Background: an optimization exercise with open tools, aiming at small area. Do not read the settings as production practice.
At most, simulation tests tie the RTL to the original design; equivalence was not proved.
The series may have gaps, and a smaller design here may also do less where the tests do not look.
For run 2, only the layout was checked, not whether the RTL still works.
Power figures rest on the tool's default switching activity, not on a simulated workload.

Figure 1. M1 wires (run 1).
(4 px per micron) Cells faint in the background.
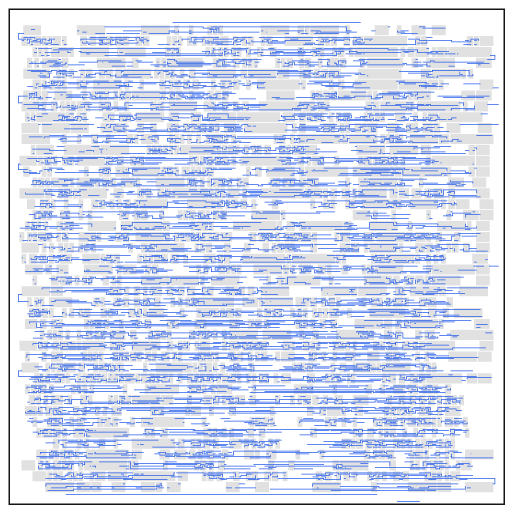
Figure 2. Gate families picked out (run 1).
(3 px per micron)
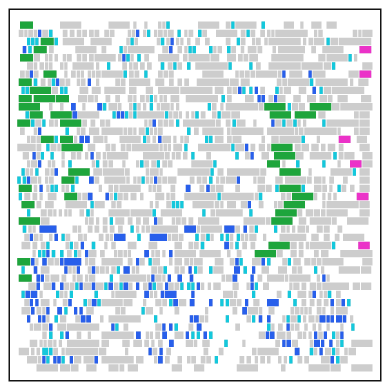
Figure 3. I/O pins on the die edge (run 1).
(4 px per micron) Pins as bars across the die edge, other pins in gray.
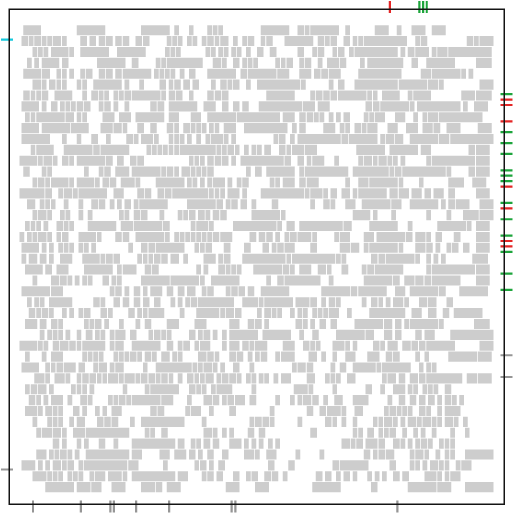
## flow/run.sh

```bash
#!/bin/bash
# synth_recipe.tcl (not shown) runs the flow's synth.tcl, then flattens the netlist and writes it again
# the make line also repeats each setting of config.mk as NAME=value (left out here)
make -C /OpenROAD-flow-scripts/flow DESIGN_CONFIG=/design/flow/config.mk WORK_HOME=/design/flow/orfs CLKGATE_MAP_FILE= SYNTH_SCRIPT=/design/flow/synth_recipe.tcl finish
```

## flow/config.mk

```make
export PLATFORM = sky130hd
export DESIGN_NAME = core
export DESIGN_NICKNAME = core
export VERILOG_FILES = /design/flow/design.v
export SDC_FILE = /design/flow/constraint.sdc
export NUM_CORES = 4
export LEC_CHECK = 0
export ABC_AREA = 1
export CAP_MARGIN = 20
export CORE_MARGIN = 2
export CORE_UTILIZATION = 60
export SLEW_MARGIN = 20
```

## flow/design.v

```verilog
module core
(
    input               clock,
    input               reset_n,
    input               ce,
    output      [15:0]  address,
    input       [ 7:0]  in,
    output reg  [ 7:0]  out,
    output              rd,
    output              we
);
localparam [4:0]
    LDC  = 5'd0,  ZP   = 5'd1,  AB1  = 5'd2,  ABZ  = 5'd3,
    IX1  = 5'd4,  IX2  = 5'd5,  IX3  = 5'd6,  RUN  = 5'd7,
    BRA  = 5'd8,  JP1  = 5'd9,  JP2  = 5'd10, TRM  = 5'd11,
    POP  = 5'd12, JND0 = 5'd13, JND1 = 5'd14, RUNM = 5'd15,
    PCL  = 5'd16, JSR0 = 5'd17, JSR1 = 5'd18, JSR2 = 5'd19,
    JSR3 = 5'd20, PCH  = 5'd21, RTS1 = 5'd22, BRK0 = 5'd23,
    BRK1 = 5'd24, BRK2 = 5'd25, BRK3 = 5'd26, RST3 = 5'd27,
    RTI0 = 5'd29;
localparam [3:0]
    ORA = 0,    AND = 1,    EOR = 2,    ADC = 3,
    STA = 4,    LDA = 5,    CMP = 6,    SBC = 7,
    ASL = 8,    ROL = 9,    LSR = 10,   ROR = 11,
    BIT = 13,   DEC = 14,   INC = 15;
reg [7:0]  a, x, y, s;
reg        fn, fv, f5, fd, fi, fz, fc;
wire [7:0] p = {fn, fv, f5, 1'b0, fd, fi, fz, fc};
reg        cp;
reg [4:0]  t;
reg [15:0] ab, pc;
reg [7:0]  op, w;
assign address = cp ? ab : pc;
wire [19:0] ctl;
assign ctl[0] = (~op[7] & op[2] & op[1] & ~op[0]) | (op[6] & op[2] & op[1] & ~op[0]);
assign ctl[1] = (op[7] & ~op[6] & ~op[5] & ~op[1] & op[0]) | (~op[7] & op[2] & op[1] & ~op[0]) | (op[6] & op[2] & op[1] & ~op[0]) | (op[7] & ~op[6] & ~op[5] & op[2] & ~op[0]);
assign ctl[2] = (op[6] & op[5] & ~op[1] & op[0]);
assign ctl[3] = (op[7] & op[6] & op[5] & ~op[1] & op[0]) | (~op[7] & ~op[6] & op[5] & ~op[4] & op[2] & ~op[1] & ~op[0]);
assign ctl[4] = (op[7] & op[6] & ~op[4] & ~op[3] & ~op[1]) | (~op[7] & op[6] & op[2] & op[1] & ~op[0]) | (op[7] & op[6] & ~op[1] & op[0]) | (op[6] & op[5] & ~op[1] & op[0]) | (~op[7] & op[6] & ~op[4] & op[3] & op[1] & ~op[0]) | (op[7] & op[6] & op[2] & ~op[1]);
assign ctl[5] = (~op[7] & op[2] & op[1] & ~op[0]) | (~op[7] & ~op[4] & op[3] & op[1] & ~op[0]);
assign ctl[6] = (~op[7] & ~op[1] & ~op[0]);
assign ctl[7] = (~op[7] & ~op[1] & op[0]) | (~op[7] & op[2] & op[1] & ~op[0]) | (op[7] & ~op[6] & ~op[5] & op[3] & ~op[2] & ~op[1] & ~op[0]) | (op[7] & ~op[6] & op[5] & ~op[4] & ~op[0]) | (op[5] & ~op[1] & op[0]) | (op[7] & op[6] & ~op[4] & ~op[1]) | (op[6] & ~op[1] & op[0]) | (~op[7] & ~op[4] & op[3] & op[1] & ~op[0]) | (op[7] & op[6] & op[2] & ~op[0]) | (op[7] & op[5] & op[2] & ~op[0]) | (~op[6] & op[5] & ~op[4] & op[2] & ~op[0]) | (~op[5] & ~op[4] & op[3] & ~op[2] & op[1] & ~op[0]);
assign ctl[8] = (op[7] & ~op[6] & op[5] & ~op[4] & ~op[1] & ~op[0]) | (op[7] & ~op[6] & op[5] & op[2] & ~op[1] & ~op[0]) | (op[7] & ~op[5] & ~op[4] & op[3] & ~op[2] & ~op[1] & ~op[0]);
assign ctl[9] = (op[7] & ~op[6] & op[5] & ~op[4] & op[1] & ~op[0]) | (op[7] & op[6] & op[5] & ~op[4] & op[3] & ~op[2] & ~op[1] & ~op[0]) | (op[7] & op[6] & ~op[5] & ~op[4] & op[3] & ~op[2] & op[1] & ~op[0]) | (op[7] & ~op[6] & op[5] & op[2] & op[1] & ~op[0]);
assign ctl[10] = (~op[7] & ~op[1] & op[0]) | (~op[6] & ~op[5] & ~op[4] & op[3] & ~op[2] & op[1] & ~op[0]) | (op[7] & ~op[6] & ~op[5] & op[4] & op[3] & ~op[2] & ~op[1] & ~op[0]) | (op[5] & ~op[1] & op[0]) | (op[6] & ~op[1] & op[0]) | (~op[7] & ~op[4] & op[3] & ~op[2] & op[1] & ~op[0]);
assign ctl[11] = (~op[7] & op[6] & ~op[5]) | (~op[7] & ~op[6] & op[5] & ~op[1]) | (~op[7] & op[6] & op[1]);
assign ctl[12] = (~op[7] & ~op[5] & ~op[1]);
assign ctl[13] = (~op[7] & op[1]);
assign ctl[14] = (op[6] & ~op[5] & ~op[1]) | (op[7] & op[6] & op[5] & ~op[0]);
assign ctl[15] = (op[6] & op[5] & op[0]) | (~op[7] & op[5]);
assign ctl[16] = (~op[6] & ~op[5] & ~op[4] & ~op[1]) | (~op[7]) | (op[6] & ~op[5] & op[1]);
assign ctl[17] = (op[7] & op[6] & op[0]) | (~op[5] & op[2] & ~op[0]) | (op[6] & op[2] & ~op[1] & ~op[0]) | (op[6] & ~op[3] & ~op[1] & ~op[0]) | (op[6] & ~op[2] & op[1]) | (op[7] & ~op[6] & ~op[5] & ~op[4] & ~op[1]);
assign ctl[18] = (op[7] & ~op[5] & op[1]) | (op[7] & ~op[6] & op[0]) | (op[2] & op[1]) | (op[7] & op[5] & op[2] & ~op[0]) | (op[5] & ~op[3] & ~op[2] & ~op[0]) | (op[7] & op[6] & op[5] & ~op[0]);
assign ctl[19] = (op[7] & ~op[6] & op[0]) | (op[7] & ~op[6] & op[2]) | (op[2] & op[1]) | (~op[5] & ~op[1] & ~op[0]) | (op[7] & ~op[6] & ~op[3]);
wire [1:0] r_asel = ctl[19:18];
wire [1:0] r_bsel = ctl[17:16];
wire [1:0] r_csel = ctl[15:14];
wire [2:0] r_rsel = ctl[13:11];
wire       r_wa   = ctl[10];
wire       r_wx   = ctl[9];
wire       r_wy   = ctl[8];
wire       r_fnz  = ctl[7];
wire       r_nbit = ctl[6];
wire [1:0] r_cm   = ctl[5:4];
wire [1:0] r_vm   = ctl[3:2];
wire       r_st   = ctl[1];
wire       r_rmw  = ctl[0];
wire [2:0] osel;
assign osel[0] = (op[7] & ~op[6] & ~op[3] & op[1]) | (op[7] & ~op[6] & ~op[4] & op[1]) | (~op[7] & ~op[6] & ~op[1]);
assign osel[1] = (~op[3] & ~op[1] & ~op[0]) | (~op[6] & ~op[4] & ~op[1] & ~op[0]);
assign osel[2] = (op[6] & op[2]) | (~op[7] & op[2]);
reg imm;
always @* begin
    casex (op)
    8'bxxx_010_x1, 8'b1xx_000_x0: imm = 1'b1;
    default: imm = 1'b0;
    endcase
end
wire idx_y = (op[4:2] == 3'b110) | (op[4] & op[2] & op[7] & ~op[6] & op[1]);
wire idx_x = (op[4:2] == 3'b000) | (op[4] & op[2] & ~(op[7] & ~op[6] & op[1]));
reg [4:0] tn;
always @* begin
    casex (in)
    8'b000_000_00: tn = BRK0;
    8'b010_000_00: tn = RTI0;
    8'b010_011_00: tn = JP1;
    8'b011_011_00: tn = JND0;
    8'b001_000_00: tn = JSR0;
    8'b011_000_00: tn = PCL;
    8'bxxx_000_x1: tn = IX1;
    8'bxxx_010_x1,
    8'b1xx_000_x0: tn = RUN;
    8'bxxx_100_x1: tn = IX1;
    8'bxxx_110_x1: tn = AB1;
    8'bxxx_001_xx: tn = ZP;
    8'bxxx_011_xx: tn = AB1;
    8'bxxx_101_xx: tn = ZP;
    8'bxxx_111_xx: tn = AB1;
    8'bxxx_100_00: tn = BRA;
    default:       tn = RUN;
    endcase
    casex (in)
    8'b0xx_110_00,
    8'b101_110_00,
    8'b11x_110_00,
    8'b111_010_10,
    8'b10x_110_10: tn = LDC;
    8'b0x0_010_00: tn = TRM;
    8'b0x1_010_00: tn = POP;
    endcase
end
wire l_push = (in[7] == 1'b0) && (in[5:0] == 6'b001000);    
wire l_pull = (in[7] == 1'b0) && (in[5:0] == 6'b101000);    
wire l_rtx  = (in[7:6] == 2'b01) && (in[4:0] == 5'b00000);  
wire l_txs  = (in == 8'h9A);
wire l_tsx  = (in == 8'hBA);
wire l_brk  = (in == 8'h00);
wire st_run  = (t == RUN) | (t == RUNM);
wire st_ain  = (t == ZP) | (t == AB1) | (t == IX1) | (t == ABZ) | (t == JND0);
wire st_inc  = (t == IX2) | (t == PCL) | (t == RTI0);
wire st_dec  = (t == JSR2) | (t == JSR3) | (t == BRK1) | (t == BRK2) | (t == BRK3);
wire st_idx  = (t == ZP) | (t == AB1) | (t == IX1);
wire st_ldc  = (t == LDC);
wire sa_a  = st_run & (r_asel == 2'd0);
wire sa_x  = (st_run & (r_asel == 2'd1)) | (st_ldc & l_txs);
wire sa_y  = st_run & (r_asel == 2'd2);
wire sa_in = (st_run & (r_asel == 2'd3)) | st_ain;
wire sa_s  = st_ldc & ~l_txs;
wire sa_ab = st_inc | st_dec;
wire [7:0] ad_a = ({8{sa_a}} & a) | ({8{sa_x}} & x) | ({8{sa_y}} & y) |
                  ({8{sa_in}} & in) | ({8{sa_s}} & s) | ({8{sa_ab}} & ab[7:0]);
wire sb_in  = st_run & (r_bsel == 2'd1);
wire sb_nin = st_run & (r_bsel == 2'd2);
wire sb_ff  = (st_run & (r_bsel == 2'd3)) | st_dec | (st_ldc & l_push);
wire sb_x   = st_idx & idx_x;
wire sb_y   = st_idx & idx_y;
wire [7:0] ad_b = ({8{sb_in}} & in) | ({8{sb_nin}} & ~in) | {8{sb_ff}} |
                  ({8{sb_x}} & x) | ({8{sb_y}} & y);
wire ad_c = (st_run & ((r_csel == 2'd1) | ((r_csel == 2'd2) & fc))) |
            (st_ldc & ~(l_push | l_txs | l_tsx)) |
            ((t == ABZ) & ab[8]) | st_inc;
wire [8:0] ad_cy;
assign ad_cy[0] = ad_c;
genvar gi;
generate for (gi = 0; gi < 8; gi = gi + 1) begin : g_add
    assign ad_cy[gi+1] = (ad_a[gi] & ad_b[gi]) | (ad_cy[gi] & (ad_a[gi] ^ ad_b[gi]));
end endgenerate
wire [8:0] sum = {ad_cy[8], ad_a ^ ad_b ^ ad_cy[7:0]};
reg [7:0] R;
always @* begin
    case (st_run ? r_rsel : 3'd0)
    3'd1:    R = ad_a & ad_b;
    3'd2:    R = ad_a | ad_b;
    3'd3:    R = ad_a ^ ad_b;
    3'd4:    R = {ad_a[6:0], ad_c};
    3'd5:    R = {ad_c, ad_a[7:1]};
    default: R = sum[7:0];
    endcase
end
wire zero = ~|R;
wire ovf  = ~(ad_a[7] ^ ad_b[7]) & (ad_a[7] ^ sum[7] ^ r_vm[1]);
wire [3:0] bra = {fz, fc, fv, fn};
wire taken = bra[op[7:6]] == op[5];
wire br    = (t == BRA) && taken;
wire [7:0]  pc_ah = (t == RTS1) ? in : pc[15:8];
wire [15:0] pc_b  = br ? {{8{in[7]}}, in} : {15'b0, (t == LDC) && l_brk};
wire [15:0] pc_a = {pc_ah, pc[7:0]};
wire [16:0] pc_cy;
assign pc_cy[0] = 1'b1;
generate for (gi = 0; gi < 16; gi = gi + 1) begin : g_pc
    assign pc_cy[gi+1] = (pc_a[gi] & pc_b[gi]) | (pc_cy[gi] & (pc_a[gi] ^ pc_b[gi]));
end endgenerate
wire [15:0] pc_inc = pc_a ^ pc_b ^ pc_cy[15:0];
assign we = (t == TRM) | (t == JSR2) | (t == JSR3) | (t == BRK1) | (t == BRK2) | (t == BRK3);
assign rd = (t == RUNM);
always @* begin
    case (t)
    JSR2, BRK1: out = pc[15:8];
    JSR3, BRK2: out = pc[7:0];
    BRK3:       out = p | 8'h10;
    default:
        case (osel)
        3'd0:    out = a;
        3'd1:    out = x;
        3'd2:    out = y;
        3'd3:    out = p | 8'h30;
        default: out = w;
        endcase
    endcase
end
always @(posedge clock)
if (reset_n == 1'b0) begin
    {fn, fv, f5, fd, fi, fz, fc} <= 7'b0110001;
    cp  <= 1'b0;
    pc  <= 16'h0000;
    a   <= 8'h80;
    x   <= 8'hFE;
    y   <= 8'hDA;
    s   <= 8'h00;
    t   <= RST3;
    op[6:5] <= 2'b00;
end
else if (ce) begin
    case (t)
    LDC: begin
        pc <= pc_inc;
        op <= in;
        t  <= tn;
        casex (in)
        8'b00x_110_00: fc <= in[5];
        8'b01x_110_00: fi <= in[5];
        8'b101_110_00: fv <= 1'b0;
        8'b11x_110_00: fd <= in[5];
        endcase
        if (l_txs) s <= sum[7:0];
        if (l_tsx) begin x <= R; fn <= R[7]; fz <= zero; end
        if (l_push) begin
            cp  <= 1'b1;
            ab  <= {8'h01, s};
            s   <= sum[7:0];
        end
        if (l_pull) begin
            cp <= 1'b1;
            ab <= {8'h01, sum[7:0]};
            s  <= sum[7:0];
        end
        if (l_rtx) begin
            cp <= 1'b1;
            ab <= {8'h01, sum[7:0]};
        end
    end
    ZP:  begin t <= RUNM; ab <= {8'h00, sum[7:0]}; cp <= 1'b1; pc <= pc_inc; end
    AB1: begin t <= ABZ;  ab <= {7'h00, sum};                  pc <= pc_inc; end
    ABZ: begin t <= RUNM; ab[15:8] <= sum[7:0];    cp <= 1'b1; pc <= pc_inc; end
    IX1: begin t <= IX2;  ab <= {8'h00, sum[7:0]}; cp <= 1'b1; pc <= pc_inc; end
    IX2: begin t <= IX3;  w <= in; ab[7:0] <= sum[7:0]; end
    IX3: begin t <= RUNM; ab <= {in, w}; end
    BRA: begin t <= LDC; pc <= pc_inc; end
    JP1: begin t <= JP2; pc <= pc_inc; w <= in; end
    JP2: begin t <= LDC; pc <= {in, w}; end
    JND0: begin t <= JND1; ab[7:0]  <= sum[7:0]; pc <= pc_inc; end
    JND1: begin t <= PCL;  ab[15:8] <= in; pc <= pc_inc; cp <= 1'b1; end
    PCL: begin
        t <= (op[5] & ~op[3]) ? RTS1 : PCH;
        pc[7:0] <= in;
        ab[7:0] <= sum[7:0];
        if (op[6] & ~op[3]) s <= sum[7:0];
    end
    PCH: begin t <= LDC; pc[15:8] <= in; cp <= 1'b0; end
    POP: begin
        t  <= LDC;
        cp <= 1'b0;
        if (op[6]) a <= in;
        else {fn, fv, f5, fd, fi, fz, fc} <= {in[7:5], in[3:0]};
    end
    JSR0: begin t <= JSR1; w <= in; pc <= pc_inc; end
    JSR1: begin t <= JSR2; ab <= {8'h01, s}; op <= in; cp <= 1'b1; end
    JSR2: begin t <= JSR3; ab[7:0] <= sum[7:0]; end
    JSR3: begin t <= LDC;  cp <= 1'b0; s <= sum[7:0]; pc <= {op, w}; end
    RTS1: begin t <= LDC;  pc <= pc_inc; end
    BRK0: begin t <= BRK1; ab <= {8'h01, s}; cp <= 1'b1; end
    BRK1: begin t <= BRK2; ab[7:0] <= sum[7:0]; end
    BRK2: begin t <= BRK3; ab[7:0] <= sum[7:0]; end
    BRK3: begin t <= PCL;  ab <= 16'hFFFE; cp <= 1'b1; s <= sum[7:0]; fi <= 1'b1; end
    RST3: begin t <= PCL;  ab <= 16'hFFF8; cp <= 1'b1; end
    RTI0: begin t <= PCL; {fn, fv, f5, fd, fi, fz, fc} <= {in[7:5], in[3:0]}; ab[7:0] <= sum[7:0]; end
    RUN, RUNM: begin
        cp <= 1'b0;
        t  <= LDC;
        if (imm) pc <= pc_inc;
        if (r_st) begin t <= TRM; cp <= 1'b1; end
        if (r_rmw) w <= R;
        if (r_wa) a <= R;
        if (r_wx) x <= R;
        if (r_wy) y <= R;
        if (r_fnz) begin
            fn <= r_nbit ? in[7] : R[7];
            fz <= zero;
        end
        case (r_cm)
        2'd1: fc <= sum[8];
        2'd2: fc <= ad_a[7];
        2'd3: fc <= ad_a[0];
        default: ;
        endcase
        case (r_vm)
        2'd1, 2'd3: fv <= ovf;
        2'd2: fv <= in[6];
        default: ;
        endcase
    end
    TRM: begin t <= LDC; cp <= 1'b0; end
    default: ;
    endcase
end
endmodule
```

## flow/constraint.sdc

```tcl
create_clock -name core_clock -period 10.0 [get_ports {clock}]
set_input_delay 2.0000 -clock core_clock [delete_from_list [all_inputs] [get_ports {clock}]]
set_output_delay 2.0000 -clock core_clock [all_outputs]
set_load 0.01 [all_outputs]
```

==> results.json, run 1 <==
{
  "avgViaCountPerCell": 6.41,
  "grt_pass1_vias": 8550,
  "num_io_pins": 37,
  "drc": 0,
  "slew_violations": 0,
  "seq_cell_count": 93,
  "antenna_found_initial": 0,
  "min_period_over_period_pct": 90.2,
  "drt-pass1-iter-count": 7,
  "seq_area_share_pct": 23.3,
  "min_path_cells": 2,
  "cts_tree": "built",
  "tightest_slew_ps": 1110,
  "ys_warn_count": 1,
  "nets": 1378,
  "globalplace.congestion": 1.08,
  "skew_ps": 10.1,
  "required_ps": 10250,
  "startpoint": "in[1]",
  "min_from": "s[6]",
  "hold_slack_ps": 482,
  "clock_area_share_pct": 3.16,
  "p_int_mw": 1.22,
  "finalSetupViolCount": 0,
  "ys_seq_area_share_pct": 25.3,
  "cpMaxStageDelayCell": "fa_1",
  "rows": 43,
  "drive_gt1_share_pct": 6.39,
  "initial_utilization_pct": 61.6,
  "clkTransAtPathRegs_ps": 70,
  "power.switching_mw": 1.32,
  "r2r_end": "pc[14]",
  "power_density_nw_per_um2": 274,
  "setup_ws_ps": 984,
  "final-nonclk-buf-share_pct": 5.02,
  "multi_input_cells": 969,
  "clockRootBuffer": "clkbuf_16",
  "r2r_cells": 30,
  "ys.flop_type": "dfxtp_1",
  "power.group.top": "combinational cells",
  "cts_buffer_depth": 2,
  "post_cts_buffers": 0,
  "design_area_sq_um": 9270,
  "cap_viol_max_count": 0,
  "min_path_type": "register to register",
  "synthCells": 1315,
  "endpoint_kind": "register",
  "grtUsageTotal_pct": 42.8,
  "area_growth_pct": 8.40,
  "synth_enable_flop_cells": 30,
  "place_ws_ps": 752,
  "clock-sinks": 93,
  "worstPathArrival_ps": 9260,
  "worstReg2RegStart": "op[7]",
  "grt_max_degree": 36,
  "fillers": 1325,
  "period_minus_slack_ps": 9020,
  "async_reset_ff_share_pct": 0,
  "cpMostUsedCell": "fa_1",
  "core_area_sq_um": 13900,
  "hold_buffers": 0,
  "syn-num-nets": 1367,
  "wire_per_inst_microns": 21.1,
  "clock.fmax_mhz": 111,
  "die_area_sq_um": 15200,
  "yosysUniqueCellTypes": 57,
  "inv_count": 203,
  "nClkBuffers": 11,
  "grt_pass1_wl_mm": 48.4,
  "combPwrFrac_pct": 63.1,
  "rsz0062_at_grt": "no",
  "finalPower_mw": 2.54,
  "p_seq_share_pct": 23.0,
  "synth.cell_area_sq_um": 8550,
  "worstSetupStartpointType": "input port",
  "antenna_cells": 0,
  "criticalPathCategory": "input port to register",
  "fin_util_pct": 66.8,
  "drtAntennaViolNets": 0,
  "numCtsBuffers": 9,
  "pg_comb_mw": 1.60,
  "drt_iter0_markers": 1652,
  "clock_power_share_pct": 14.0,
  "slew_headroom_pct": 26.0,
  "htreeDepth": 3,
  "critPathMaxFanout": 4,
  "status": "no timing/DRC/antenna violations",
  "slowest_delay_ps": 540,
  "taps": 180,
  "pg_seq_mw": 0.583,
  "postSynthAreaPerCell_sq_um": 6.50,
  "p_leak_nw": 4.11,
  "postPlaceCellArea_sq_um": 8970,
  "layout.non_clock_buffers": 50,
  "multi_input_area_sq_um": 5360,
  "largest_cell_class": "multi-input gates",
  "cp-endpoint": "pc[14]",
  "setup_tns_ps": 0,
  "rrSetupSlack_ps": 2340,
  "swShare_pct": 52.0,
  "powerClk_mw": 0.355,
  "cts_resized": 0,
  "ys_seq_elements": 93,
  "dp_hpwl_mm": 24.3,
  "ir_drop_mv": 0.313,
  "regArea_sq_um": 2160,
  "numPlacedInstances": 1495,
  "grt-ovfl-total": 0,
  "min_to": "s[6]",
  "hold_violations": 0,
  "insertion_delay_ps": 370
}
Back to the opening pictures, Figure 1:
share of all routed wire: 39%
longest straight run: 77.7 microns
wire length on this layer: 12400 microns
Detailed Route WL: 32.0 mm
GR Util met1: 58.3%
via count: 9689

Back to the opening pictures, Figure 2:
[cyan] inverters | cells: 203 | where: spread over the die
[magenta] multiplexers | cells: 6
[green] adder and majority cells | cells: 41
[blue] NOR gates | cells: 166 | where: spread over the die
commonest non-fill, non-tap cell in the layout: nand2_1
Final Instance Count excl. Fillers: 1511
multi-input logic portion of the cell area: 57.8%

Back to the opening pictures, Figure 3:
[cyan] `clock` | pins: 1 | direction: input | edge: left
[red] `out` | pins: 8 | direction: output | edge: 7 right, 1 top
[green] `address` | pins: 16 | direction: output | edge: 13 right, 3 top
all pins by edge: 22 right, 9 bottom, 4 top, 2 left
die height: 123 microns
I/O Buffers: 36
Die Wd: 123 microns

==> run 1: cells in the final DEF (no fill, tap or decap), types with 15 or more instances in the layout <==
| cell type | count |
|---|---|
| o22ai_1 | 17 |
| o21ai_0 | 130 |
| edfxtp_1 | 30 |
| clkdlybuf4s50_1 | 36 |
| nand3_1 | 81 |
| nand2_1 | 296 |
| dfxtp_1 | 63 |
| nor3_1 | 33 |
| fa_1 | 22 |
| a211oi_1 | 15 |
| inv_1 | 187 |
| nor2_1 | 119 |
| ha_1 | 19 |
| a21oi_1 | 78 |
==> run 1: cell families (layout without fill, tap and decap cells) <==
| kind of cell | after synthesis | count (layout) | share of synthesized area (%) |
|---|---|---|---|
| simple gates | 579 | 579 | 29.5 |
| fa+ha+maj | 41 | 41 | 7.93 |
| mux | 6 | 6 | 0.790 |
| xor+xnor | 2 | 2 | 0.205 |
| buf+inv | 253 | 269 | 12.0 |
| flops | 93 | 93 | 25.3 |
| compound gates | 341 | 341 | 24.3 |
==> run 1: state kept, by name, summed over array words and instances (netlist names), 5 cells and up <==
name and count:
ab 16, pc 16, s 8, y 8, a 8, x 8
op 8, t 5, w 8
==> run 1: metal layers <==
| layer | vias up | share of wire, % | track usage [%] |
|---|---|---|---|
| li1 | 4461 | - | - |
| met3 | 121 | 15 | 13.1 |
| met2 | 816 | 41 | 62.4 |
| met4 | 0 | 4.9 | 19.0 |
| met1 | 4291 | 39 | 58.3 |
| met5 | - | 0 | 0 |
==> run 1: synth_stat cells (all sizes together) (6+ instances only) <==
cell type,instances,area [sq um]
fa,22,440
a211oi,17,138
dfxtp,63,1260
o211ai,10,75.1
o221ai,11,96.3
nand4,14,87.6
inv,198,746
buf,23,164
o21ai,144,751
mux2,6,67.6
o2111ai,10,87.6
nor3,37,224
a22oi,14,105
nand3,84,443
a31oi,10,62.6
a221oi,9,78.8
clkbuf,27,101
ha,19,238
nor2,126,510
edfxtp,30,901
nand2,310,1200
o22ai,17,106
a21oi,79,399
==> run 1: worst max-delay path: cells and delay by family <==
kind | cells | cell delay [ps]
and+or+nand+nor | 5 | 1070
buffers and inverters | 7 | 980
adders and majority gates | 15 | 4790
AOI/OAI and AO/OA | 4 | 450
Figure 4. Routing congestion map (run 1).
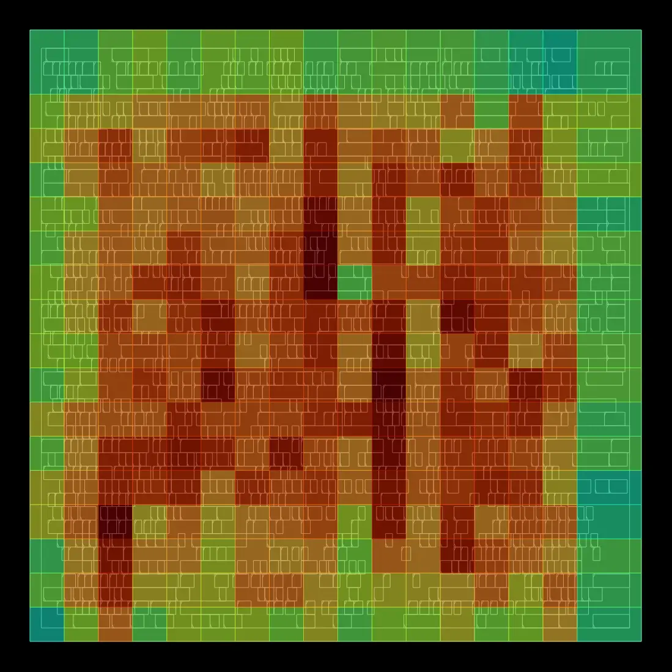

## Run 2: files that changed since run 1, shown whole
==> flow/design.v <==
module core
(
    input               clock,
    input               reset_n,
    input               ce,
    output      [15:0]  address,
    input       [ 7:0]  in,
    output reg  [ 7:0]  out,
    output reg          rd,
    output reg          we
);
localparam [4:0]
    LDC  = 5'd0,  ZP   = 5'd1,  AB1  = 5'd2,  ABZ  = 5'd3,
    IX1  = 5'd4,  IX2  = 5'd5,  IX3  = 5'd6,  RUN  = 5'd7,
    BRA  = 5'd8,  JP1  = 5'd9,  JP2  = 5'd10, TRM  = 5'd11,
    POP  = 5'd12, JND0 = 5'd13, JND1 = 5'd14, JND2 = 5'd15,
    JND3 = 5'd16, JSR0 = 5'd17, JSR1 = 5'd18, JSR2 = 5'd19,
    JSR3 = 5'd20, RTS0 = 5'd21, RTS1 = 5'd22, BRK0 = 5'd23,
    BRK1 = 5'd24, BRK2 = 5'd25, BRK3 = 5'd26, BRK4 = 5'd27,
    BRK5 = 5'd28, RTI0 = 5'd29, RTI1 = 5'd30, RTI2 = 5'd31;
localparam [3:0]
    ORA = 0,    AND = 1,    EOR = 2,    ADC = 3,
    STA = 4,    LDA = 5,    CMP = 6,    SBC = 7,
    ASL = 8,    ROL = 9,    LSR = 10,   ROR = 11,
    BIT = 13,   DEC = 14,   INC = 15;
reg [7:0]  a, x, y, s;
reg        fn, fv, f5, fd, fi, fz, fc;
wire [7:0] p = {fn, fv, f5, 1'b0, fd, fi, fz, fc};
reg        cp, vec;
reg [4:0]  t;
reg [15:0] ab, pc;
reg [7:0]  op, w;
assign address = cp ? ab : pc;
reg [3:0] alu;
always @* begin
    alu = 4'bxxxx;
    casex (op)
    8'bxxx_xxx_01: alu = {1'b0, op[7:5]};
    8'b100_xx1_x0: alu = STA;
    8'b101_xx1_x0,
    8'b101_000_x0,
    8'b101_010_00,
    8'b10x_010_10,
    8'b100_110_00: alu = LDA;
    8'b11x_000_00,
    8'b11x_xx1_00: alu = CMP;
    8'b001_0x1_00: alu = BIT;
    8'b110_xx1_10,
    8'b100_010_00,
    8'b110_010_10: alu = DEC;
    8'b111_xx1_10,
    8'b11x_010_00: alu = INC;
    8'b0xx_010_10,
    8'b0xx_xx1_10: alu = {1'b1, op[7:5]};
    endcase
end
reg [1:0] dst;
always @* begin
    casex (op)
    8'h86, 8'hA6, 8'hB6, 8'h96, 8'h8E, 8'hAE,
    8'hBE, 8'hA2, 8'hCA, 8'hE8, 8'h9A,
    8'hE0, 8'b111_xx1_00: dst = 2'd1;
    8'hA0, 8'h84, 8'hA4, 8'h88, 8'hC8,
    8'h8C, 8'hAC, 8'h94, 8'hB4, 8'hBC,
    8'hC0, 8'b110_xx1_00: dst = 2'd2;
    default:              dst = 2'd0;
    endcase
end
reg [1:0] src;
always @* begin
    case (op)
    8'hE8, 8'hCA, 8'h8A: src = 2'd1;
    8'h88, 8'hC8, 8'h98: src = 2'd2;
    8'hA8, 8'hAA,
    8'h0A, 8'h2A, 8'h4A, 8'h6A: src = 2'd3;
    default:             src = 2'd0;
    endcase
end
reg run_st, run_a, run_y, run_x, run_rmw, run_f;
always @* begin
    {run_st, run_a, run_y, run_x, run_rmw, run_f} = 6'b0;
    casex (op)
    8'b100_xxx_01,
    8'b100_xx1_x0: run_st = 1'b1;
    8'bxxx_xxx_01,
    8'b0xx_010_10,
    8'b100_010_10,
    8'b100_110_00: run_a = 1'b1;
    8'b101_xx1_00,
    8'b101_000_00,
    8'b1x0_010_00,
    8'b101_010_00: run_y = 1'b1;
    8'b101_xx1_10,
    8'b101_000_10,
    8'b111_010_00,
    8'b110_010_10,
    8'b101_010_10: run_x = 1'b1;
    8'b0xx_xx1_10,
    8'b11x_xx1_10: run_rmw = 1'b1;
    8'b110_xxx_01,
    8'b11x_000_00,
    8'b11x_xx1_00,
    8'b001_0x1_00: run_f = 1'b1;
    endcase
end
reg imm;
always @* begin
    casex (op)
    8'bxxx_010_x1, 8'b1xx_000_x0: imm = 1'b1;
    default: imm = 1'b0;
    endcase
end
wire idx_y = (op[4:2] == 3'b110) | (op[4] & op[2] & op[7] & ~op[6] & op[1]);
wire idx_x = (op[4:2] == 3'b000) | (op[4] & op[2] & ~(op[7] & ~op[6] & op[1]));
reg [4:0] tn;
always @* begin
    casex (in)
    8'b000_000_00: tn = BRK0;
    8'b010_000_00: tn = RTI0;
    8'b010_011_00: tn = JP1;
    8'b011_011_00: tn = JND0;
    8'b001_000_00: tn = JSR0;
    8'b011_000_00: tn = RTS0;
    8'bxxx_000_x1: tn = IX1;
    8'bxxx_010_x1,
    8'b1xx_000_x0: tn = RUN;
    8'bxxx_100_x1: tn = IX1;
    8'bxxx_110_x1: tn = AB1;
    8'bxxx_001_xx: tn = ZP;
    8'bxxx_011_xx: tn = AB1;
    8'bxxx_101_xx: tn = ZP;
    8'bxxx_111_xx: tn = AB1;
    8'bxxx_100_00: tn = BRA;
    default:       tn = RUN;
    endcase
    casex (in)
    8'b0xx_110_00,
    8'b101_110_00,
    8'b11x_110_00,
    8'b111_010_10,
    8'b10x_110_10: tn = LDC;
    8'b0x0_010_00: tn = TRM;
    8'b0x1_010_00: tn = POP;
    endcase
end
wire l_push = (in[7] == 1'b0) && (in[5:0] == 6'b001000);    
wire l_pull = (in[7] == 1'b0) && (in[5:0] == 6'b101000);    
wire l_rtx  = (in[7:6] == 2'b01) && (in[4:0] == 5'b00000);  
wire l_txs  = (in == 8'h9A);
wire l_tsx  = (in == 8'hBA);
wire l_brk  = (in == 8'h00);
wire [7:0] op1 = dst == 2'd1 ? x : dst == 2'd2 ? y : a;
wire [7:0] op2 = src == 2'd1 ? x : src == 2'd2 ? y : src == 2'd3 ? a : in;
reg  [7:0] ad_a, ad_b;
reg        ad_c;
always @* begin
    ad_a = in; ad_b = 8'h00; ad_c = 1'b0;
    case (t)
    LDC: begin
        ad_a = l_txs ? x : s;
        ad_b = l_push ? 8'hFF : 8'h00;
        ad_c = ~(l_push | l_txs | l_tsx);
    end
    ZP, AB1, IX1: begin
        ad_a = in;
        ad_b = idx_x ? x : idx_y ? y : 8'h00;
    end
    ABZ: begin ad_a = in; ad_c = ab[8]; end
    IX2, JND2, RTS0, RTI0, RTI1, BRK4: begin ad_a = ab[7:0]; ad_c = 1'b1; end
    JSR2, JSR3, BRK1, BRK2, BRK3: begin ad_a = ab[7:0]; ad_b = 8'hFF; end
    RTS1, RTI2: begin ad_a = ab[7:0]; end
    default: begin  
        case (alu)
        ADC: begin ad_a = op1; ad_b = op2;  ad_c = fc; end
        SBC: begin ad_a = op1; ad_b = ~op2; ad_c = fc; end
        CMP: begin ad_a = op1; ad_b = ~op2; ad_c = 1'b1; end
        INC: begin ad_a = op2; ad_c = 1'b1; end
        DEC: begin ad_a = op2; ad_b = 8'hFF; end
        ASL: begin ad_a = op2; ad_b = op2; end
        ROL: begin ad_a = op2; ad_b = op2; ad_c = fc; end
        STA: begin ad_a = op1; end
        default: begin ad_a = op2; end
        endcase
    end
    endcase
end
wire [8:0] ad_cy;
assign ad_cy[0] = ad_c;
genvar gi;
generate for (gi = 0; gi < 8; gi = gi + 1) begin : g_add
    assign ad_cy[gi+1] = (ad_a[gi] & ad_b[gi]) | (ad_cy[gi] & (ad_a[gi] ^ ad_b[gi]));
end endgenerate
wire [8:0] sum = {ad_cy[8], ad_a ^ ad_b ^ ad_cy[7:0]};
reg [7:0] R;
always @* begin
    R = sum[7:0];
    if (t == RUN)
        case (alu)
        ORA: R = op1 | op2;
        AND, BIT: R = op1 & op2;
        EOR: R = op1 ^ op2;
        LSR: R = {1'b0, op2[7:1]};
        ROR: R = {fc, op2[7:1]};
        default: R = sum[7:0];
        endcase
end
wire zero = ~|R;
wire ovf  = ~(ad_a[7] ^ ad_b[7]) & (ad_a[7] ^ sum[7] ^ (alu == SBC));
wire [3:0] bra = {fz, fc, fv, fn};
wire taken = bra[op[7:6]] == op[5];
wire br    = (t == BRA) && taken;
wire [7:0]  pc_ah = (t == RTS1) ? in : pc[15:8];
wire [15:0] pc_b  = br ? {{8{in[7]}}, in} : {15'b0, (t == LDC) && l_brk};
wire [15:0] pc_a = {pc_ah, pc[7:0]};
wire [16:0] pc_cy;
assign pc_cy[0] = 1'b1;
generate for (gi = 0; gi < 16; gi = gi + 1) begin : g_pc
    assign pc_cy[gi+1] = (pc_a[gi] & pc_b[gi]) | (pc_cy[gi] & (pc_a[gi] ^ pc_b[gi]));
end endgenerate
wire [15:0] pc_inc = pc_a ^ pc_b ^ pc_cy[15:0];
always @(posedge clock)
if (reset_n == 1'b0) begin
    {fn, fv, f5, fd, fi, fz, fc} <= 7'b0110001;
    cp  <= 1'b0;
    pc  <= 16'h0000;
    a   <= 8'h80;
    x   <= 8'hFE;
    y   <= 8'hDA;
    s   <= 8'h00;
    t   <= BRK3;
    vec <= 1'b0;
    rd  <= 1'b0;
    we  <= 1'b0;
end
else if (ce) begin
    rd <= 1'b0;
    we <= 1'b0;
    case (t)
    LDC: begin
        pc <= pc_inc;
        op <= in;
        t  <= tn;
        if (l_brk) vec <= 1'b1;
        casex (in)
        8'b00x_110_00: fc <= in[5];
        8'b01x_110_00: fi <= in[5];
        8'b101_110_00: fv <= 1'b0;
        8'b11x_110_00: fd <= in[5];
        endcase
        if (l_txs) s <= sum[7:0];
        if (l_tsx) begin x <= R; fn <= R[7]; fz <= zero; end
        if (l_push) begin
            we  <= 1'b1;
            cp  <= 1'b1;
            out <= in[6] ? a : (p | 8'h30);
            ab  <= {8'h01, s};
            s   <= sum[7:0];
        end
        if (l_pull) begin
            cp <= 1'b1;
            ab <= {8'h01, sum[7:0]};
            s  <= sum[7:0];
        end
        if (l_rtx) begin
            cp <= 1'b1;
            ab <= {8'h01, sum[7:0]};
        end
    end
    ZP:  begin t <= RUN; ab <= {8'h00, sum[7:0]}; cp <= 1'b1; rd <= 1'b1; pc <= pc_inc; end
    AB1: begin t <= ABZ; ab <= {7'h00, sum};                              pc <= pc_inc; end
    ABZ: begin t <= RUN; ab[15:8] <= sum[7:0];    cp <= 1'b1; rd <= 1'b1; pc <= pc_inc; end
    IX1: begin t <= IX2; ab <= {8'h00, sum[7:0]}; cp <= 1'b1;             pc <= pc_inc; end
    IX2: begin t <= IX3; w <= in; ab[7:0] <= sum[7:0]; end
    IX3: begin t <= RUN; rd <= 1'b1; ab <= {in, w}; end
    BRA: begin t <= LDC; pc <= pc_inc; end
    JP1: begin t <= JP2; pc <= pc_inc; w <= in; end
    JP2: begin t <= LDC; pc <= {in, w}; end
    JND0: begin t <= JND1; ab[7:0]  <= in; pc <= pc_inc; end
    JND1: begin t <= JND2; ab[15:8] <= in; pc <= pc_inc; cp <= 1'b1; end
    JND2: begin t <= JND3; pc[7:0]  <= in; ab[7:0] <= sum[7:0]; end
    JND3: begin t <= LDC;  pc[15:8] <= in; cp <= 1'b0; end
    POP: begin
        t  <= LDC;
        cp <= 1'b0;
        if (op[6]) a <= in;
        else {fn, fv, f5, fd, fi, fz, fc} <= {in[7:5], in[3:0]};
    end
    JSR0: begin t <= JSR1; w <= in; pc <= pc_inc; end
    JSR1: begin t <= JSR2; we <= 1'b1; out <= pc[15:8]; ab <= {8'h01, s}; pc[15:8] <= in; cp <= 1'b1; end
    JSR2: begin t <= JSR3; we <= 1'b1; out <= pc[7:0];  ab[7:0] <= sum[7:0]; pc[7:0] <= w; end
    JSR3: begin t <= LDC;  cp <= 1'b0; s <= sum[7:0]; end
    RTS0: begin t <= RTS1; pc[7:0] <= in; ab[7:0] <= sum[7:0]; end
    RTS1: begin t <= LDC;  pc <= pc_inc; s <= sum[7:0]; end
    BRK0: begin t <= BRK1; we <= 1'b1; ab <= {8'h01, s}; out <= pc[15:8]; cp <= 1'b1; end
    BRK1: begin t <= BRK2; we <= 1'b1; ab[7:0] <= sum[7:0]; out <= pc[7:0]; end
    BRK2: begin t <= BRK3; we <= 1'b1; ab[7:0] <= sum[7:0]; out <= p | 8'h10; fi <= 1'b1; end
    BRK3: begin
        t  <= BRK4;
        ab <= {13'h1FFF, vec, vec, 1'b0};
        cp <= 1'b1;
        if (vec) s <= sum[7:0];
    end
    BRK4: begin t <= BRK5; pc[7:0] <= in; ab[7:0] <= sum[7:0]; end
    BRK5: begin t <= LDC;  pc[15:8] <= in; cp <= 1'b0; end
    RTI0: begin t <= RTI1; {fn, fv, f5, fd, fi, fz, fc} <= {in[7:5], in[3:0]}; ab[7:0] <= sum[7:0]; end
    RTI1: begin t <= RTI2; pc[7:0]  <= in; ab[7:0] <= sum[7:0]; end
    RTI2: begin t <= LDC;  pc[15:8] <= in; s <= sum[7:0]; cp <= 1'b0; end
    RUN: begin
        cp <= 1'b0;
        t  <= LDC;
        if (imm) pc <= pc_inc;
        if (run_st) begin
            t <= TRM; out <= R; we <= 1'b1; cp <= 1'b1;
        end else if (run_a | run_y | run_x | run_rmw | run_f) begin
            if (run_a) a <= R;
            if (run_y) y <= R;
            if (run_x) x <= R;
            if (run_rmw) begin t <= TRM; out <= R; we <= 1'b1; cp <= 1'b1; end
            fn <= (alu == BIT) ? in[7] : R[7];
            fz <= zero;
            case (alu)
            ADC, SBC: begin fv <= ovf; fc <= sum[8]; end
            CMP, ASL, ROL: fc <= sum[8];
            LSR, ROR: fc <= op2[0];
            BIT: fv <= in[6];
            default: ;
            endcase
        end
    end
    TRM: begin t <= LDC; cp <= 1'b0; end
    endcase
end
endmodule
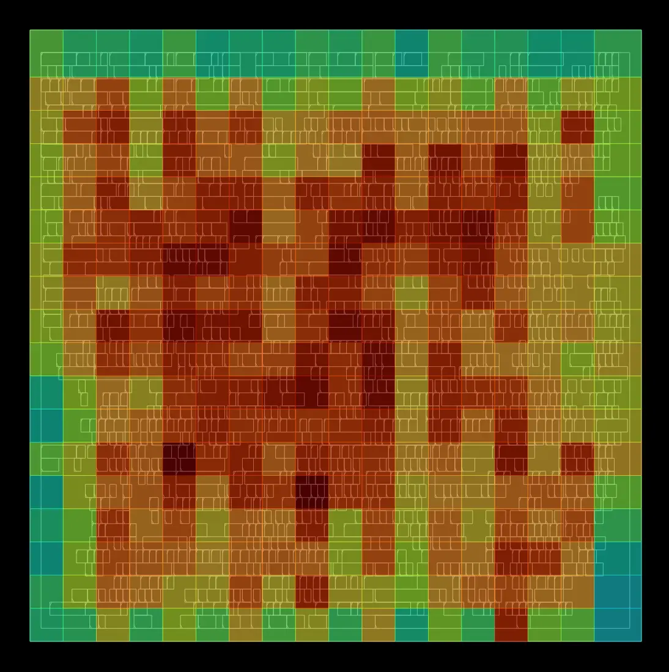
Figure 5: run 2, routing congestion map.
met3 Use GR: 7.75%
GR peak layer: met2
GR Util met1: 55.0%

==> results.json, run 2 <==
{
  "status": "no timing/DRC/antenna violations",
  "rsz0062_at_grt": "no",
  "slew_headroom_pct": 28.8,
  "reg.largest.list": "ab (16), pc (16)",
  "slowest_delay_ps": 550,
  "antenna_found_initial": 0,
  "drive_gt1_share_pct": 6.92,
  "io_buffers": 36,
  "nets": 1462,
  "min_from": "pc[15]",
  "period_minus_slack_ps": 9600,
  "r2r_end": "pc[14]",
  "synthCells": 1393,
  "cap_viol_max_count": 0,
  "criticalPathCategory": "input port to register",
  "area_growth_pct": 8.96,
  "finalNonFillerCells": 1600,
  "synth.most_common_cell": "nand2_1",
  "drc": 0,
  "worstReg2RegStart": "op[6]",
  "clock_power_share_pct": 19.8,
  "grtUsageTotal_pct": 41.6,
  "post_cts_buffers": 0,
  "clkTransAtPathRegs_ps": 80,
  "grt-ovfl-total": 0,
  "yosysUniqueCellTypes": 58,
  "synth_area_leaders": "dfxtp_1, edfxtp_1, nand2_1",
  "ys_seq_elements": 104,
  "cpMaxStageDelayCell": "fa_1",
  "async_reset_ff_share_pct": 0,
  "numCtsBuffers": 9,
  "cpMostUsedCell": "fa_1",
  "min_path_type": "register to register",
  "skew_ps": 10.7,
  "core_area_sq_um": 14600,
  "min_period_over_period_pct": 96.0,
  "mostFrequentLayoutCells": "nand2_1, inv_1, nor2_1, o21ai_0, a21oi_1",
  "r2r_cells": 30,
  "drt-pass1-iter-count": 7,
  "ys.flop_type": "dfxtp_1",
  "power_density_nw_per_um2": 184,
  "hold_violations": 0,
  "critPathMaxFanout": 3,
  "ys_seq_area_share_pct": 27.3,
  "synth.cell_area_sq_um": 9090,
  "htreeDepth": 3,
  "rows": 44,
  "finalPower_mw": 1.83,
  "grt_max_degree": 38,
  "insertion_delay_ps": 360,
  "crit_family": "adder cells",
  "min_path_cells": 2,
  "required_ps": 10220,
  "mostFrequentLayoutCell": "nand2_1",
  "ys_warn_count": 1,
  "combPwrFrac_pct": 51.1,
  "ir_drop_mv": 0.102,
  "slew_violations": 0,
  "initial_utilization_pct": 62.1,
  "dp_hpwl_mm": 25.8,
  "num_io_pins": 37,
  "min_to": "pc[15]",
  "drt_iter0_markers": 1644,
  "synth_area_leader_cell": "dfxtp_1",
  "worstPathArrival_ps": 9820,
  "p_seq_share_pct": 29.1,
  "cts_tree": "built",
  "cts_buffer_depth": 2,
  "grt_pass1_wl_mm": 52.4,
  "postSynthAreaPerCell_sq_um": 6.53,
  "path_buf_inv": 8,
  "tightest_slew_ps": 1070,
  "antenna_cells": 0,
  "finalSetupViolCount": 0,
  "clock-sinks": 104,
  "avgViaCountPerCell": 6.51,
  "die_w_microns": 127,
  "swShare_pct": 47.2,
  "rrSetupSlack_ps": 1430,
  "p_leak_nw": 4.43,
  "die_area_sq_um": 16200,
  "globalplace.congestion": 1.00,
  "hold_slack_ps": 467,
  "wire_per_inst_microns": 21.0
}
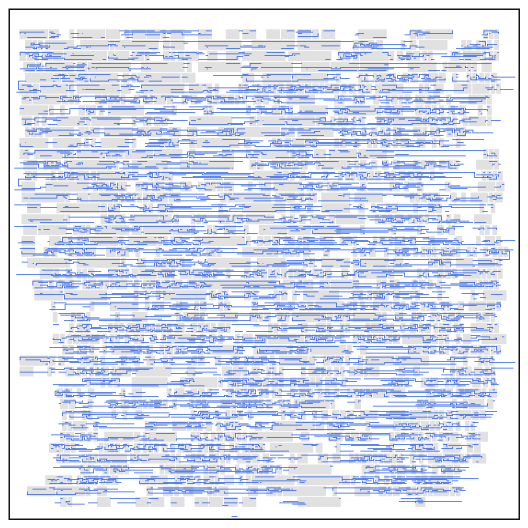
Figure 6: run 2, M1 wires.
(4 px per micron) Cells faint in the background.
wire length on this layer: 12700 microns
main direction: horizontal
longest straight run: 55.2 microns
via count: 10400
Detailed Route WL: 33.6 mm

-- run 2: cell count changes after synthesis, sizes merged, moves of 11 or more --
cell and change:
a21oi +23, o21ai -16, buf -11, o211ai +16, nor2 +31, nor3 -12, nand2 +22
-- run 2: layout make-up --
| type | count | area [sq um] |
|---|---|---|
| clock buffer | 9 | 225 |
| fill | 1303 | 4740 |
| tap | 184 | 230 |
| clock inverter | 7 | 65.1 |
| sequential | 104 | 2480 |
| inverter | 209 | 785 |
| timing repair buffer | 54 | 495 |
| multi-input combinational | 1033 | 5620 |
-- run 2: repair_timing --
action | CTS | global route
endpoints found under the hold margin | 0 | 0
gates resized for setup | 0 | 1
endpoints found under the setup margin | 0 | 2
-- run 2: how the worst max path moves through the flow --
| stage | start | end | cells past startpoint |
|---|---|---|---|
| floorplan | in[3] | pc[14] | 31 |
| global placement | in[3] | pc[14] | 31 |
| detailed placement | in[3] | pc[14] | 31 |
| CTS | in[3] | pc[14] | 31 |
| global route | in[3] | pc[14] | 31 |
| finish | in[3] | pc[14] | 31 |
-- run 2: per-stage QoR --
step | worst slack, ps | utilization [%] | setup TNS (ps) | area, sq um
after detailed placement | -54.0 | 65.6 | -54.0 | 9610
final | 397 | 67.7 | 0 | 9910
after global placement | 124 | 65.6 | 0 | 9610
after floorplan | 683 | - | 0 | 9090
after global routing | 53.8 | 67.7 | 0 | 9910
after CTS | 315 | 67.6 | 0 | 9900
-- run 2: routing by layer --
layer,vias to the layer above,part of all wire (%)
met5,-,0
met1,4681,38
met4,0,5.8
met2,821,44
li1,4750,-
met3,164,12
-- run 2: tightest hold or removal path, delay by kind of cell (launching register included) --
family | cells | cell delay [ps]
DFF | 1 | 320
and+or+nand+nor | 1 | 60
AOI/OAI and AO/OA | 1 | 50
-- run 2: power groups by stage --
stage               Sequential [mW]  Combinational [mW]  Clock [mW]
floorplan                     0.519               0.603           0
global placement              0.538               0.875           0
detailed placement            0.539               0.882           0
CTS                           0.529               0.888       0.354
global route                  0.535                1.00       0.374
finish                        0.532               0.934       0.361
-- run 2: cell families (layout without fill, tap and decap cells) --
family / after synthesis / count (layout) / share of synthesized area [%]
buf+inv: 256 / 279 / 10.9
compound gates: 359 / 359 / 23.8
simple gates: 631 / 631 / 30.4
fa+ha+maj: 40 / 40 / 7.32
flops: 104 / 104 / 27.3
xor+xnor: 3 / 3 / 0.289
Figure 7. I/O pins on the die edge (run 2).
(4 px per micron) Pins as bars across the die edge, other pins in gray.
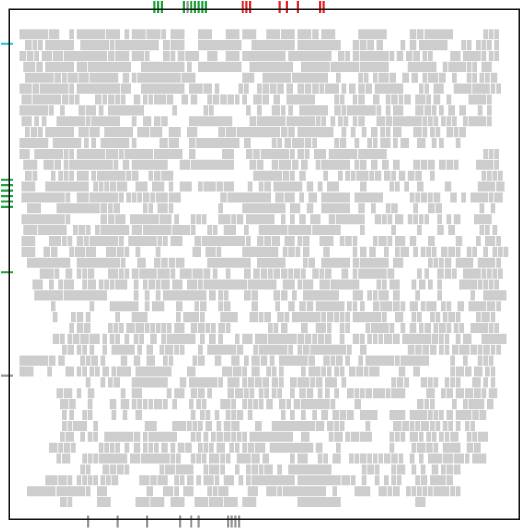

--- run 3: outline of the changes from run 2 ---
flow/design.v: 333 -> 2421 lines; modules unchanged: 0
  core: edited, 333 -> 2421 lines
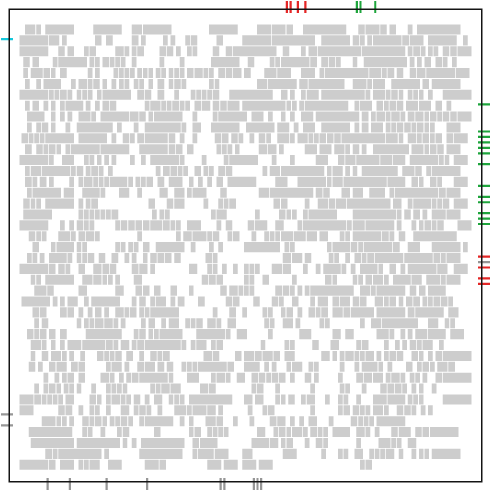
Figure 8: run 3, I/O pins on the die edge.
(4 px per micron) Pins as bars across the die edge, other pins in gray.
[green] `address` | pins: 16 | direction: output | edge: 13 right, 3 top
[cyan] `clock` | pins: 1 | direction: input | edge: left
[red] `out` | pins: 8 | direction: output | edge: 4 right, 4 top
Die Wd: 118 microns
die height: 118 microns

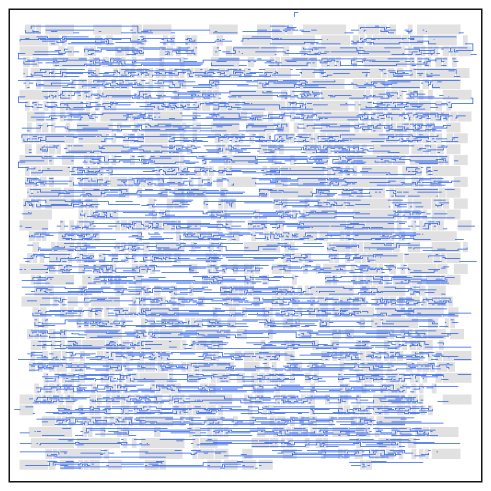
Figure 9: run 3, M1 wires.
(4 px per micron) Cells faint in the background.
wire length on this layer: 11800 microns
nets with wire on the layer: 1210
longest straight run: 45.1 microns
via count: 9430
GR Util met1: 60.7%
Detailed Route WL: 33.2 mm

==> results.json, run 3 <==
{
  "status": "no timing/DRC/antenna violations",
  "postPlaceCellArea_sq_um": 8210,
  "clock.fmax_mhz": 130,
  "globalplace.congestion": 1.13,
  "period_minus_slack_ps": 7720,
  "ys_seq_elements": 93,
  "num_io_pins": 37,
  "antenna_cells": 0,
  "clockRootBuffer": "clkbuf_16",
  "finalPower_mw": 1.55,
  "met3_length_mm": 5.52,
  "clock-sinks": 93,
  "ys.flop_type": "dfxtp_1",
  "rsz0062_at_grt": "no",
  "min_period_over_period_pct": 77.2,
  "grt_pass1_wl_mm": 50.2,
  "numCtsBuffers": 9,
  "required_ps": 10110,
  "fin_util_pct": 67.6,
  "r2r_end": "out[6]",
  "endpoint_kind": "register",
  "postSynthAreaPerCell_sq_um": 6.35,
  "min_path_cells": 2,
  "synth_top_area_share_pct": 16.2,
  "use_met2_pct": 68.8,
  "skew_ps": 12.0,
  "dp_hpwl_mm": 25.3,
  "drtAntennaViolNets": 0,
  "rows": 41,
  "synth_enable_flop_cells": 30,
  "critPathMaxFanout": 10,
  "slowest_delay_ps": 830,
  "cpMaxStageDelayCell": "clkdlybuf4s50_1",
  "grtUsageTotal_pct": 47.3,
  "drive_gt1_share_pct": 5.32,
  "grt_pass1_vias": 8597,
  "synth.most_common_cell": "nand2_1",
  "p_leak_nw": 3.84,
  "ys_warn_count": 1,
  "criticalPathCategory": "input port to register",
  "wire_per_inst_microns": 23.5,
  "cpMostUsedCell": "fa_1",
  "drc": 0,
  "synth_area_leader_cell": "dfxtp_1",
  "fillers": 1189,
  "min_path_type": "register to register",
  "area_growth_pct": 9.83,
  "finalSetupViolCount": 0,
  "post_cts_buffers": 0,
  "design_area_sq_um": 8530,
  "worstReg2RegStart": "t[1]",
  "wl_met1_mm": 11.8,
  "drt-pass1-iter-count": 9,
  "synth_area_leaders": "dfxtp_1, nand2_1, edfxtp_1",
  "async_reset_ff_share_pct": 0,
  "use_met3_pct": 16.9,
  "initial_utilization_pct": 61.5,
  "min_to": "f5",
  "core_area_sq_um": 12600,
  "synth_commonest_cells": "nand2_1, inv_1, o21ai_0, nor2_1, a21oi_1",
  "startpoint": "in[2]",
  "slew_violations": 0,
  "min_from": "f5",
  "htreeDepth": 3,
  "avgViaCountPerCell": 6.67,
  "nets": 1274,
  "mostFrequentLayoutCells": "nand2_1, inv_1, o21ai_0, nor2_1, a21oi_1",
  "worstPathArrival_ps": 7830,
  "drt_iter0_markers": 1670,
  "cap_viol_max_count": 0,
  "die_area_sq_um": 13900,
  "synthCells": 1223,
  "slew_headroom_pct": 23.4,
  "tightest_slew_ps": 1140,
  "hold_buffers": 0,
  "yosysUniqueCellTypes": 58,
  "rrSetupSlack_ps": 2990,
  "routed.top_layer": "met4",
  "met2WireLength_mm": 13.4,
  "synth.cell_area_sq_um": 7760,
  "clkTransAtPathRegs_ps": 80,
  "reg.largest.list": "ab (16), pc (16)",
  "cts_buffer_depth": 2,
  "cts_tree": "built",
  "grt-ovfl-total": 0,
  "ir_drop_mv": 0.234,
  "antenna_found_initial": 0,
  "busiest_layer": "met2",
  "setup_tns_ps": 0,
  "ys_seq_area_share_pct": 27.8,
  "power_density_nw_per_um2": 182,
  "grt_max_degree": 39,
  "mostFrequentLayoutCell": "nand2_1",
  "worstSetupStartpointType": "input port",
  "r2r_cells": 28,
  "io_buffers": 36,
  "insertion_delay_ps": 380,
  "hold_violations": 0,
  "cts_resized": 0,
  "syn-num-nets": 1261
}
## run 3: changes by cell type after synthesis, sizes merged, moves of 6 or more
| cell | before | now |
|---|---|---|
| a21oi | 102 | 88 |
| inv | 206 | 174 |
| o221ai | 16 | 5 |
| nor3 | 25 | 17 |
| fa | 22 | 8 |
| nand2 | 332 | 317 |
| nor4 | 11 | 5 |
| edfxtp | 40 | 30 |
| nor2 | 157 | 110 |
| o21ai | 128 | 120 |
| a211oi | 24 | 8 |
| o211ai | 26 | 20 |
| clkbuf | 35 | 26 |
## run 3: final cells by class
cell class / instances / area, sq um / area share, %
Clock buffer: 9 / 225 / 2.64
Clock inverter: 7 / 91.3 / 1.07
Inverter: 182 / 686 / 8.04
Multi-Input combinational cell: 907 / 4740 / 55.5
Sequential cell: 93 / 2160 / 25.4
Tap cell: 172 / 215 / 2.52
Timing Repair Buffer: 43 / 413 / 4.84
## run 3: worst max path at each step
stage | slack [ps] | end | depth (start not counted)
4_1_cts | 2500 | out[6] | 29
6_report | 2280 | out[6] | 27
3_5_place_dp | 2170 | out[6] | 29
2_1_floorplan | 3430 | out[6] | 26
3_3_place_gp | 2320 | out[6] | 29
5_1_grt | 2050 | a[7] | 33
## run 3: kinds of logic after synthesis
group / Yosys count / share of synthesized area (%)
and+or+nand+nor: 561 / 31.3
xor gates and xnor gates: 11 / 1.24
adders and majority gates: 27 / 5.12
muxes: 1 / 0.129
buffers and inverters: 223 / 11.2
AOI/OAI and AO/OA: 307 / 23.2
DFF: 93 / 27.8
## run 3: where the power goes
part	total, mW	internal, mW	leakage (nW)	switching, mW
Clock	0.367	0.180	0.152	0.187
Sequential	0.474	0.430	0.787	0.0442
Combinational	0.707	0.218	2.90	0.489
Total	1.55	0.828	3.84	0.720
## run 3: critical path: cells and delay by family
family / cells / cell delay [ps]
buffers and inverters: 8 / 1800
AND/OR/NAND/NOR: 8 / 1160
AO/OA/AOI/OAI: 4 / 460
adder cells (fa/ha/maj): 7 / 2410
## run 3: through the flow
stage | hold WS, ps | worst slack (ps) | std cells
6_report | 516 | 2280 | 1413
5_1_grt | 523 | 2050 | 1413
4_1_cts | 505 | 2500 | 1413
3_5_place_dp | 458 | 2170 | 1397
2_1_floorplan | 441 | 3430 | 1223
3_3_place_gp | 450 | 2320 | 1397
Figure 10. Routing congestion map (run 3).
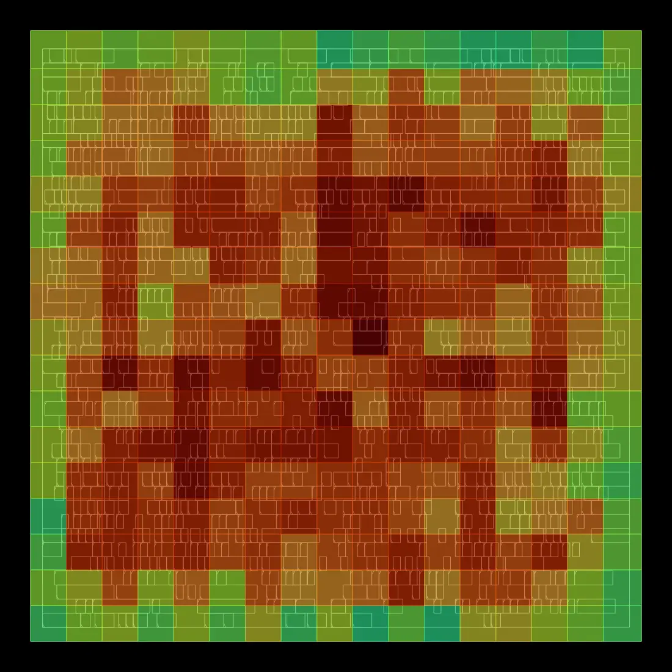

==> run 4: too many edits to list; what changed since run 3 <==
flow/design.v: 2421 -> 2429 lines; modules unchanged: 0
  core: edited, 2421 -> 2429 lines
==> flow/flow/run.sh (new file) <==
#!/bin/bash
# The standard layout (standard.sh) with two changes:
#  - after the standard synthesis, the combinational logic between the registers
#    is re-mapped for area with ABC's &nf mapper (flow/remap.tcl); the registers
#    keep their cells and names;
#  - the port buffers inserted at global placement are the smallest buffer cell.
set -euo pipefail
export RES_DIR=$PWD/orfs/results/${FLOW_PLATFORM}/core/base
export BUFFER_PORTS_ARGS="-buffer_cell sky130_fd_sc_hd__buf_1"
YOSYS=$FLOW_HOME/../tools/install/yosys/bin/yosys
bash standard.sh synth > standard_synth.log 2>&1
cp "$RES_DIR/1_2_yosys.v" "$RES_DIR/1_2_yosys_std.v"
"$YOSYS" -c flow/remap.tcl > remap.log 2>&1
rm -f "$RES_DIR/1_synth.odb" "$RES_DIR/1_synth.sdc"
bash standard.sh > standard.log 2>&1
==> flow/flow/dont_use.txt (new file) <==
-dont_use sky130_fd_sc_hd__probe_p_8 -dont_use sky130_fd_sc_hd__probec_p_8 -dont_use sky130_fd_sc_hd__lpflow_bleeder_1 -dont_use sky130_fd_sc_hd__lpflow_clkbufkapwr_1 -dont_use sky130_fd_sc_hd__lpflow_clkbufkapwr_16 -dont_use sky130_fd_sc_hd__lpflow_clkbufkapwr_2 -dont_use sky130_fd_sc_hd__lpflow_clkbufkapwr_4 -dont_use sky130_fd_sc_hd__lpflow_clkbufkapwr_8 -dont_use sky130_fd_sc_hd__lpflow_clkinvkapwr_1 -dont_use sky130_fd_sc_hd__lpflow_clkinvkapwr_16 -dont_use sky130_fd_sc_hd__lpflow_clkinvkapwr_2 -dont_use sky130_fd_sc_hd__lpflow_clkinvkapwr_4 -dont_use sky130_fd_sc_hd__lpflow_clkinvkapwr_8 -dont_use sky130_fd_sc_hd__lpflow_decapkapwr_12 -dont_use sky130_fd_sc_hd__lpflow_decapkapwr_3 -dont_use sky130_fd_sc_hd__lpflow_decapkapwr_4 -dont_use sky130_fd_sc_hd__lpflow_decapkapwr_6 -dont_use sky130_fd_sc_hd__lpflow_decapkapwr_8 -dont_use sky130_fd_sc_hd__lpflow_inputiso0n_1 -dont_use sky130_fd_sc_hd__lpflow_inputiso0p_1 -dont_use sky130_fd_sc_hd__lpflow_inputiso1n_1 -dont_use sky130_fd_sc_hd__lpflow_inputiso1p_1 -dont_use sky130_fd_sc_hd__lpflow_inputisolatch_1 -dont_use sky130_fd_sc_hd__lpflow_isobufsrc_1 -dont_use sky130_fd_sc_hd__lpflow_isobufsrc_16 -dont_use sky130_fd_sc_hd__lpflow_isobufsrc_2 -dont_use sky130_fd_sc_hd__lpflow_isobufsrc_4 -dont_use sky130_fd_sc_hd__lpflow_isobufsrc_8 -dont_use sky130_fd_sc_hd__lpflow_isobufsrckapwr_16 -dont_use sky130_fd_sc_hd__lpflow_lsbuf_lh_hl_isowell_tap_1 -dont_use sky130_fd_sc_hd__lpflow_lsbuf_lh_hl_isowell_tap_2 -dont_use sky130_fd_sc_hd__lpflow_lsbuf_lh_hl_isowell_tap_4 -dont_use sky130_fd_sc_hd__lpflow_lsbuf_lh_isowell_4 -dont_use sky130_fd_sc_hd__lpflow_lsbuf_lh_isowell_tap_1 -dont_use sky130_fd_sc_hd__lpflow_lsbuf_lh_isowell_tap_2 -dont_use sky130_fd_sc_hd__lpflow_lsbuf_lh_isowell_tap_4 
==> flow/flow/remap.tcl (new file) <==
# Re-maps the combinational logic of the standard synthesis netlist for area.
# The registers (and tie cells) are kept as they are, instance for instance:
# they are black boxes here, so only the logic between them is re-mapped.
yosys -import
set lib $::env(FLOW_HOME)/platforms/sky130hd/lib/sky130_fd_sc_hd__tt_025C_1v80.lib
set res $::env(RES_DIR)
set fp [open flow/dont_use.txt r]; set du [string trim [read $fp]]; close $fp
read_liberty -ignore_miss_func $lib
blackbox sky130_fd_sc_hd__dfxtp_1 sky130_fd_sc_hd__edfxtp_1 sky130_fd_sc_hd__conb_1
read_verilog $res/1_2_yosys_std.v
hierarchy -check -top core
flatten
yosys rename -hide w:*.*
opt_clean
tee -o remap_before.txt stat -liberty $lib
abc -liberty $lib {*}$du -script "+strash;&get -n;&dch;&nf -R 1000;&put;topo"
read_liberty -lib -ignore_redef $lib
splitnets
opt_clean -purge
hilomap -singleton -hicell sky130_fd_sc_hd__conb_1 HI -locell sky130_fd_sc_hd__conb_1 LO
insbuf -buf sky130_fd_sc_hd__buf_4 A X
check -assert
tee -o remap_after.txt stat -liberty $lib
write_verilog -noattr -nohex -nodec $res/1_2_yosys.v
==> flow/standard.sh (new file) <==
#!/bin/bash
# synth_recipe.tcl (not shown) runs the flow's synth.tcl, then flattens the netlist and writes it again
# the make line also repeats each setting of config.mk as NAME=value (left out here)
make -C /OpenROAD-flow-scripts/flow DESIGN_CONFIG=/design/flow/config.mk WORK_HOME=/design/flow/orfs CLKGATE_MAP_FILE= SYNTH_SCRIPT=/design/flow/synth_recipe.tcl "${@:-finish}"
--- a/flow/config.mk
+++ b/flow/config.mk
@@ -9,4 +9,5 @@
 export CAP_MARGIN = 20
 export CORE_MARGIN = 2
-export CORE_UTILIZATION = 60
+export CORE_UTILIZATION = 45
+export CTS_BUF_LIST = sky130_fd_sc_hd__clkbuf_8
 export SLEW_MARGIN = 20
removed: flow/run.sh
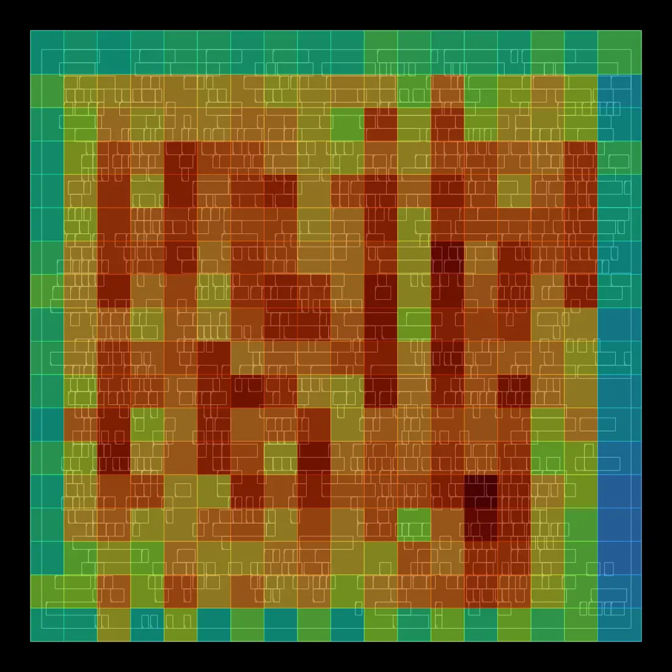
Figure 11: run 4, routing congestion map.
GR Util met1: 51.0%
GRT met2 Usage: 55.0%
final core utilization: 51.5%
GRT Util Overall: 36.2%
met3 Use GR: 6.41%

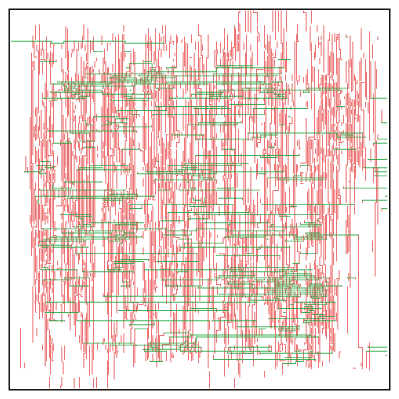
Figure 12: run 4, metal layers overlaid.
(3 px per micron) Two of the layers only.
[red] metal 2 | wire length: 12700 microns
[green] metal 3 | wire length: 3460 microns
via count: 7994
wire per inst: 25.5 microns
Detailed Route WL: 29.2 mm

==> results.json, run 4 <==
{
  "status": "no timing/DRC/antenna violations",
  "p_seq_share_pct": 32.0,
  "slew_violations": 0,
  "antenna_cells": 0,
  "slowest_delay_ps": 580,
  "num_io_pins": 37,
  "p_leak_nw": 2.62,
  "rows": 44,
  "drt-pass1-iter-count": 9,
  "die_area_sq_um": 16000,
  "globalplace.congestion": 0.987,
  "die_h_microns": 126,
  "met3_length_mm": 3.46,
  "die_w_microns": 126,
  "grt_max_degree": 54,
  "swShare_pct": 47.5,
  "insertion_delay_ps": 400,
  "synth.cell_area_sq_um": 6740,
  "cpMaxStageDelayCell": "a2111oi_0",
  "dp_hpwl_mm": 22.0,
  "synthCells": 888,
  "mostFrequentLayoutCell": "nand2_1",
  "nets": 969,
  "grt-ovfl-total": 0,
  "reg.largest.list": "ab (16), pc (16)",
  "tightest_slew_ps": 1040,
  "cts_tree": "built",
  "power_density_nw_per_um2": 209,
  "numCtsBuffers": 9,
  "avgViaCountPerCell": 6.97,
  "fillers": 1471,
  "wl_met1_mm": 11.9,
  "clock_power_share_pct": 19.0,
  "p_int_mw": 0.823,
  "initial_utilization_pct": 46.2,
  "cts_buffer_depth": 2,
  "htreeDepth": 3,
  "finalPower_mw": 1.57,
  "postSynthAreaPerCell_sq_um": 7.58,
  "io_buffers": 36,
  "power.switching_mw": 0.746,
  "clockRootBuffer": "clkbuf_8",
  "critPathMaxFanout": 5,
  "routed.top_layer": "met4",
  "area_growth_pct": 11.5,
  "syn-num-nets": 899,
  "slew_headroom_pct": 30.4,
  "clock-sinks": 93,
  "drive_gt1_share_pct": 4.47,
  "rsz0062_at_grt": "no",
  "endpoint_kind": "register",
  "clock.fmax_mhz": 110,
  "antenna_found_initial": 0,
  "post_cts_buffers": 0,
  "cap_viol_max_count": 0,
  "drtAntennaViolNets": 0,
  "grt_pass1_vias": 7313,
  "met2WireLength_mm": 12.7,
  "hold_violations": 0,
  "combPwrFrac_pct": 49.1,
  "period_minus_slack_ps": 9110,
  "worstSetupStartpointType": "input port",
  "required_ps": 10280,
  "ir_drop_mv": 0.134,
  "clkTransAtPathRegs_ps": 100,
  "cpMostUsedCell": "a21oi_1",
  "criticalPathCategory": "input port to register",
  "min_period_over_period_pct": 91.1,
  "hold_buffers": 0,
  "grt_pass1_wl_mm": 44.5,
  "skew_ps": 16.2,
  "core_area_sq_um": 14600,
  "drc": 0,
  "worstPathArrival_ps": 9390,
  "cts_resized": 0,
  "finalSetupViolCount": 0,
  "setup_tns_ps": 0,
  "ys_warn_count": 1,
  "mostFrequentLayoutCells": "nand2_1, a21oi_1, nor2_1, o21ai_0, dfxtp_1",
  "drt_iter0_markers": 1421
}
## run 4: worst paths after layout
kind                             from      to  slack, ps  cells after the start
worst max-delay path            in[7]  pc[15]        890                     35
worst min-delay path               fi      fi        480                      2
worst max register to register   t[4]      fz       2510                     29
worst min register to register     fi      fi        480                      2
## run 4: critical path: cells and delay by family
family	cells	cell delay (ps)
adders and majority gates	1	380
buffers and inverters	1	270
and+or+nand+nor	15	2690
AOI/OAI and AO/OA	14	3260
xor gates and xnor gates	4	740
## run 4: layer usage
metal	vias up	track usage [%]
met5	-	0
met4	0	15.0
met3	80	6.41
met2	605	55.0
met1	3746	51.0
li1	3563	-
## run 4: area by class of cell
| class | count | area [sq um] | share of cell area (%) |
|---|---|---|---|
| Multi-Input combinational cell | 771 | 4500 | 59.9 |
| Sequential cell | 93 | 2160 | 28.8 |
| Timing Repair Buffer | 59 | 309 | 4.12 |
| Tap cell | 184 | 230 | 3.07 |
| Clock buffer | 9 | 124 | 1.65 |
| Clock inverter | 7 | 97.6 | 1.30 |
| Inverter | 24 | 90.1 | 1.20 |
## run 4: metrics by stage
step / setup slack (ps) / hold WS (ps) / area, sq um / std cells
after floorplan: 2040 / 417 / 6740 / 888
after global placement: 1040 / 465 / 7280 / 1131
after detailed placement: 776 / 467 / 7280 / 1131
after CTS: 1180 / 482 / 7500 / 1147
after global routing: 212 / 503 / 7510 / 1147
final: 890 / 481 / 7510 / 1147
## run 4: power by group through the flow
stage / registers [mW] / clock network (mW) / logic, mW
after floorplan: 0.488 / 0 / 0.480
after global placement: 0.506 / 0 / 0.738
after detailed placement: 0.507 / 0 / 0.743
after CTS: 0.498 / 0.299 / 0.747
after global routing: 0.505 / 0.311 / 0.826
final: 0.501 / 0.298 / 0.770
Figure 13. M1 wires (run 4).
(4 px per micron) Cells faint in the background.
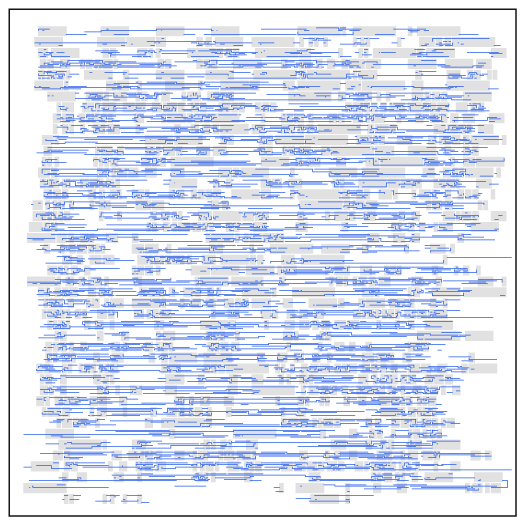

==> run 5: changes to the inputs <==
==> flow/flow/run.sh (replaced) <==
#!/bin/bash
# The standard layout (standard.sh) with these changes:
#  - after the standard synthesis, the combinational logic between the registers
#    is re-mapped for area with ABC's &nf mapper (flow/remap.tcl); the registers
#    keep their cells and names;
#  - the port buffers inserted at global placement are the smallest buffer cell;
#  - clock tree synthesis inserts no dummy loads.
set -euo pipefail
export RES_DIR=$PWD/orfs/results/${FLOW_PLATFORM}/core/base
export BUFFER_PORTS_ARGS="-buffer_cell sky130_fd_sc_hd__buf_1"
export CTS_ARGS="-sink_clustering_enable -repair_clock_nets -buf_list sky130_fd_sc_hd__clkbuf_8 -dont_use_dummy_load"
YOSYS=$FLOW_HOME/../tools/install/yosys/bin/yosys
bash standard.sh synth > standard_synth.log 2>&1
cp "$RES_DIR/1_2_yosys.v" "$RES_DIR/1_2_yosys_std.v"
"$YOSYS" -c flow/remap.tcl > remap.log 2>&1
rm -f "$RES_DIR/1_synth.odb" "$RES_DIR/1_synth.sdc"
bash standard.sh > standard.log 2>&1
--- a/flow/flow/remap.tcl
+++ b/flow/flow/remap.tcl
@@ -14,5 +14,5 @@
 opt_clean
 tee -o remap_before.txt stat -liberty $lib
-abc -liberty $lib {*}$du -script "+strash;&get -n;&dch;&nf -R 1000;&put;topo"
+abc -liberty $lib {*}$du -script "+strash;&get -n;&dch;&nf -R 1000 -F 10 -A 10 -a -p;&put;topo"
 read_liberty -lib -ignore_redef $lib
 splitnets
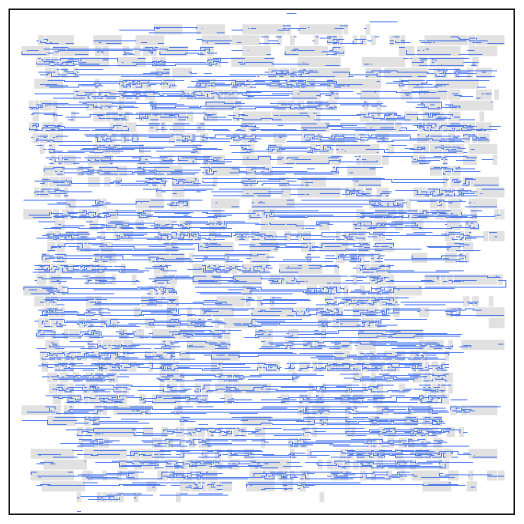
Figure 14: run 5, M1 wires.
(4 px per micron) Cells faint in the background.
wire length on this layer: 11800 microns
nets with wire on the layer: 920
GR Util met1: 50.4%
Detailed Route WL: 29.2 mm

==> results.json, run 5 <==
{
  "wire_per_inst_microns": 25.6,
  "dp_hpwl_mm": 21.4,
  "startpoint": "in[4]",
  "synthCells": 879,
  "slew_headroom_pct": 21.4,
  "cpMaxStageDelayCell": "a31oi_1",
  "clockRootBuffer": "clkbuf_8",
  "rows": 44,
  "min_path_type": "register to register",
  "power.switching_mw": 0.730,
  "finalPower_mw": 1.49,
  "slowest_delay_ps": 590,
  "min_period_over_period_pct": 92.7,
  "ir_drop_mv": 0.146,
  "p_int_mw": 0.763,
  "p_leak_nw": 2.49,
  "period_minus_slack_ps": 9270,
  "setup_tns_ps": 0,
  "nets": 966,
  "hold_violations": 0,
  "grt_max_degree": 50,
  "numCtsBuffers": 9,
  "die_area_sq_um": 15800,
  "cap_viol_max_count": 0,
  "die_w_microns": 126,
  "p_seq_share_pct": 33.9,
  "drive_gt1_share_pct": 4.30,
  "drtAntennaViolNets": 0,
  "cts_tree": "built",
  "swShare_pct": 48.9,
  "required_ps": 10300,
  "cts_buffer_depth": 2,
  "io_buffers": 36,
  "numPlacedInstances": 1128,
  "num_io_pins": 37,
  "power_density_nw_per_um2": 202,
  "clock_power_share_pct": 14.5,
  "die_h_microns": 126,
  "grt_pass1_wl_mm": 44.0,
  "tightest_slew_ps": 1180,
  "worstReg2RegStart": "op[5]",
  "insertion_delay_ps": 390,
  "htreeDepth": 3,
  "rsz0062_at_grt": "no",
  "finalSetupViolCount": 0,
  "grt_pass1_vias": 7240,
  "endpoint_kind": "register",
  "finalNonFillerCells": 1137,
  "postSynthAreaPerCell_sq_um": 7.61,
  "drc": 0,
  "grt-ovfl-total": 0,
  "min_from": "x[4]",
  "antenna_found_initial": 0,
  "mostFrequentLayoutCells": "a21oi_1, o21ai_0, nand2_1, nor2_1, dfxtp_1",
  "drt-pass1-iter-count": 8,
  "vias": 7996,
  "drt_iter0_markers": 1312,
  "syn-num-nets": 890,
  "worstSetupStartpointType": "input port",
  "grtUsageTotal_pct": 36.0,
  "clock.fmax_mhz": 108,
  "combPwrFrac_pct": 51.7,
  "avgViaCountPerCell": 7.03,
  "globalplace.congestion": 1.00,
  "clkTransAtPathRegs_ps": 90,
  "ys_warn_count": 1,
  "cpMostUsedCell": "nor2_1",
  "criticalPathCategory": "input port to register",
  "status": "no timing/DRC/antenna violations",
  "critPathMaxFanout": 7,
  "slew_violations": 0,
  "core_area_sq_um": 14500,
  "skew_ps": 30.3,
  "post_cts_buffers": 0,
  "area_growth_pct": 10.6,
  "reg.largest.list": "ab (16), pc (16)",
  "synth.cell_area_sq_um": 6690,
  "antenna_cells": 0,
  "initial_utilization_pct": 46.0,
  "worstPathArrival_ps": 9570,
  "clock-sinks": 93
}
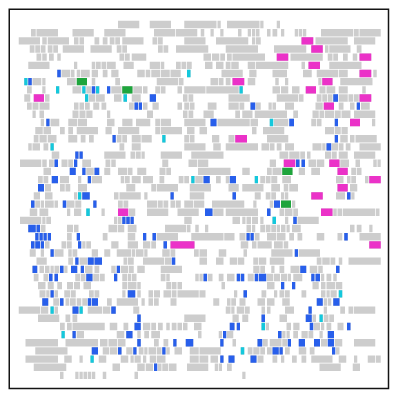
Figure 15: run 5, gate families picked out.
(3 px per micron)
[cyan] inverters | cells: 24
[magenta] multiplexers | cells: 24
[green] adder and majority cells | cells: 4
[blue] NOR gates | cells: 133
multi-input logic portion of the cell area: 60.0%
commonest non-fill, non-tap cell in the layout: a21oi_1

==> run 5: final timing paths <==
path | depth (start not counted) | slack, ps | end
setup reg to reg | 28 | 1910 | fz
setup / recovery | 33 | 730 | fz
hold reg to reg | 2 | 510 | x[4]
hold / removal | 2 | 510 | x[4]
==> run 5: worst max-delay path, delay by kind of cell <==
family          cells  cell delay, ps
buf+inv             6             950
xor+xnor            1             340
simple gates       12            2180
compound gates     12            3220
fa+ha+maj           2             880
==> run 5: layout make-up <==
cell class,instances,area (sq um)
fillers,1458,7140
multi-input cells,762,4440
flip-flops and latches,93,2160
repair buffers,65,354
well taps,184,230
clock buffers,9,124
inverters,24,90.1
==> run 5: power groups by stage <==
stage               logic [mW]  clock network [mW]  registers (mW)
finish                   0.771               0.216           0.506
detailed placement       0.734                   0           0.510
floorplan                0.474                   0           0.488
global placement         0.728                   0           0.510
global route             0.824               0.231           0.509
CTS                      0.737               0.217           0.502
==> run 5: metal layers <==
metal | up-vias | GRT usage, % | share of wire, %
li1 | 3545 | - | -
met1 | 3733 | 50.4 | 40
met2 | 632 | 54.6 | 43
met3 | 86 | 7.14 | 13
met4 | 0 | 14.4 | 4.0
met5 | - | 0 | 0
==> run 5: timing repair <==
action	4_1_cts	5_1_grt
hold buffers	0	0
setup endpoints to repair	0	1
resized for setup	0	1
==> run 5: stage by stage <==
stage / setup slack, ps / hold WS, ps / area [sq um] / util, %
6_report: 731 / 512 / 7400 / 50.9
5_1_grt: 84.9 / 537 / 7400 / 50.9
4_1_cts: 672 / 518 / 7390 / 50.9
3_5_place_dp: 290 / 495 / 7270 / 50.0
3_3_place_gp: 515 / 483 / 7270 / 50.0
2_1_floorplan: 2290 / 439 / 6690 / -
Figure 16. Metal layers overlaid (run 5).
(3 px per micron) Two of the layers only.
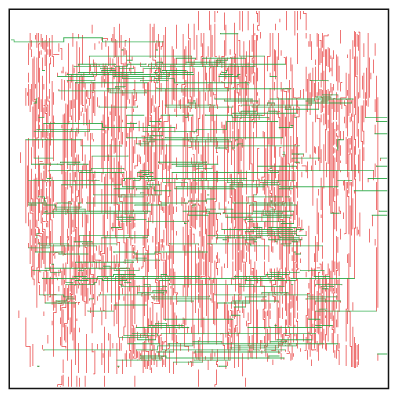

==> run 6: changes to the inputs <==
--- a/flow/config.mk
+++ b/flow/config.mk
@@ -11,3 +11,4 @@
 export CORE_UTILIZATION = 45
 export CTS_BUF_LIST = sky130_fd_sc_hd__clkbuf_8
+export GPL_TIMING_DRIVEN = 0
 export SLEW_MARGIN = 20
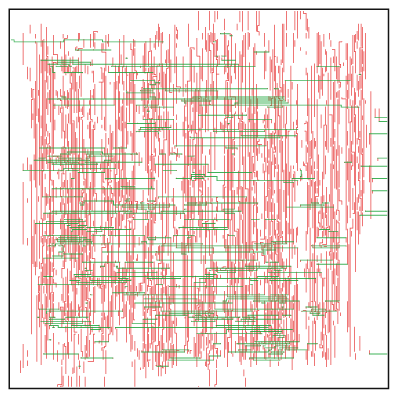
Figure 17: run 6, metal layers overlaid.
(3 px per micron) Two of the layers only.
[green] metal 3 | wire length: 3220 microns
[red] metal 2 | wire length: 12800 microns
via count: 7913
GRT Util Overall: 35.6%

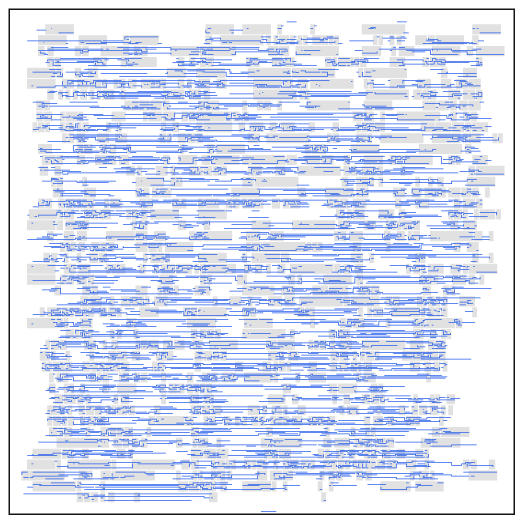
Figure 18: run 6, M1 wires.
(4 px per micron) Cells faint in the background.
longest straight run: 39.6 microns
wire length on this layer: 11700 microns
main direction: horizontal
nets with wire on the layer: 901
share of all routed wire: 41%
GR Util met1: 49.7%
Detailed Route WL: 28.8 mm

==> results.json, run 6 <==
{
  "status": "no timing/DRC/antenna violations",
  "htreeDepth": 3,
  "core_area_sq_um": 14500,
  "cp-endpoint": "fz",
  "die_area_sq_um": 15800,
  "p_int_mw": 0.750,
  "p_leak_nw": 2.39,
  "grt_pass1_vias": 7289,
  "routed.top_layer": "met4",
  "clkTransAtPathRegs_ps": 90,
  "insertion_delay_ps": 400,
  "setup_ws_ps": 643,
  "finalSetupViolCount": 0,
  "r2r_end": "fz",
  "globalplace.congestion": 0.973,
  "cts_buffer_depth": 2,
  "period_minus_slack_ps": 9360,
  "min_path_type": "register to register",
  "drc": 0,
  "p_seq_share_pct": 35.0,
  "worstReg2RegStart": "op[6]",
  "area_growth_pct": 8.68,
  "drt-pass1-iter-count": 6,
  "antenna_cells": 0,
  "clock_power_share_pct": 14.6,
  "post_cts_buffers": 0,
  "syn-num-nets": 890,
  "mostFrequentLayoutCell": "a21oi_1",
  "power_density_nw_per_um2": 202,
  "avgViaCountPerCell": 7.12,
  "tightest_slew_ps": 1160,
  "postPlaceCellArea_sq_um": 7120,
  "die_h_microns": 126,
  "min_period_over_period_pct": 93.6,
  "rows": 44,
  "drive_gt1_share_pct": 3.13,
  "rsz0062_at_grt": "no",
  "reg.largest.list": "ab (16), pc (16)",
  "design_area_sq_um": 7270,
  "met3_length_mm": 3.22,
  "endpoint_kind": "register",
  "synth.cell_area_sq_um": 6690,
  "cpMaxStageDelayCell": "or3_1",
  "cap_viol_max_count": 0,
  "slowest_delay_ps": 530,
  "drt_iter0_markers": 1398,
  "criticalPathCategory": "input port to register",
  "clock-sinks": 93,
  "initial_utilization_pct": 46.0,
  "clock.fmax_mhz": 107,
  "slew_headroom_pct": 22.4,
  "met2WireLength_mm": 12.8,
  "nets": 941,
  "hold_violations": 0,
  "r2r_cells": 28,
  "skew_ps": 29.9,
  "grt_pass1_wl_mm": 43.8,
  "numCtsBuffers": 9,
  "die_w_microns": 126,
  "cpMostUsedCell": "nor2_1",
  "grt-ovfl-total": 0,
  "rrSetupSlack_ps": 1610,
  "setup_tns_ps": 0,
  "dp_hpwl_mm": 20.9,
  "worstSetupStartpointType": "input port",
  "mostFrequentLayoutCells": "a21oi_1, nand2_1, o21ai_0, nor2_1, dfxtp_1",
  "ir_drop_mv": 0.167,
  "critPathMaxFanout": 14,
  "grt_max_degree": 36,
  "slew_violations": 0,
  "postSynthAreaPerCell_sq_um": 7.61,
  "ys_warn_count": 1,
  "antenna_found_initial": 0,
  "combPwrFrac_pct": 50.4,
  "swShare_pct": 49.0,
  "wl_met1_mm": 11.7,
  "io_buffers": 36,
  "cts_tree": "built",
  "worstPathArrival_ps": 9660,
  "drtAntennaViolNets": 0,
  "wire_per_inst_microns": 25.9,
  "clockRootBuffer": "clkbuf_8",
  "required_ps": 10310,
  "power.switching_mw": 0.722,
  "num_io_pins": 37,
  "startpoint": "in[1]",
  "finalPower_mw": 1.47,
  "place_ws_ps": -174,
  "synthCells": 879
}
## run 6: worst min path at each step
stage                     from  endpoint  slack, ps  cells after the start
after floorplan             f5        f5        440                      2
after global placement    x[7]      x[7]        480                      2
after detailed placement  x[7]      x[7]        490                      2
after CTS                 x[7]      x[7]        510                      2
after global routing      a[7]      a[7]        560                      2
final                     x[7]      x[7]        510                      2
## run 6: critical path: cells and delay by family
family	cells	cell delay [ps]
adders and majority gates	2	860
xor gates and xnor gates	1	390
and+or+nand+nor	11	2250
AOI/OAI and AO/OA	12	3090
buffers and inverters	6	1070
## run 6: power by group through the flow
| stage | Sequential (mW) | Combinational, mW | Clock [mW] |
|---|---|---|---|
| detailed placement | 0.519 | 0.703 | 0 |
| floorplan | 0.488 | 0.474 | 0 |
| global route | 0.519 | 0.787 | 0.228 |
| global placement | 0.517 | 0.685 | 0 |
| CTS | 0.510 | 0.707 | 0.215 |
| finish | 0.516 | 0.741 | 0.215 |
## run 6: final cells by class
type	instances	area, sq um
fillers	1509	7270
well taps	184	230
multi-input cells	762	4470
clock buffers	9	124
inverters	24	90.1
repair buffers	40	185
flip-flops and latches	93	2160
## run 6: stage by stage
stage	hold slack (ps)	util, %	instances
finish	512	50.0	1112
global route	560	50.0	1112
CTS	513	49.8	1112
detailed placement	493	49.0	1103
global placement	482	48.5	1099
floorplan	439	-	879
## run 6: metal layers
layer	up-vias	global-route usage, %
li1	3498	-
met1	3753	49.7
met2	569	54.3
met3	93	6.80
met4	0	14.9
met5	-	0
## run 6: timing repair
action                                  CTS  global route
endpoints found under the setup margin    0             6
hold buffers                              0             0
gates resized for setup                   0             9
Figure 19. I/O pins on the die edge (run 6).
(4 px per micron) Pins as bars across the die edge, other pins in gray.
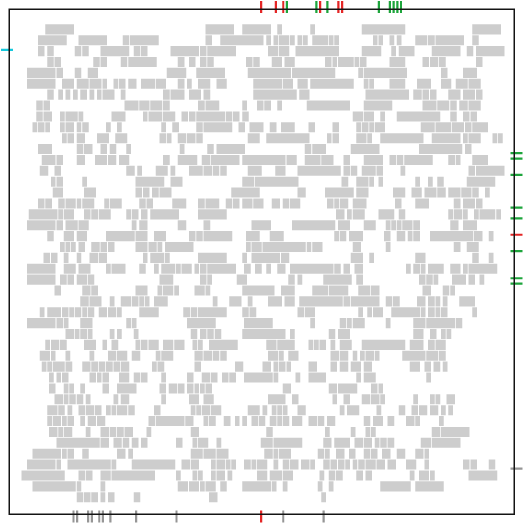

==> run 7: changes to the inputs <==
==> flow/run.sh (new file) <==
#!/bin/bash
# synth_recipe.tcl (not shown) runs the flow's synth.tcl, then flattens the netlist and writes it again
# the make line also repeats each setting of config.mk as NAME=value (left out here)
make -C /OpenROAD-flow-scripts/flow DESIGN_CONFIG=/design/flow/config.mk WORK_HOME=/design/flow/orfs CLKGATE_MAP_FILE= SYNTH_SCRIPT=/design/flow/synth_recipe.tcl finish
--- a/flow/config.mk
+++ b/flow/config.mk
@@ -11,4 +11,3 @@
 export CORE_UTILIZATION = 45
 export CTS_BUF_LIST = sky130_fd_sc_hd__clkbuf_8
-export GPL_TIMING_DRIVEN = 0
 export SLEW_MARGIN = 20
removed: flow/flow/run.sh
removed: flow/flow/dont_use.txt
removed: flow/flow/remap.tcl
removed: flow/standard.sh
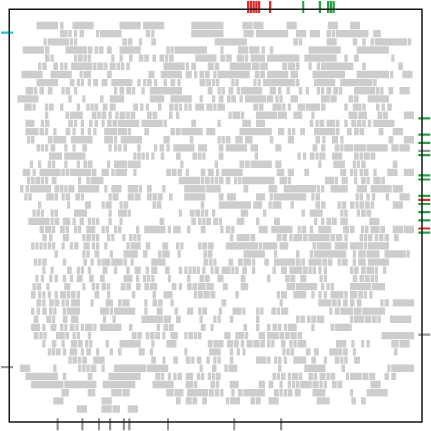
Figure 20: run 7, I/O pins on the die edge.
(3 px per micron) Pins as bars across the die edge, other pins in gray.
[cyan] `clock` | pins: 1 | direction: input | edge: left
[green] `address` | pins: 16 | direction: output | edge: 11 right, 5 top
[red] `out` | pins: 8 | direction: output | edge: 6 top, 2 right
all pins by edge: 15 right, 11 top, 9 bottom, 2 left
die height: 137 microns
Die Wd: 137 microns

==> results.json, run 7 <==
{
  "synth_enable_flop_cells": 30,
  "dp_hpwl_mm": 26.2,
  "skew_ps": 13.6,
  "cpMaxStageDelayCell": "clkdlybuf4s50_1",
  "drc": 0,
  "vias": 8962,
  "grt-ovfl-total": 0,
  "hold_slack_ps": 476,
  "endpoint_kind": "register",
  "min_path_cells": 2,
  "drt-pass1-iter-count": 6,
  "avgViaCountPerCell": 6.07,
  "setup_tns_ps": 0,
  "finalSetupViolCount": 0,
  "finalPower_mw": 1.85,
  "numCtsBuffers": 9,
  "async_reset_ff_share_pct": 0,
  "ys.flop_type": "dfxtp_1",
  "antenna_cells": 0,
  "required_ps": 10290,
  "drive_gt1_share_pct": 8.23,
  "mostFrequentLayoutCells": "nand2_1, inv_1, o21ai_0, nor2_1, a21oi_1",
  "ys_warn_count": 1,
  "postSynthAreaPerCell_sq_um": 6.51,
  "grt_pass1_wl_mm": 50.6,
  "p_leak_nw": 4.00,
  "io_buffers": 36,
  "grtUsageTotal_pct": 36.7,
  "rsz0062_at_grt": "no",
  "area_growth_pct": 9.28,
  "synth.cell_area_sq_um": 7970,
  "worstPathArrival_ps": 8850,
  "ir_drop_mv": 0.209,
  "synth.most_common_cell": "nand2_1",
  "cts_tree": "built",
  "ys_seq_elements": 93,
  "drt_iter0_markers": 1218,
  "insertion_delay_ps": 390,
  "period_minus_slack_ps": 8560,
  "rows": 48,
  "synth_commonest_cells": "nand2_1, inv_1, o21ai_0, nor2_1, a21oi_1",
  "cts_buffer_depth": 2,
  "cap_viol_max_count": 0,
  "criticalPathCategory": "input port to register",
  "critPathMaxFanout": 14,
  "tightest_slew_ps": 1030,
  "core_area_sq_um": 17300,
  "clockRootBuffer": "clkbuf_8",
  "clkTransAtPathRegs_ps": 100,
  "status": "no timing/DRC/antenna violations",
  "slew_violations": 0,
  "clock-sinks": 93,
  "wire_per_inst_microns": 22.9,
  "cts_resized": 0,
  "drtAntennaViolNets": 0,
  "grt_max_degree": 35,
  "r2r_cells": 35,
  "mostFrequentLayoutCell": "nand2_1",
  "nets": 1290,
  "yosysUniqueCellTypes": 59,
  "worstSetupStartpointType": "input port",
  "power_density_nw_per_um2": 213,
  "slowest_delay_ps": 860,
  "antenna_found_initial": 0,
  "ys_seq_area_share_pct": 27.1,
  "synth_top_area_share_pct": 15.8,
  "die_area_sq_um": 18800,
  "synth_area_leaders": "dfxtp_1, nand2_1, edfxtp_1",
  "globalplace.congestion": 1.10,
  "wirelength_mm": 33.8,
  "hold_buffers": 0,
  "clock.fmax_mhz": 117,
  "post_cts_buffers": 0,
  "slew_headroom_pct": 31.1,
  "min_period_over_period_pct": 85.6,
  "synthCells": 1224,
  "syn-num-nets": 1267,
  "num_io_pins": 37,
  "hold_violations": 0,
  "min_path_type": "register to register",
  "reg.largest.list": "ab (16), pc (16)",
  "initial_utilization_pct": 46.1,
  "htreeDepth": 3,
  "grt_pass1_vias": 8288,
  "synth_area_leader_cell": "dfxtp_1"
}
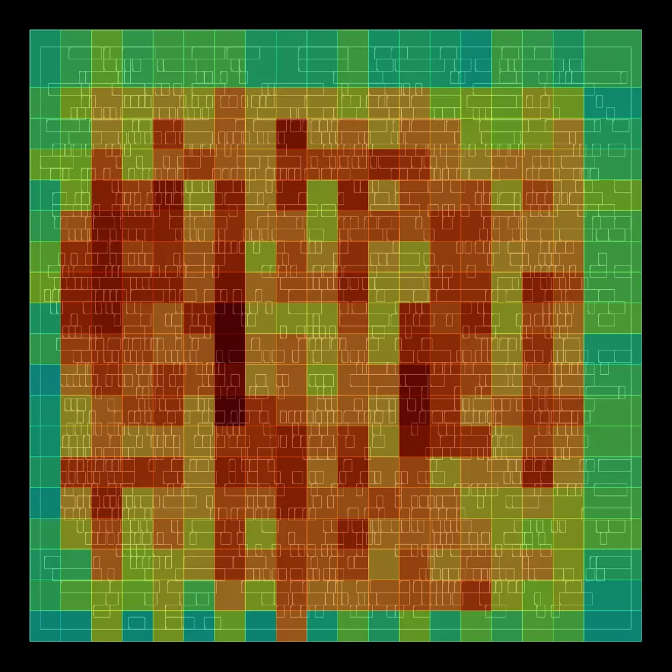
Figure 21: run 7, routing congestion map.
met3 Use GR: 6.85%
final core utilization: 50.4%
GR Util met1: 50.1%
GRT met2 Usage: 56.5%

## run 7: cell count changes in the layout (fill, tap and decap cells not counted), moves of 17 or more
cell / previous run / this run
ha_1: 0 / 25
inv_1: 0 / 173
nand2_1: 109 / 291
buf_1: 30 / 0
clkinv_1: 24 / 1
clkdlybuf4s50_1: 0 / 36
a21oi_1: 112 / 83
nand3_1: 29 / 68
nor2b_1: 24 / 0
nor2_1: 87 / 104
## run 7: worst max-delay path, delay by kind of cell
family / cells / cell delay [ps]
XOR/XNOR: 1 / 180
AO/OA/AOI/OAI: 9 / 1470
buffers and inverters: 6 / 1560
AND/OR/NAND/NOR: 21 / 2340
adder cells (fa/ha/maj): 6 / 1330
## run 7: where the power goes
group / switching [mW] / leakage (nW) / internal (mW)
Clock: 0.152 / 0.117 / 0.141
Sequential: 0.0520 / 0.787 / 0.448
Combinational: 0.736 / 3.10 / 0.325
## run 7: layout make-up
cell class	instances	area [sq um]
fillers	1867	8590
multi-input cells	904	4870
flip-flops and latches	93	2160
inverters	189	714
repair buffers	50	465
well taps	225	282
clock buffers	9	124
clock inverters	7	91.3
## run 7: cells by family (layout without fill, tap and decap cells)
kind of cell / count (synthesis) / in the layout / share of synthesized area [%]
and+or+nand+nor: 555 / 555 / 31.5
AOI/OAI and AO/OA: 309 / 309 / 22.9
buffers and inverters: 227 / 255 / 11.8
DFF: 93 / 93 / 27.1
adders and majority gates: 32 / 32 / 5.68
xor gates and xnor gates: 7 / 7 / 0.863
muxes: 1 / 1 / 0.141
## run 7: through the flow
step / util, % / std cells / area [sq um] / setup slack (ps)
floorplan: - / 1224 / 7970 / 2830
global placement: 49.1 / 1461 / 8490 / 1370
detailed placement: 49.1 / 1461 / 8490 / 1260
CTS: 50.3 / 1477 / 8710 / 1630
global route: 50.4 / 1477 / 8710 / 936
finish: 50.4 / 1477 / 8710 / 1440
## run 7: worst paths after layout
path | start | to | slack, ps
hold reg to reg | fn | fn | 480
setup / recovery | in[6] | pc[14] | 1440
hold / removal | fn | fn | 480
setup reg to reg | t[4] | fz | 2790
## run 7: metal layers
| metal | part of all wire [%] | global-route usage (%) | wire, microns |
|---|---|---|---|
| met1 | 41 | 50.1 | 13800 |
| met2 | 44 | 56.5 | 14800 |
| met3 | 11 | 6.85 | 3710 |
| met4 | 4.5 | 15.5 | 1500 |
| met5 | 0 | 0 | 0 |
Figure 22. M1 wires (run 7).
(3 px per micron) Cells faint in the background.
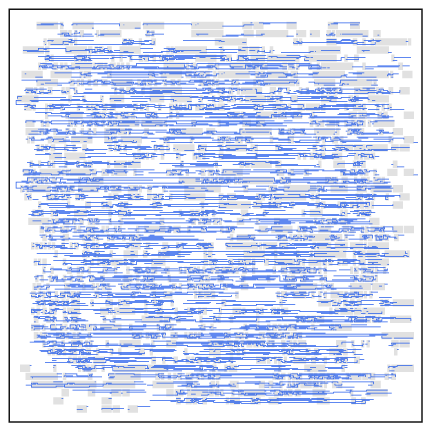

==> run 8: too many edits to list; what changed since run 7 <==
flow/design.v: 2429 -> 2399 lines; modules unchanged: 0
  core: edited, 2429 -> 2399 lines
==> flow/flow/run.sh (new file) <==
#!/bin/bash
# The standard layout (standard.sh) with these changes:
#  - after the standard synthesis, the combinational logic between the registers
#    is re-mapped for area with ABC's &nf mapper (flow/remap.tcl); the registers
#    keep their cells and names;
#  - the port buffers inserted at global placement are the smallest buffer cell;
#  - clock tree synthesis inserts no dummy loads.
set -euo pipefail
export RES_DIR=$PWD/orfs/results/${FLOW_PLATFORM}/core/base
export BUFFER_PORTS_ARGS="-buffer_cell sky130_fd_sc_hd__buf_1"
export CTS_ARGS="-sink_clustering_enable -repair_clock_nets -buf_list sky130_fd_sc_hd__clkbuf_4 -root_buf sky130_fd_sc_hd__clkbuf_8 -sink_clustering_size 8 -dont_use_dummy_load"
YOSYS=$FLOW_HOME/../tools/install/yosys/bin/yosys
bash standard.sh synth > standard_synth.log 2>&1
cp "$RES_DIR/1_2_yosys.v" "$RES_DIR/1_2_yosys_std.v"
"$YOSYS" -c flow/remap.tcl > remap.log 2>&1
rm -f "$RES_DIR/1_synth.odb" "$RES_DIR/1_synth.sdc"
bash standard.sh > standard.log 2>&1
==> flow/flow/dont_use.txt (new file) <==
-dont_use sky130_fd_sc_hd__probe_p_8 -dont_use sky130_fd_sc_hd__probec_p_8 -dont_use sky130_fd_sc_hd__lpflow_bleeder_1 -dont_use sky130_fd_sc_hd__lpflow_clkbufkapwr_1 -dont_use sky130_fd_sc_hd__lpflow_clkbufkapwr_16 -dont_use sky130_fd_sc_hd__lpflow_clkbufkapwr_2 -dont_use sky130_fd_sc_hd__lpflow_clkbufkapwr_4 -dont_use sky130_fd_sc_hd__lpflow_clkbufkapwr_8 -dont_use sky130_fd_sc_hd__lpflow_clkinvkapwr_1 -dont_use sky130_fd_sc_hd__lpflow_clkinvkapwr_16 -dont_use sky130_fd_sc_hd__lpflow_clkinvkapwr_2 -dont_use sky130_fd_sc_hd__lpflow_clkinvkapwr_4 -dont_use sky130_fd_sc_hd__lpflow_clkinvkapwr_8 -dont_use sky130_fd_sc_hd__lpflow_decapkapwr_12 -dont_use sky130_fd_sc_hd__lpflow_decapkapwr_3 -dont_use sky130_fd_sc_hd__lpflow_decapkapwr_4 -dont_use sky130_fd_sc_hd__lpflow_decapkapwr_6 -dont_use sky130_fd_sc_hd__lpflow_decapkapwr_8 -dont_use sky130_fd_sc_hd__lpflow_inputiso0n_1 -dont_use sky130_fd_sc_hd__lpflow_inputiso0p_1 -dont_use sky130_fd_sc_hd__lpflow_inputiso1n_1 -dont_use sky130_fd_sc_hd__lpflow_inputiso1p_1 -dont_use sky130_fd_sc_hd__lpflow_inputisolatch_1 -dont_use sky130_fd_sc_hd__lpflow_isobufsrc_1 -dont_use sky130_fd_sc_hd__lpflow_isobufsrc_16 -dont_use sky130_fd_sc_hd__lpflow_isobufsrc_2 -dont_use sky130_fd_sc_hd__lpflow_isobufsrc_4 -dont_use sky130_fd_sc_hd__lpflow_isobufsrc_8 -dont_use sky130_fd_sc_hd__lpflow_isobufsrckapwr_16 -dont_use sky130_fd_sc_hd__lpflow_lsbuf_lh_hl_isowell_tap_1 -dont_use sky130_fd_sc_hd__lpflow_lsbuf_lh_hl_isowell_tap_2 -dont_use sky130_fd_sc_hd__lpflow_lsbuf_lh_hl_isowell_tap_4 -dont_use sky130_fd_sc_hd__lpflow_lsbuf_lh_isowell_4 -dont_use sky130_fd_sc_hd__lpflow_lsbuf_lh_isowell_tap_1 -dont_use sky130_fd_sc_hd__lpflow_lsbuf_lh_isowell_tap_2 -dont_use sky130_fd_sc_hd__lpflow_lsbuf_lh_isowell_tap_4 
==> flow/flow/remap.tcl (new file) <==
# Re-maps the combinational logic of the standard synthesis netlist for area.
# The registers (and tie cells) are kept as they are, instance for instance:
# they are black boxes here, so only the logic between them is re-mapped.
yosys -import
set lib $::env(FLOW_HOME)/platforms/sky130hd/lib/sky130_fd_sc_hd__tt_025C_1v80.lib
set res $::env(RES_DIR)
set fp [open flow/dont_use.txt r]; set du [string trim [read $fp]]; close $fp
read_liberty -ignore_miss_func $lib
blackbox sky130_fd_sc_hd__dfxtp_1 sky130_fd_sc_hd__edfxtp_1 sky130_fd_sc_hd__conb_1
read_verilog $res/1_2_yosys_std.v
hierarchy -check -top core
flatten
yosys rename -hide w:*.*
opt_clean
tee -o remap_before.txt stat -liberty $lib
abc -liberty $lib {*}$du -script "+strash;&get -n;&dch;&nf -R 1000 -F 10 -A 10 -a -p;&put;topo"
read_liberty -lib -ignore_redef $lib
splitnets
opt_clean -purge
hilomap -singleton -hicell sky130_fd_sc_hd__conb_1 HI -locell sky130_fd_sc_hd__conb_1 LO
insbuf -buf sky130_fd_sc_hd__buf_4 A X
check -assert
tee -o remap_after.txt stat -liberty $lib
write_verilog -noattr -nohex -nodec $res/1_2_yosys.v
==> flow/standard.sh (new file) <==
#!/bin/bash
# synth_recipe.tcl (not shown) runs the flow's synth.tcl, then flattens the netlist and writes it again
# the make line also repeats each setting of config.mk as NAME=value (left out here)
make -C /OpenROAD-flow-scripts/flow DESIGN_CONFIG=/design/flow/config.mk WORK_HOME=/design/flow/orfs CLKGATE_MAP_FILE= SYNTH_SCRIPT=/design/flow/synth_recipe.tcl "${@:-finish}"
--- a/flow/config.mk
+++ b/flow/config.mk
@@ -11,3 +11,4 @@
 export CORE_UTILIZATION = 45
 export CTS_BUF_LIST = sky130_fd_sc_hd__clkbuf_8
+export GPL_TIMING_DRIVEN = 0
 export SLEW_MARGIN = 20
removed: flow/run.sh
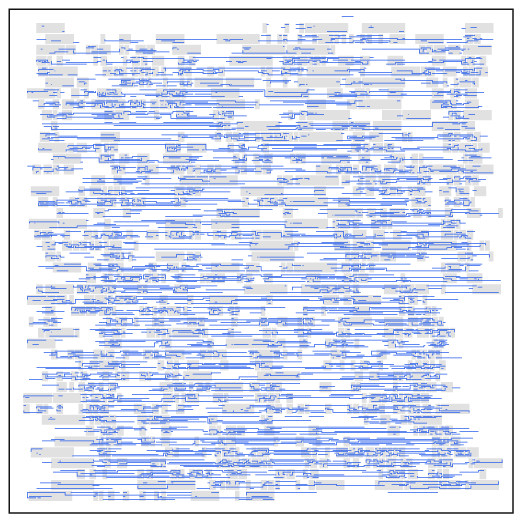
Figure 23: run 8, M1 wires.
(4 px per micron) Cells faint in the background.
main direction: horizontal
wire length on this layer: 11400 microns
nets with wire on the layer: 889
share of all routed wire: 42%
longest straight run: 52.0 microns
Detailed Route WL: 27.4 mm
GR Util met1: 47.0%
via count: 7537

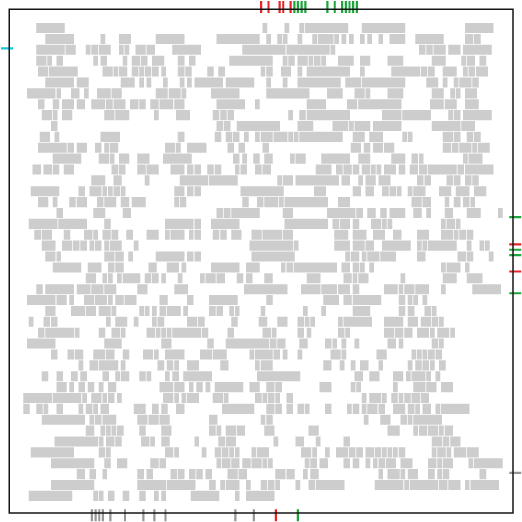
Figure 24: run 8, I/O pins on the die edge.
(4 px per micron) Pins as bars across the die edge, other pins in gray.
[green] `address` | pins: 16 | direction: output | edge: 11 top, 4 right, 1 bottom
[cyan] `clock` | pins: 1 | direction: input | edge: left
[red] `out` | pins: 8 | direction: output | edge: 5 top, 2 right, 1 bottom
all pins by edge: 16 top, 13 bottom, 7 right, 1 left
Die Wd: 126 microns
die height: 126 microns

==> results.json, run 8 <==
{
  "min_to": "x[0]",
  "mostFrequentLayoutCells": "nand2_1, a21oi_1, o21ai_0, nor2_1, dfxtp_1",
  "rrSetupSlack_ps": 1990,
  "worstPathArrival_ps": 9280,
  "initial_utilization_pct": 45.9,
  "clkTransAtPathRegs_ps": 90,
  "post_cts_buffers": 0,
  "tightest_slew_ps": 1220,
  "cts_tree": "built",
  "syn-num-nets": 875,
  "hold_violations": 0,
  "slew_headroom_pct": 18.9,
  "drt_iter0_markers": 1122,
  "design_area_sq_um": 7220,
  "power_density_nw_per_um2": 168,
  "postPlaceCellArea_sq_um": 7080,
  "drt-pass1-iter-count": 5,
  "grt_max_degree": 45,
  "nets": 925,
  "postSynthAreaPerCell_sq_um": 7.70,
  "clockRootBuffer": "clkbuf_8",
  "min_path_cells": 2,
  "ys_warn_count": 1,
  "crit_family": "simple AND/OR/NAND/NOR gates",
  "period_minus_slack_ps": 8970,
  "r2r_end": "fz",
  "reg.largest.list": "ab (16), pc (16)",
  "clock-sinks": 93,
  "mostFrequentLayoutCell": "nand2_1",
  "grt_pass1_vias": 6943,
  "path_buf_inv": 1,
  "cpMaxStageDelayCell": "nor2_1",
  "endpoint_kind": "register",
  "grt_pass1_wl_mm": 41.6,
  "min_period_over_period_pct": 89.7,
  "numCtsBuffers": 9,
  "synth.cell_area_sq_um": 6650,
  "skew_ps": 16.6,
  "slew_violations": 0,
  "cts_buffer_depth": 2,
  "clock.fmax_mhz": 111,
  "critPathMaxFanout": 17,
  "rsz0062_at_grt": "no",
  "rows": 44,
  "worstSetupStartpointType": "input port",
  "hold_buffers": 0,
  "io_buffers": 36,
  "r2r_cells": 20,
  "p_leak_nw": 2.54,
  "min_from": "x[0]",
  "die_area_sq_um": 15800,
  "slowest_delay_ps": 660,
  "setup_tns_ps": 0,
  "drive_gt1_share_pct": 2.85,
  "min_path_type": "register to register",
  "drc": 0,
  "core_area_sq_um": 14500,
  "finalSetupViolCount": 0,
  "status": "no timing/DRC/antenna violations",
  "wire_per_inst_microns": 25.0,
  "hold_slack_ps": 502,
  "synthCells": 864,
  "cts_resized": 0,
  "dp_hpwl_mm": 19.8,
  "grt-ovfl-total": 0,
  "cap_viol_max_count": 0,
  "num_io_pins": 37,
  "required_ps": 10310,
  "criticalPathCategory": "input port to register",
  "area_growth_pct": 8.58,
  "antenna_found_initial": 0,
  "insertion_delay_ps": 380,
  "ir_drop_mv": 0.0736,
  "drtAntennaViolNets": 0,
  "avgViaCountPerCell": 6.87,
  "worstReg2RegStart": "t[3]",
  "htreeDepth": 3,
  "grtUsageTotal_pct": 34.0,
  "globalplace.congestion": 0.987
}
run 8: worst max-delay path by stage:
stage | depth (start not counted) | startpoint | slack, ps | to
detailed placement | 30 | in[1] | 910 | pc[15]
CTS | 30 | in[1] | 1330 | pc[15]
finish | 30 | in[1] | 1030 | pc[15]
floorplan | 29 | in[7] | 2600 | pc[15]
global placement | 33 | in[3] | 950 | pc[15]
global route | 33 | in[4] | 570 | pc[15]
run 8: metrics by stage:
stage	power [mW]	util (%)	std cells	worst slack (ps)
6_report	1.22	49.9	1097	1030
5_1_grt	1.27	49.8	1096	574
4_1_cts	1.20	49.7	1095	1330
3_5_place_dp	0.988	48.9	1086	912
3_3_place_gp	0.980	48.4	1084	949
2_1_floorplan	0.801	-	864	2600
run 8: per-layer routing:
layer,GRT usage (%),part of all wire [%],vias up
li1,-,-,3416
met1,47.0,42,3655
met2,54.2,46,424
met3,6.63,9.5,42
met4,9.93,2.4,0
met5,0,0,-
run 8: tightest hold or removal path, cell delays in order, from the launching register on:
cell	delay (ps)
dfxtp_1	350
clkinv_1	60
a21oi_1	50
run 8: power by group:
group / internal (mW) / total [mW] / leakage, nW / switching (mW)
Clock: 0.0811 / 0.215 / 0.0647 / 0.134
Sequential: 0.426 / 0.465 / 0.782 / 0.0392
Combinational: 0.162 / 0.537 / 1.69 / 0.375
Total: 0.668 / 1.22 / 2.54 / 0.548
run 8: layout make-up:
cell class	instances	area, sq um
antenna	1	2.50
sequential	93	2160
timing repair buffer	39	174
clock buffer	9	124
fill	1447	7260
multi-input combinational	743	4420
inverter	28	105
tap	184	230
Figure 25. Routing congestion map (run 8).
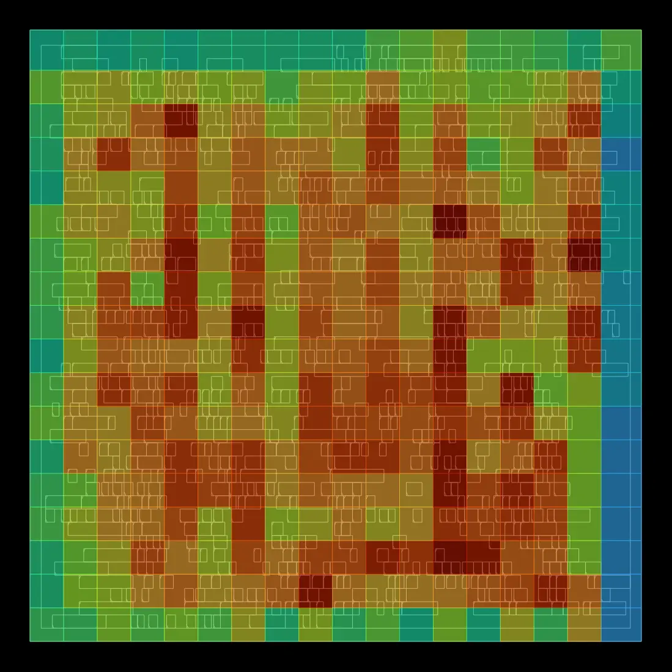

==> run 9: changes to the inputs <==
--- a/flow/flow/run.sh
+++ b/flow/flow/run.sh
@@ -9,5 +9,5 @@
 export RES_DIR=$PWD/orfs/results/${FLOW_PLATFORM}/core/base
 export BUFFER_PORTS_ARGS="-buffer_cell sky130_fd_sc_hd__buf_1"
-export CTS_ARGS="-sink_clustering_enable -repair_clock_nets -buf_list sky130_fd_sc_hd__clkbuf_4 -root_buf sky130_fd_sc_hd__clkbuf_8 -sink_clustering_size 8 -dont_use_dummy_load"
+export CTS_ARGS="-sink_clustering_enable -repair_clock_nets -buf_list sky130_fd_sc_hd__clkbuf_16 -sink_clustering_size 32 -dont_use_dummy_load"
 YOSYS=$FLOW_HOME/../tools/install/yosys/bin/yosys
 bash standard.sh synth > standard_synth.log 2>&1
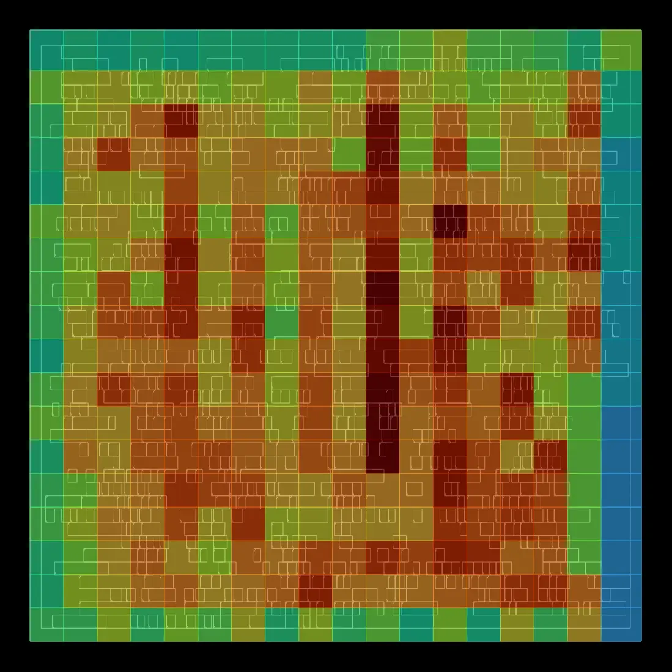
Figure 26: run 9, routing congestion map.
GR Util met1: 47.1%
final core utilization: 50.7%
met3 Use GR: 6.29%
GRT Util Overall: 34.1%

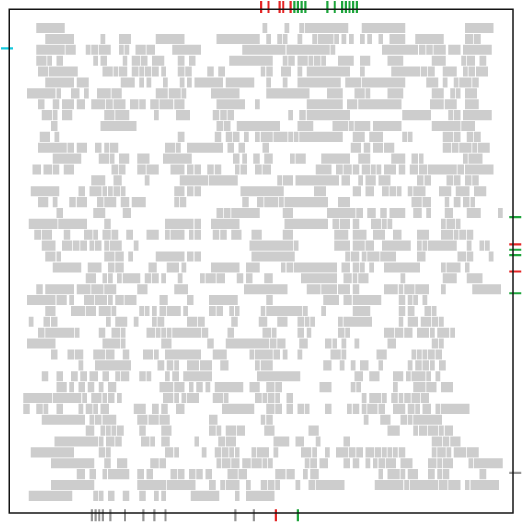
Figure 27: run 9, I/O pins on the die edge.
(4 px per micron) Pins as bars across the die edge, other pins in gray.
[green] `address` | pins: 16 | direction: output | edge: 11 top, 4 right, 1 bottom
[cyan] `clock` | pins: 1 | direction: input | edge: left
[red] `out` | pins: 8 | direction: output | edge: 5 top, 2 right, 1 bottom
all pins by edge: 16 top, 13 bottom, 7 right, 1 left

==> results.json, run 9 <==
{
  "status": "no timing/DRC/antenna violations",
  "mostFrequentLayoutCell": "nand2_1",
  "rows": 44,
  "cts_tree": "built",
  "setup_tns_ps": 0,
  "cts_resized": 0,
  "worstPathArrival_ps": 9210,
  "rsz0062_at_grt": "no",
  "post_cts_buffers": 0,
  "insertion_delay_ps": 360,
  "drt_iter0_markers": 1187,
  "die_area_sq_um": 15800,
  "postSynthAreaPerCell_sq_um": 7.70,
  "path_buf_inv": 1,
  "crit_family": "simple AND/OR/NAND/NOR gates",
  "grt-ovfl-total": 0,
  "globalplace.congestion": 0.987,
  "slew_headroom_pct": 23.1,
  "clock.fmax_mhz": 112,
  "cap_viol_max_count": 0,
  "clockRootBuffer": "clkbuf_16",
  "area_growth_pct": 10.5,
  "drive_gt1_share_pct": 3.06,
  "clkTransAtPathRegs_ps": 70,
  "finalNonFillerCells": 1098,
  "drc": 0,
  "core_area_sq_um": 14500,
  "grt_pass1_vias": 6907,
  "slew_violations": 0,
  "tightest_slew_ps": 1150,
  "reg.largest.list": "ab (16), pc (16)",
  "hold_violations": 0,
  "mostFrequentLayoutCells": "nand2_1, a21oi_1, o21ai_0, nor2_1, dfxtp_1",
  "io_buffers": 36,
  "synthCells": 864,
  "grt_pass1_wl_mm": 41.5,
  "power_density_nw_per_um2": 178,
  "ys_warn_count": 1,
  "criticalPathCategory": "input port to register",
  "cpMaxStageDelayCell": "nor4b_1",
  "hold_buffers": 0,
  "num_io_pins": 37,
  "synth.cell_area_sq_um": 6650,
  "wire_per_inst_microns": 25.0,
  "fillers": 1438,
  "cts_buffer_depth": 2,
  "avgViaCountPerCell": 6.83,
  "period_minus_slack_ps": 8930,
  "min_path_type": "register to register",
  "endpoint_kind": "register",
  "antenna_cells": 0,
  "p_leak_nw": 2.60,
  "required_ps": 10280,
  "slowest_delay_ps": 650,
  "wirelength_mm": 27.5,
  "clock-sinks": 93,
  "drt-pass1-iter-count": 8,
  "worstSetupStartpointType": "input port",
  "die_h_microns": 126,
  "dp_hpwl_mm": 19.8,
  "ir_drop_mv": 0.104,
  "nets": 927,
  "grt_max_degree": 45,
  "min_period_over_period_pct": 89.3,
  "finalSetupViolCount": 0,
  "hold_slack_ps": 492,
  "vias": 7496,
  "initial_utilization_pct": 45.9,
  "drtAntennaViolNets": 0,
  "numCtsBuffers": 9,
  "htreeDepth": 3,
  "syn-num-nets": 875,
  "skew_ps": 10.2,
  "critPathMaxFanout": 15,
  "die_w_microns": 126,
  "antenna_found_initial": 0,
  "numPlacedInstances": 1086
}
-- run 9: path summary, 6_finish.rpt --
kind	to	depth (start not counted)	start	slack [ps]
setup / recovery	pc[15]	30	in[7]	1070
hold reg to reg	x[0]	2	x[0]	490
setup reg to reg	fz	20	t[3]	2090
hold / removal	x[0]	2	x[0]	490
-- run 9: metrics by stage --
step / worst slack, ps / instance area, sq um / total power [mW] / util, %
final: 1070 / 7340 / 1.31 / 50.7
after global placement: 949 / 7010 / 0.980 / 48.4
after global routing: 577 / 7340 / 1.36 / 50.7
after detailed placement: 912 / 7080 / 0.988 / 48.9
after floorplan: 2600 / 6650 / 0.801 / -
after CTS: 1290 / 7300 / 1.29 / 50.4
-- run 9: routing by layer --
layer	up-vias	share of wire [%]	global-route usage (%)
met1	3577	41	47.1
met2	443	46	54.2
met4	0	3.0	10.8
li1	3418	-	-
met5	-	0	0
met3	58	10	6.29
-- run 9: area by class of cell --
cell class	count	area, sq um	area share (%)
Multi-Input combinational cell	743	4420	60.2
Sequential cell	93	2160	29.4
Tap cell	184	230	3.13
Clock buffer	9	225	3.07
Timing Repair Buffer	41	200	2.73
Inverter	28	105	1.43
-- run 9: power breakdown --
group	internal, mW	switching, mW	total [mW]	leakage [nW]
clock network	0.159	0.146	0.305	0.111
registers	0.426	0.0392	0.465	0.782
logic	0.163	0.375	0.537	1.71
total	0.748	0.560	1.31	2.60
-- run 9: worst min-delay path, stage by stage, from the launching register on --
cell and delay [ps]:
dfxtp_1 340, clkinv_1 60, a21oi_1 50

==> screenshots <==
Metal layers overlaid.
(3 px per micron) Two of the layers only.
picture 1
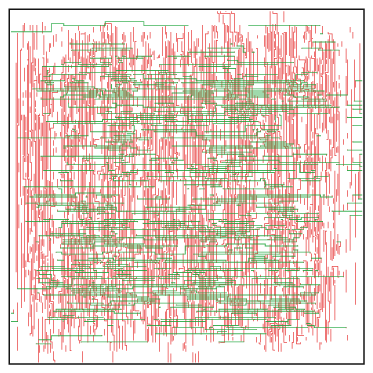
picture 2
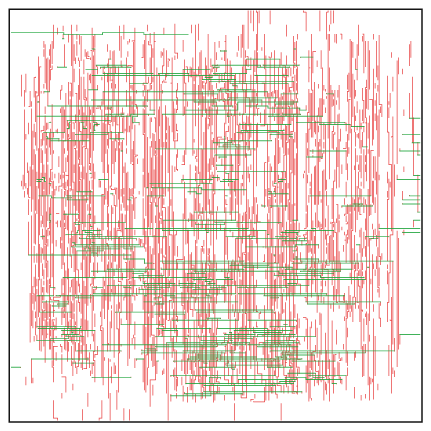
picture 3
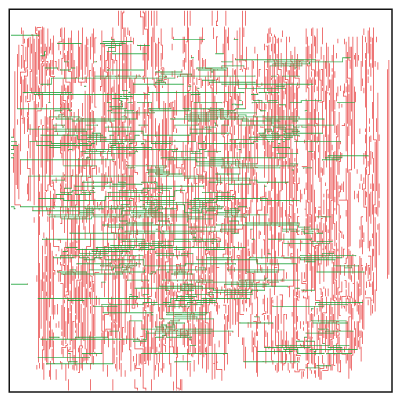
picture 4
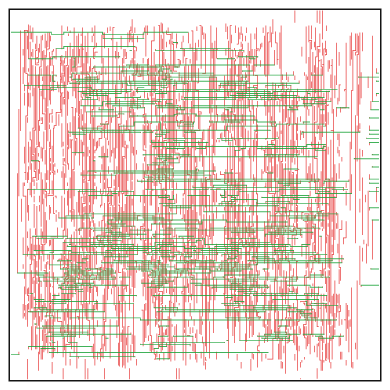
picture 5
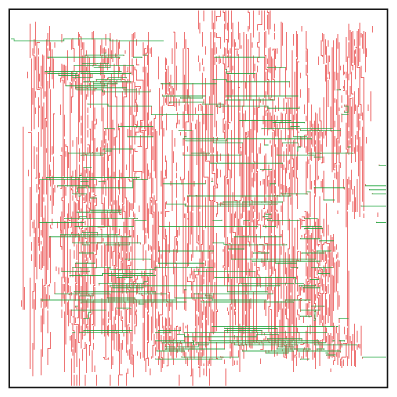
Picture 5 comes from run 8.
Picture 3 comes from run 2.
Picture 2 comes from run 7.
Picture 1 comes from run 3.
Picture 4 comes from run 1.

Key to picture 1:
[red] metal 2 | wire length: 13400 microns
[green] metal 3 | wire length: 5520 microns


## Gallery

Gate families picked out.
(3 px per micron)
panel A
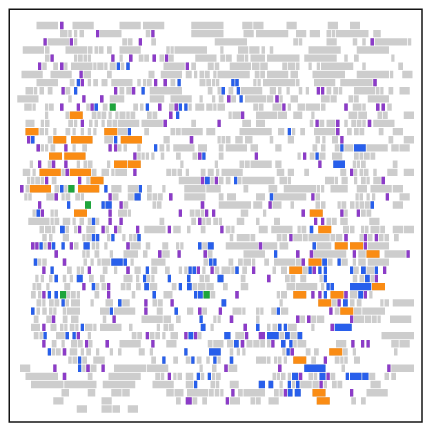
panel B
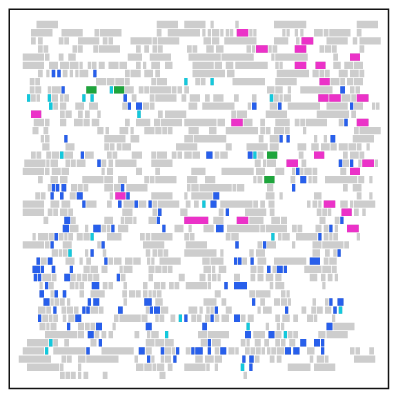
panel C
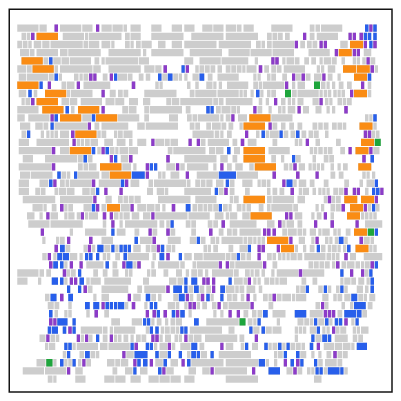
panel D
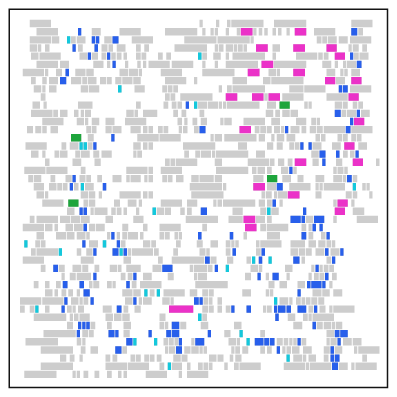
panel E
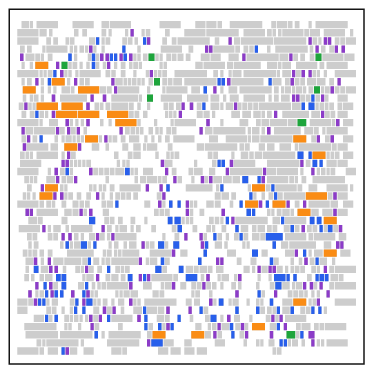
panel F
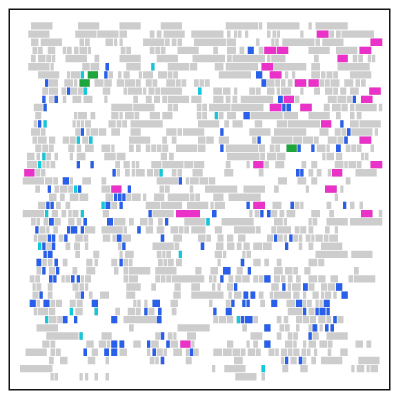
run 4 -> panel F
run 6 -> panel B
run 2 -> panel C
run 8 -> panel D
run 7 -> panel A
run 3 -> panel E
The one with the largest die is panel A.

Key to panel F:
[magenta] multiplexers | cells: 27
[green] adder and majority cells | cells: 3
[cyan] inverters | cells: 24
[blue] NOR gates | cells: 140

-- afterwards: timing with drivers on the ports --
No port has a modelled driver above. Below, the same layouts with a new extraction and two added sets of constraints. Step 1 sets driving cells, clkbuf_16 on the clock port and buf_2 on the other inputs (assumed; they add their load-dependent delay and slew). Step 2 moves the port delays by t, midway between the first and last clock arrival at a register: inputs arrive t later, outputs are due t later. That takes back most of the time a late clock gives input paths. a / b / c = no drivers / after step 1 / after step 2; a / b = the first two.
run	t, ns	setup slack, ns	worst setup path at the end
run 1	0.409	0.984 / 1.012 / 0.603	input to register
run 2	0.406	0.397 / 0.421 / 0.015	input to register
run 3	0.413	2.283 / 2.297 / 1.884	input to register
run 4	0.433	0.890 / 0.904 / 0.471	input to register
run 5	0.415	0.731 / 0.746 / 0.331	input to register
run 6	0.418	0.643 / 0.660 / 0.241	input to register
run 7	0.422	1.444 / 1.448 / 1.026	input to register
run 8	0.414	1.030 / 1.050 / 0.636	input to register
run 9	0.398	1.074 / 1.099 / 0.702	input to register
After both steps setup and hold are still met in every run listed. The setup slack of run 4, which loses most, moves by +0.014 ns with the drivers and by -0.419 ns with both steps.
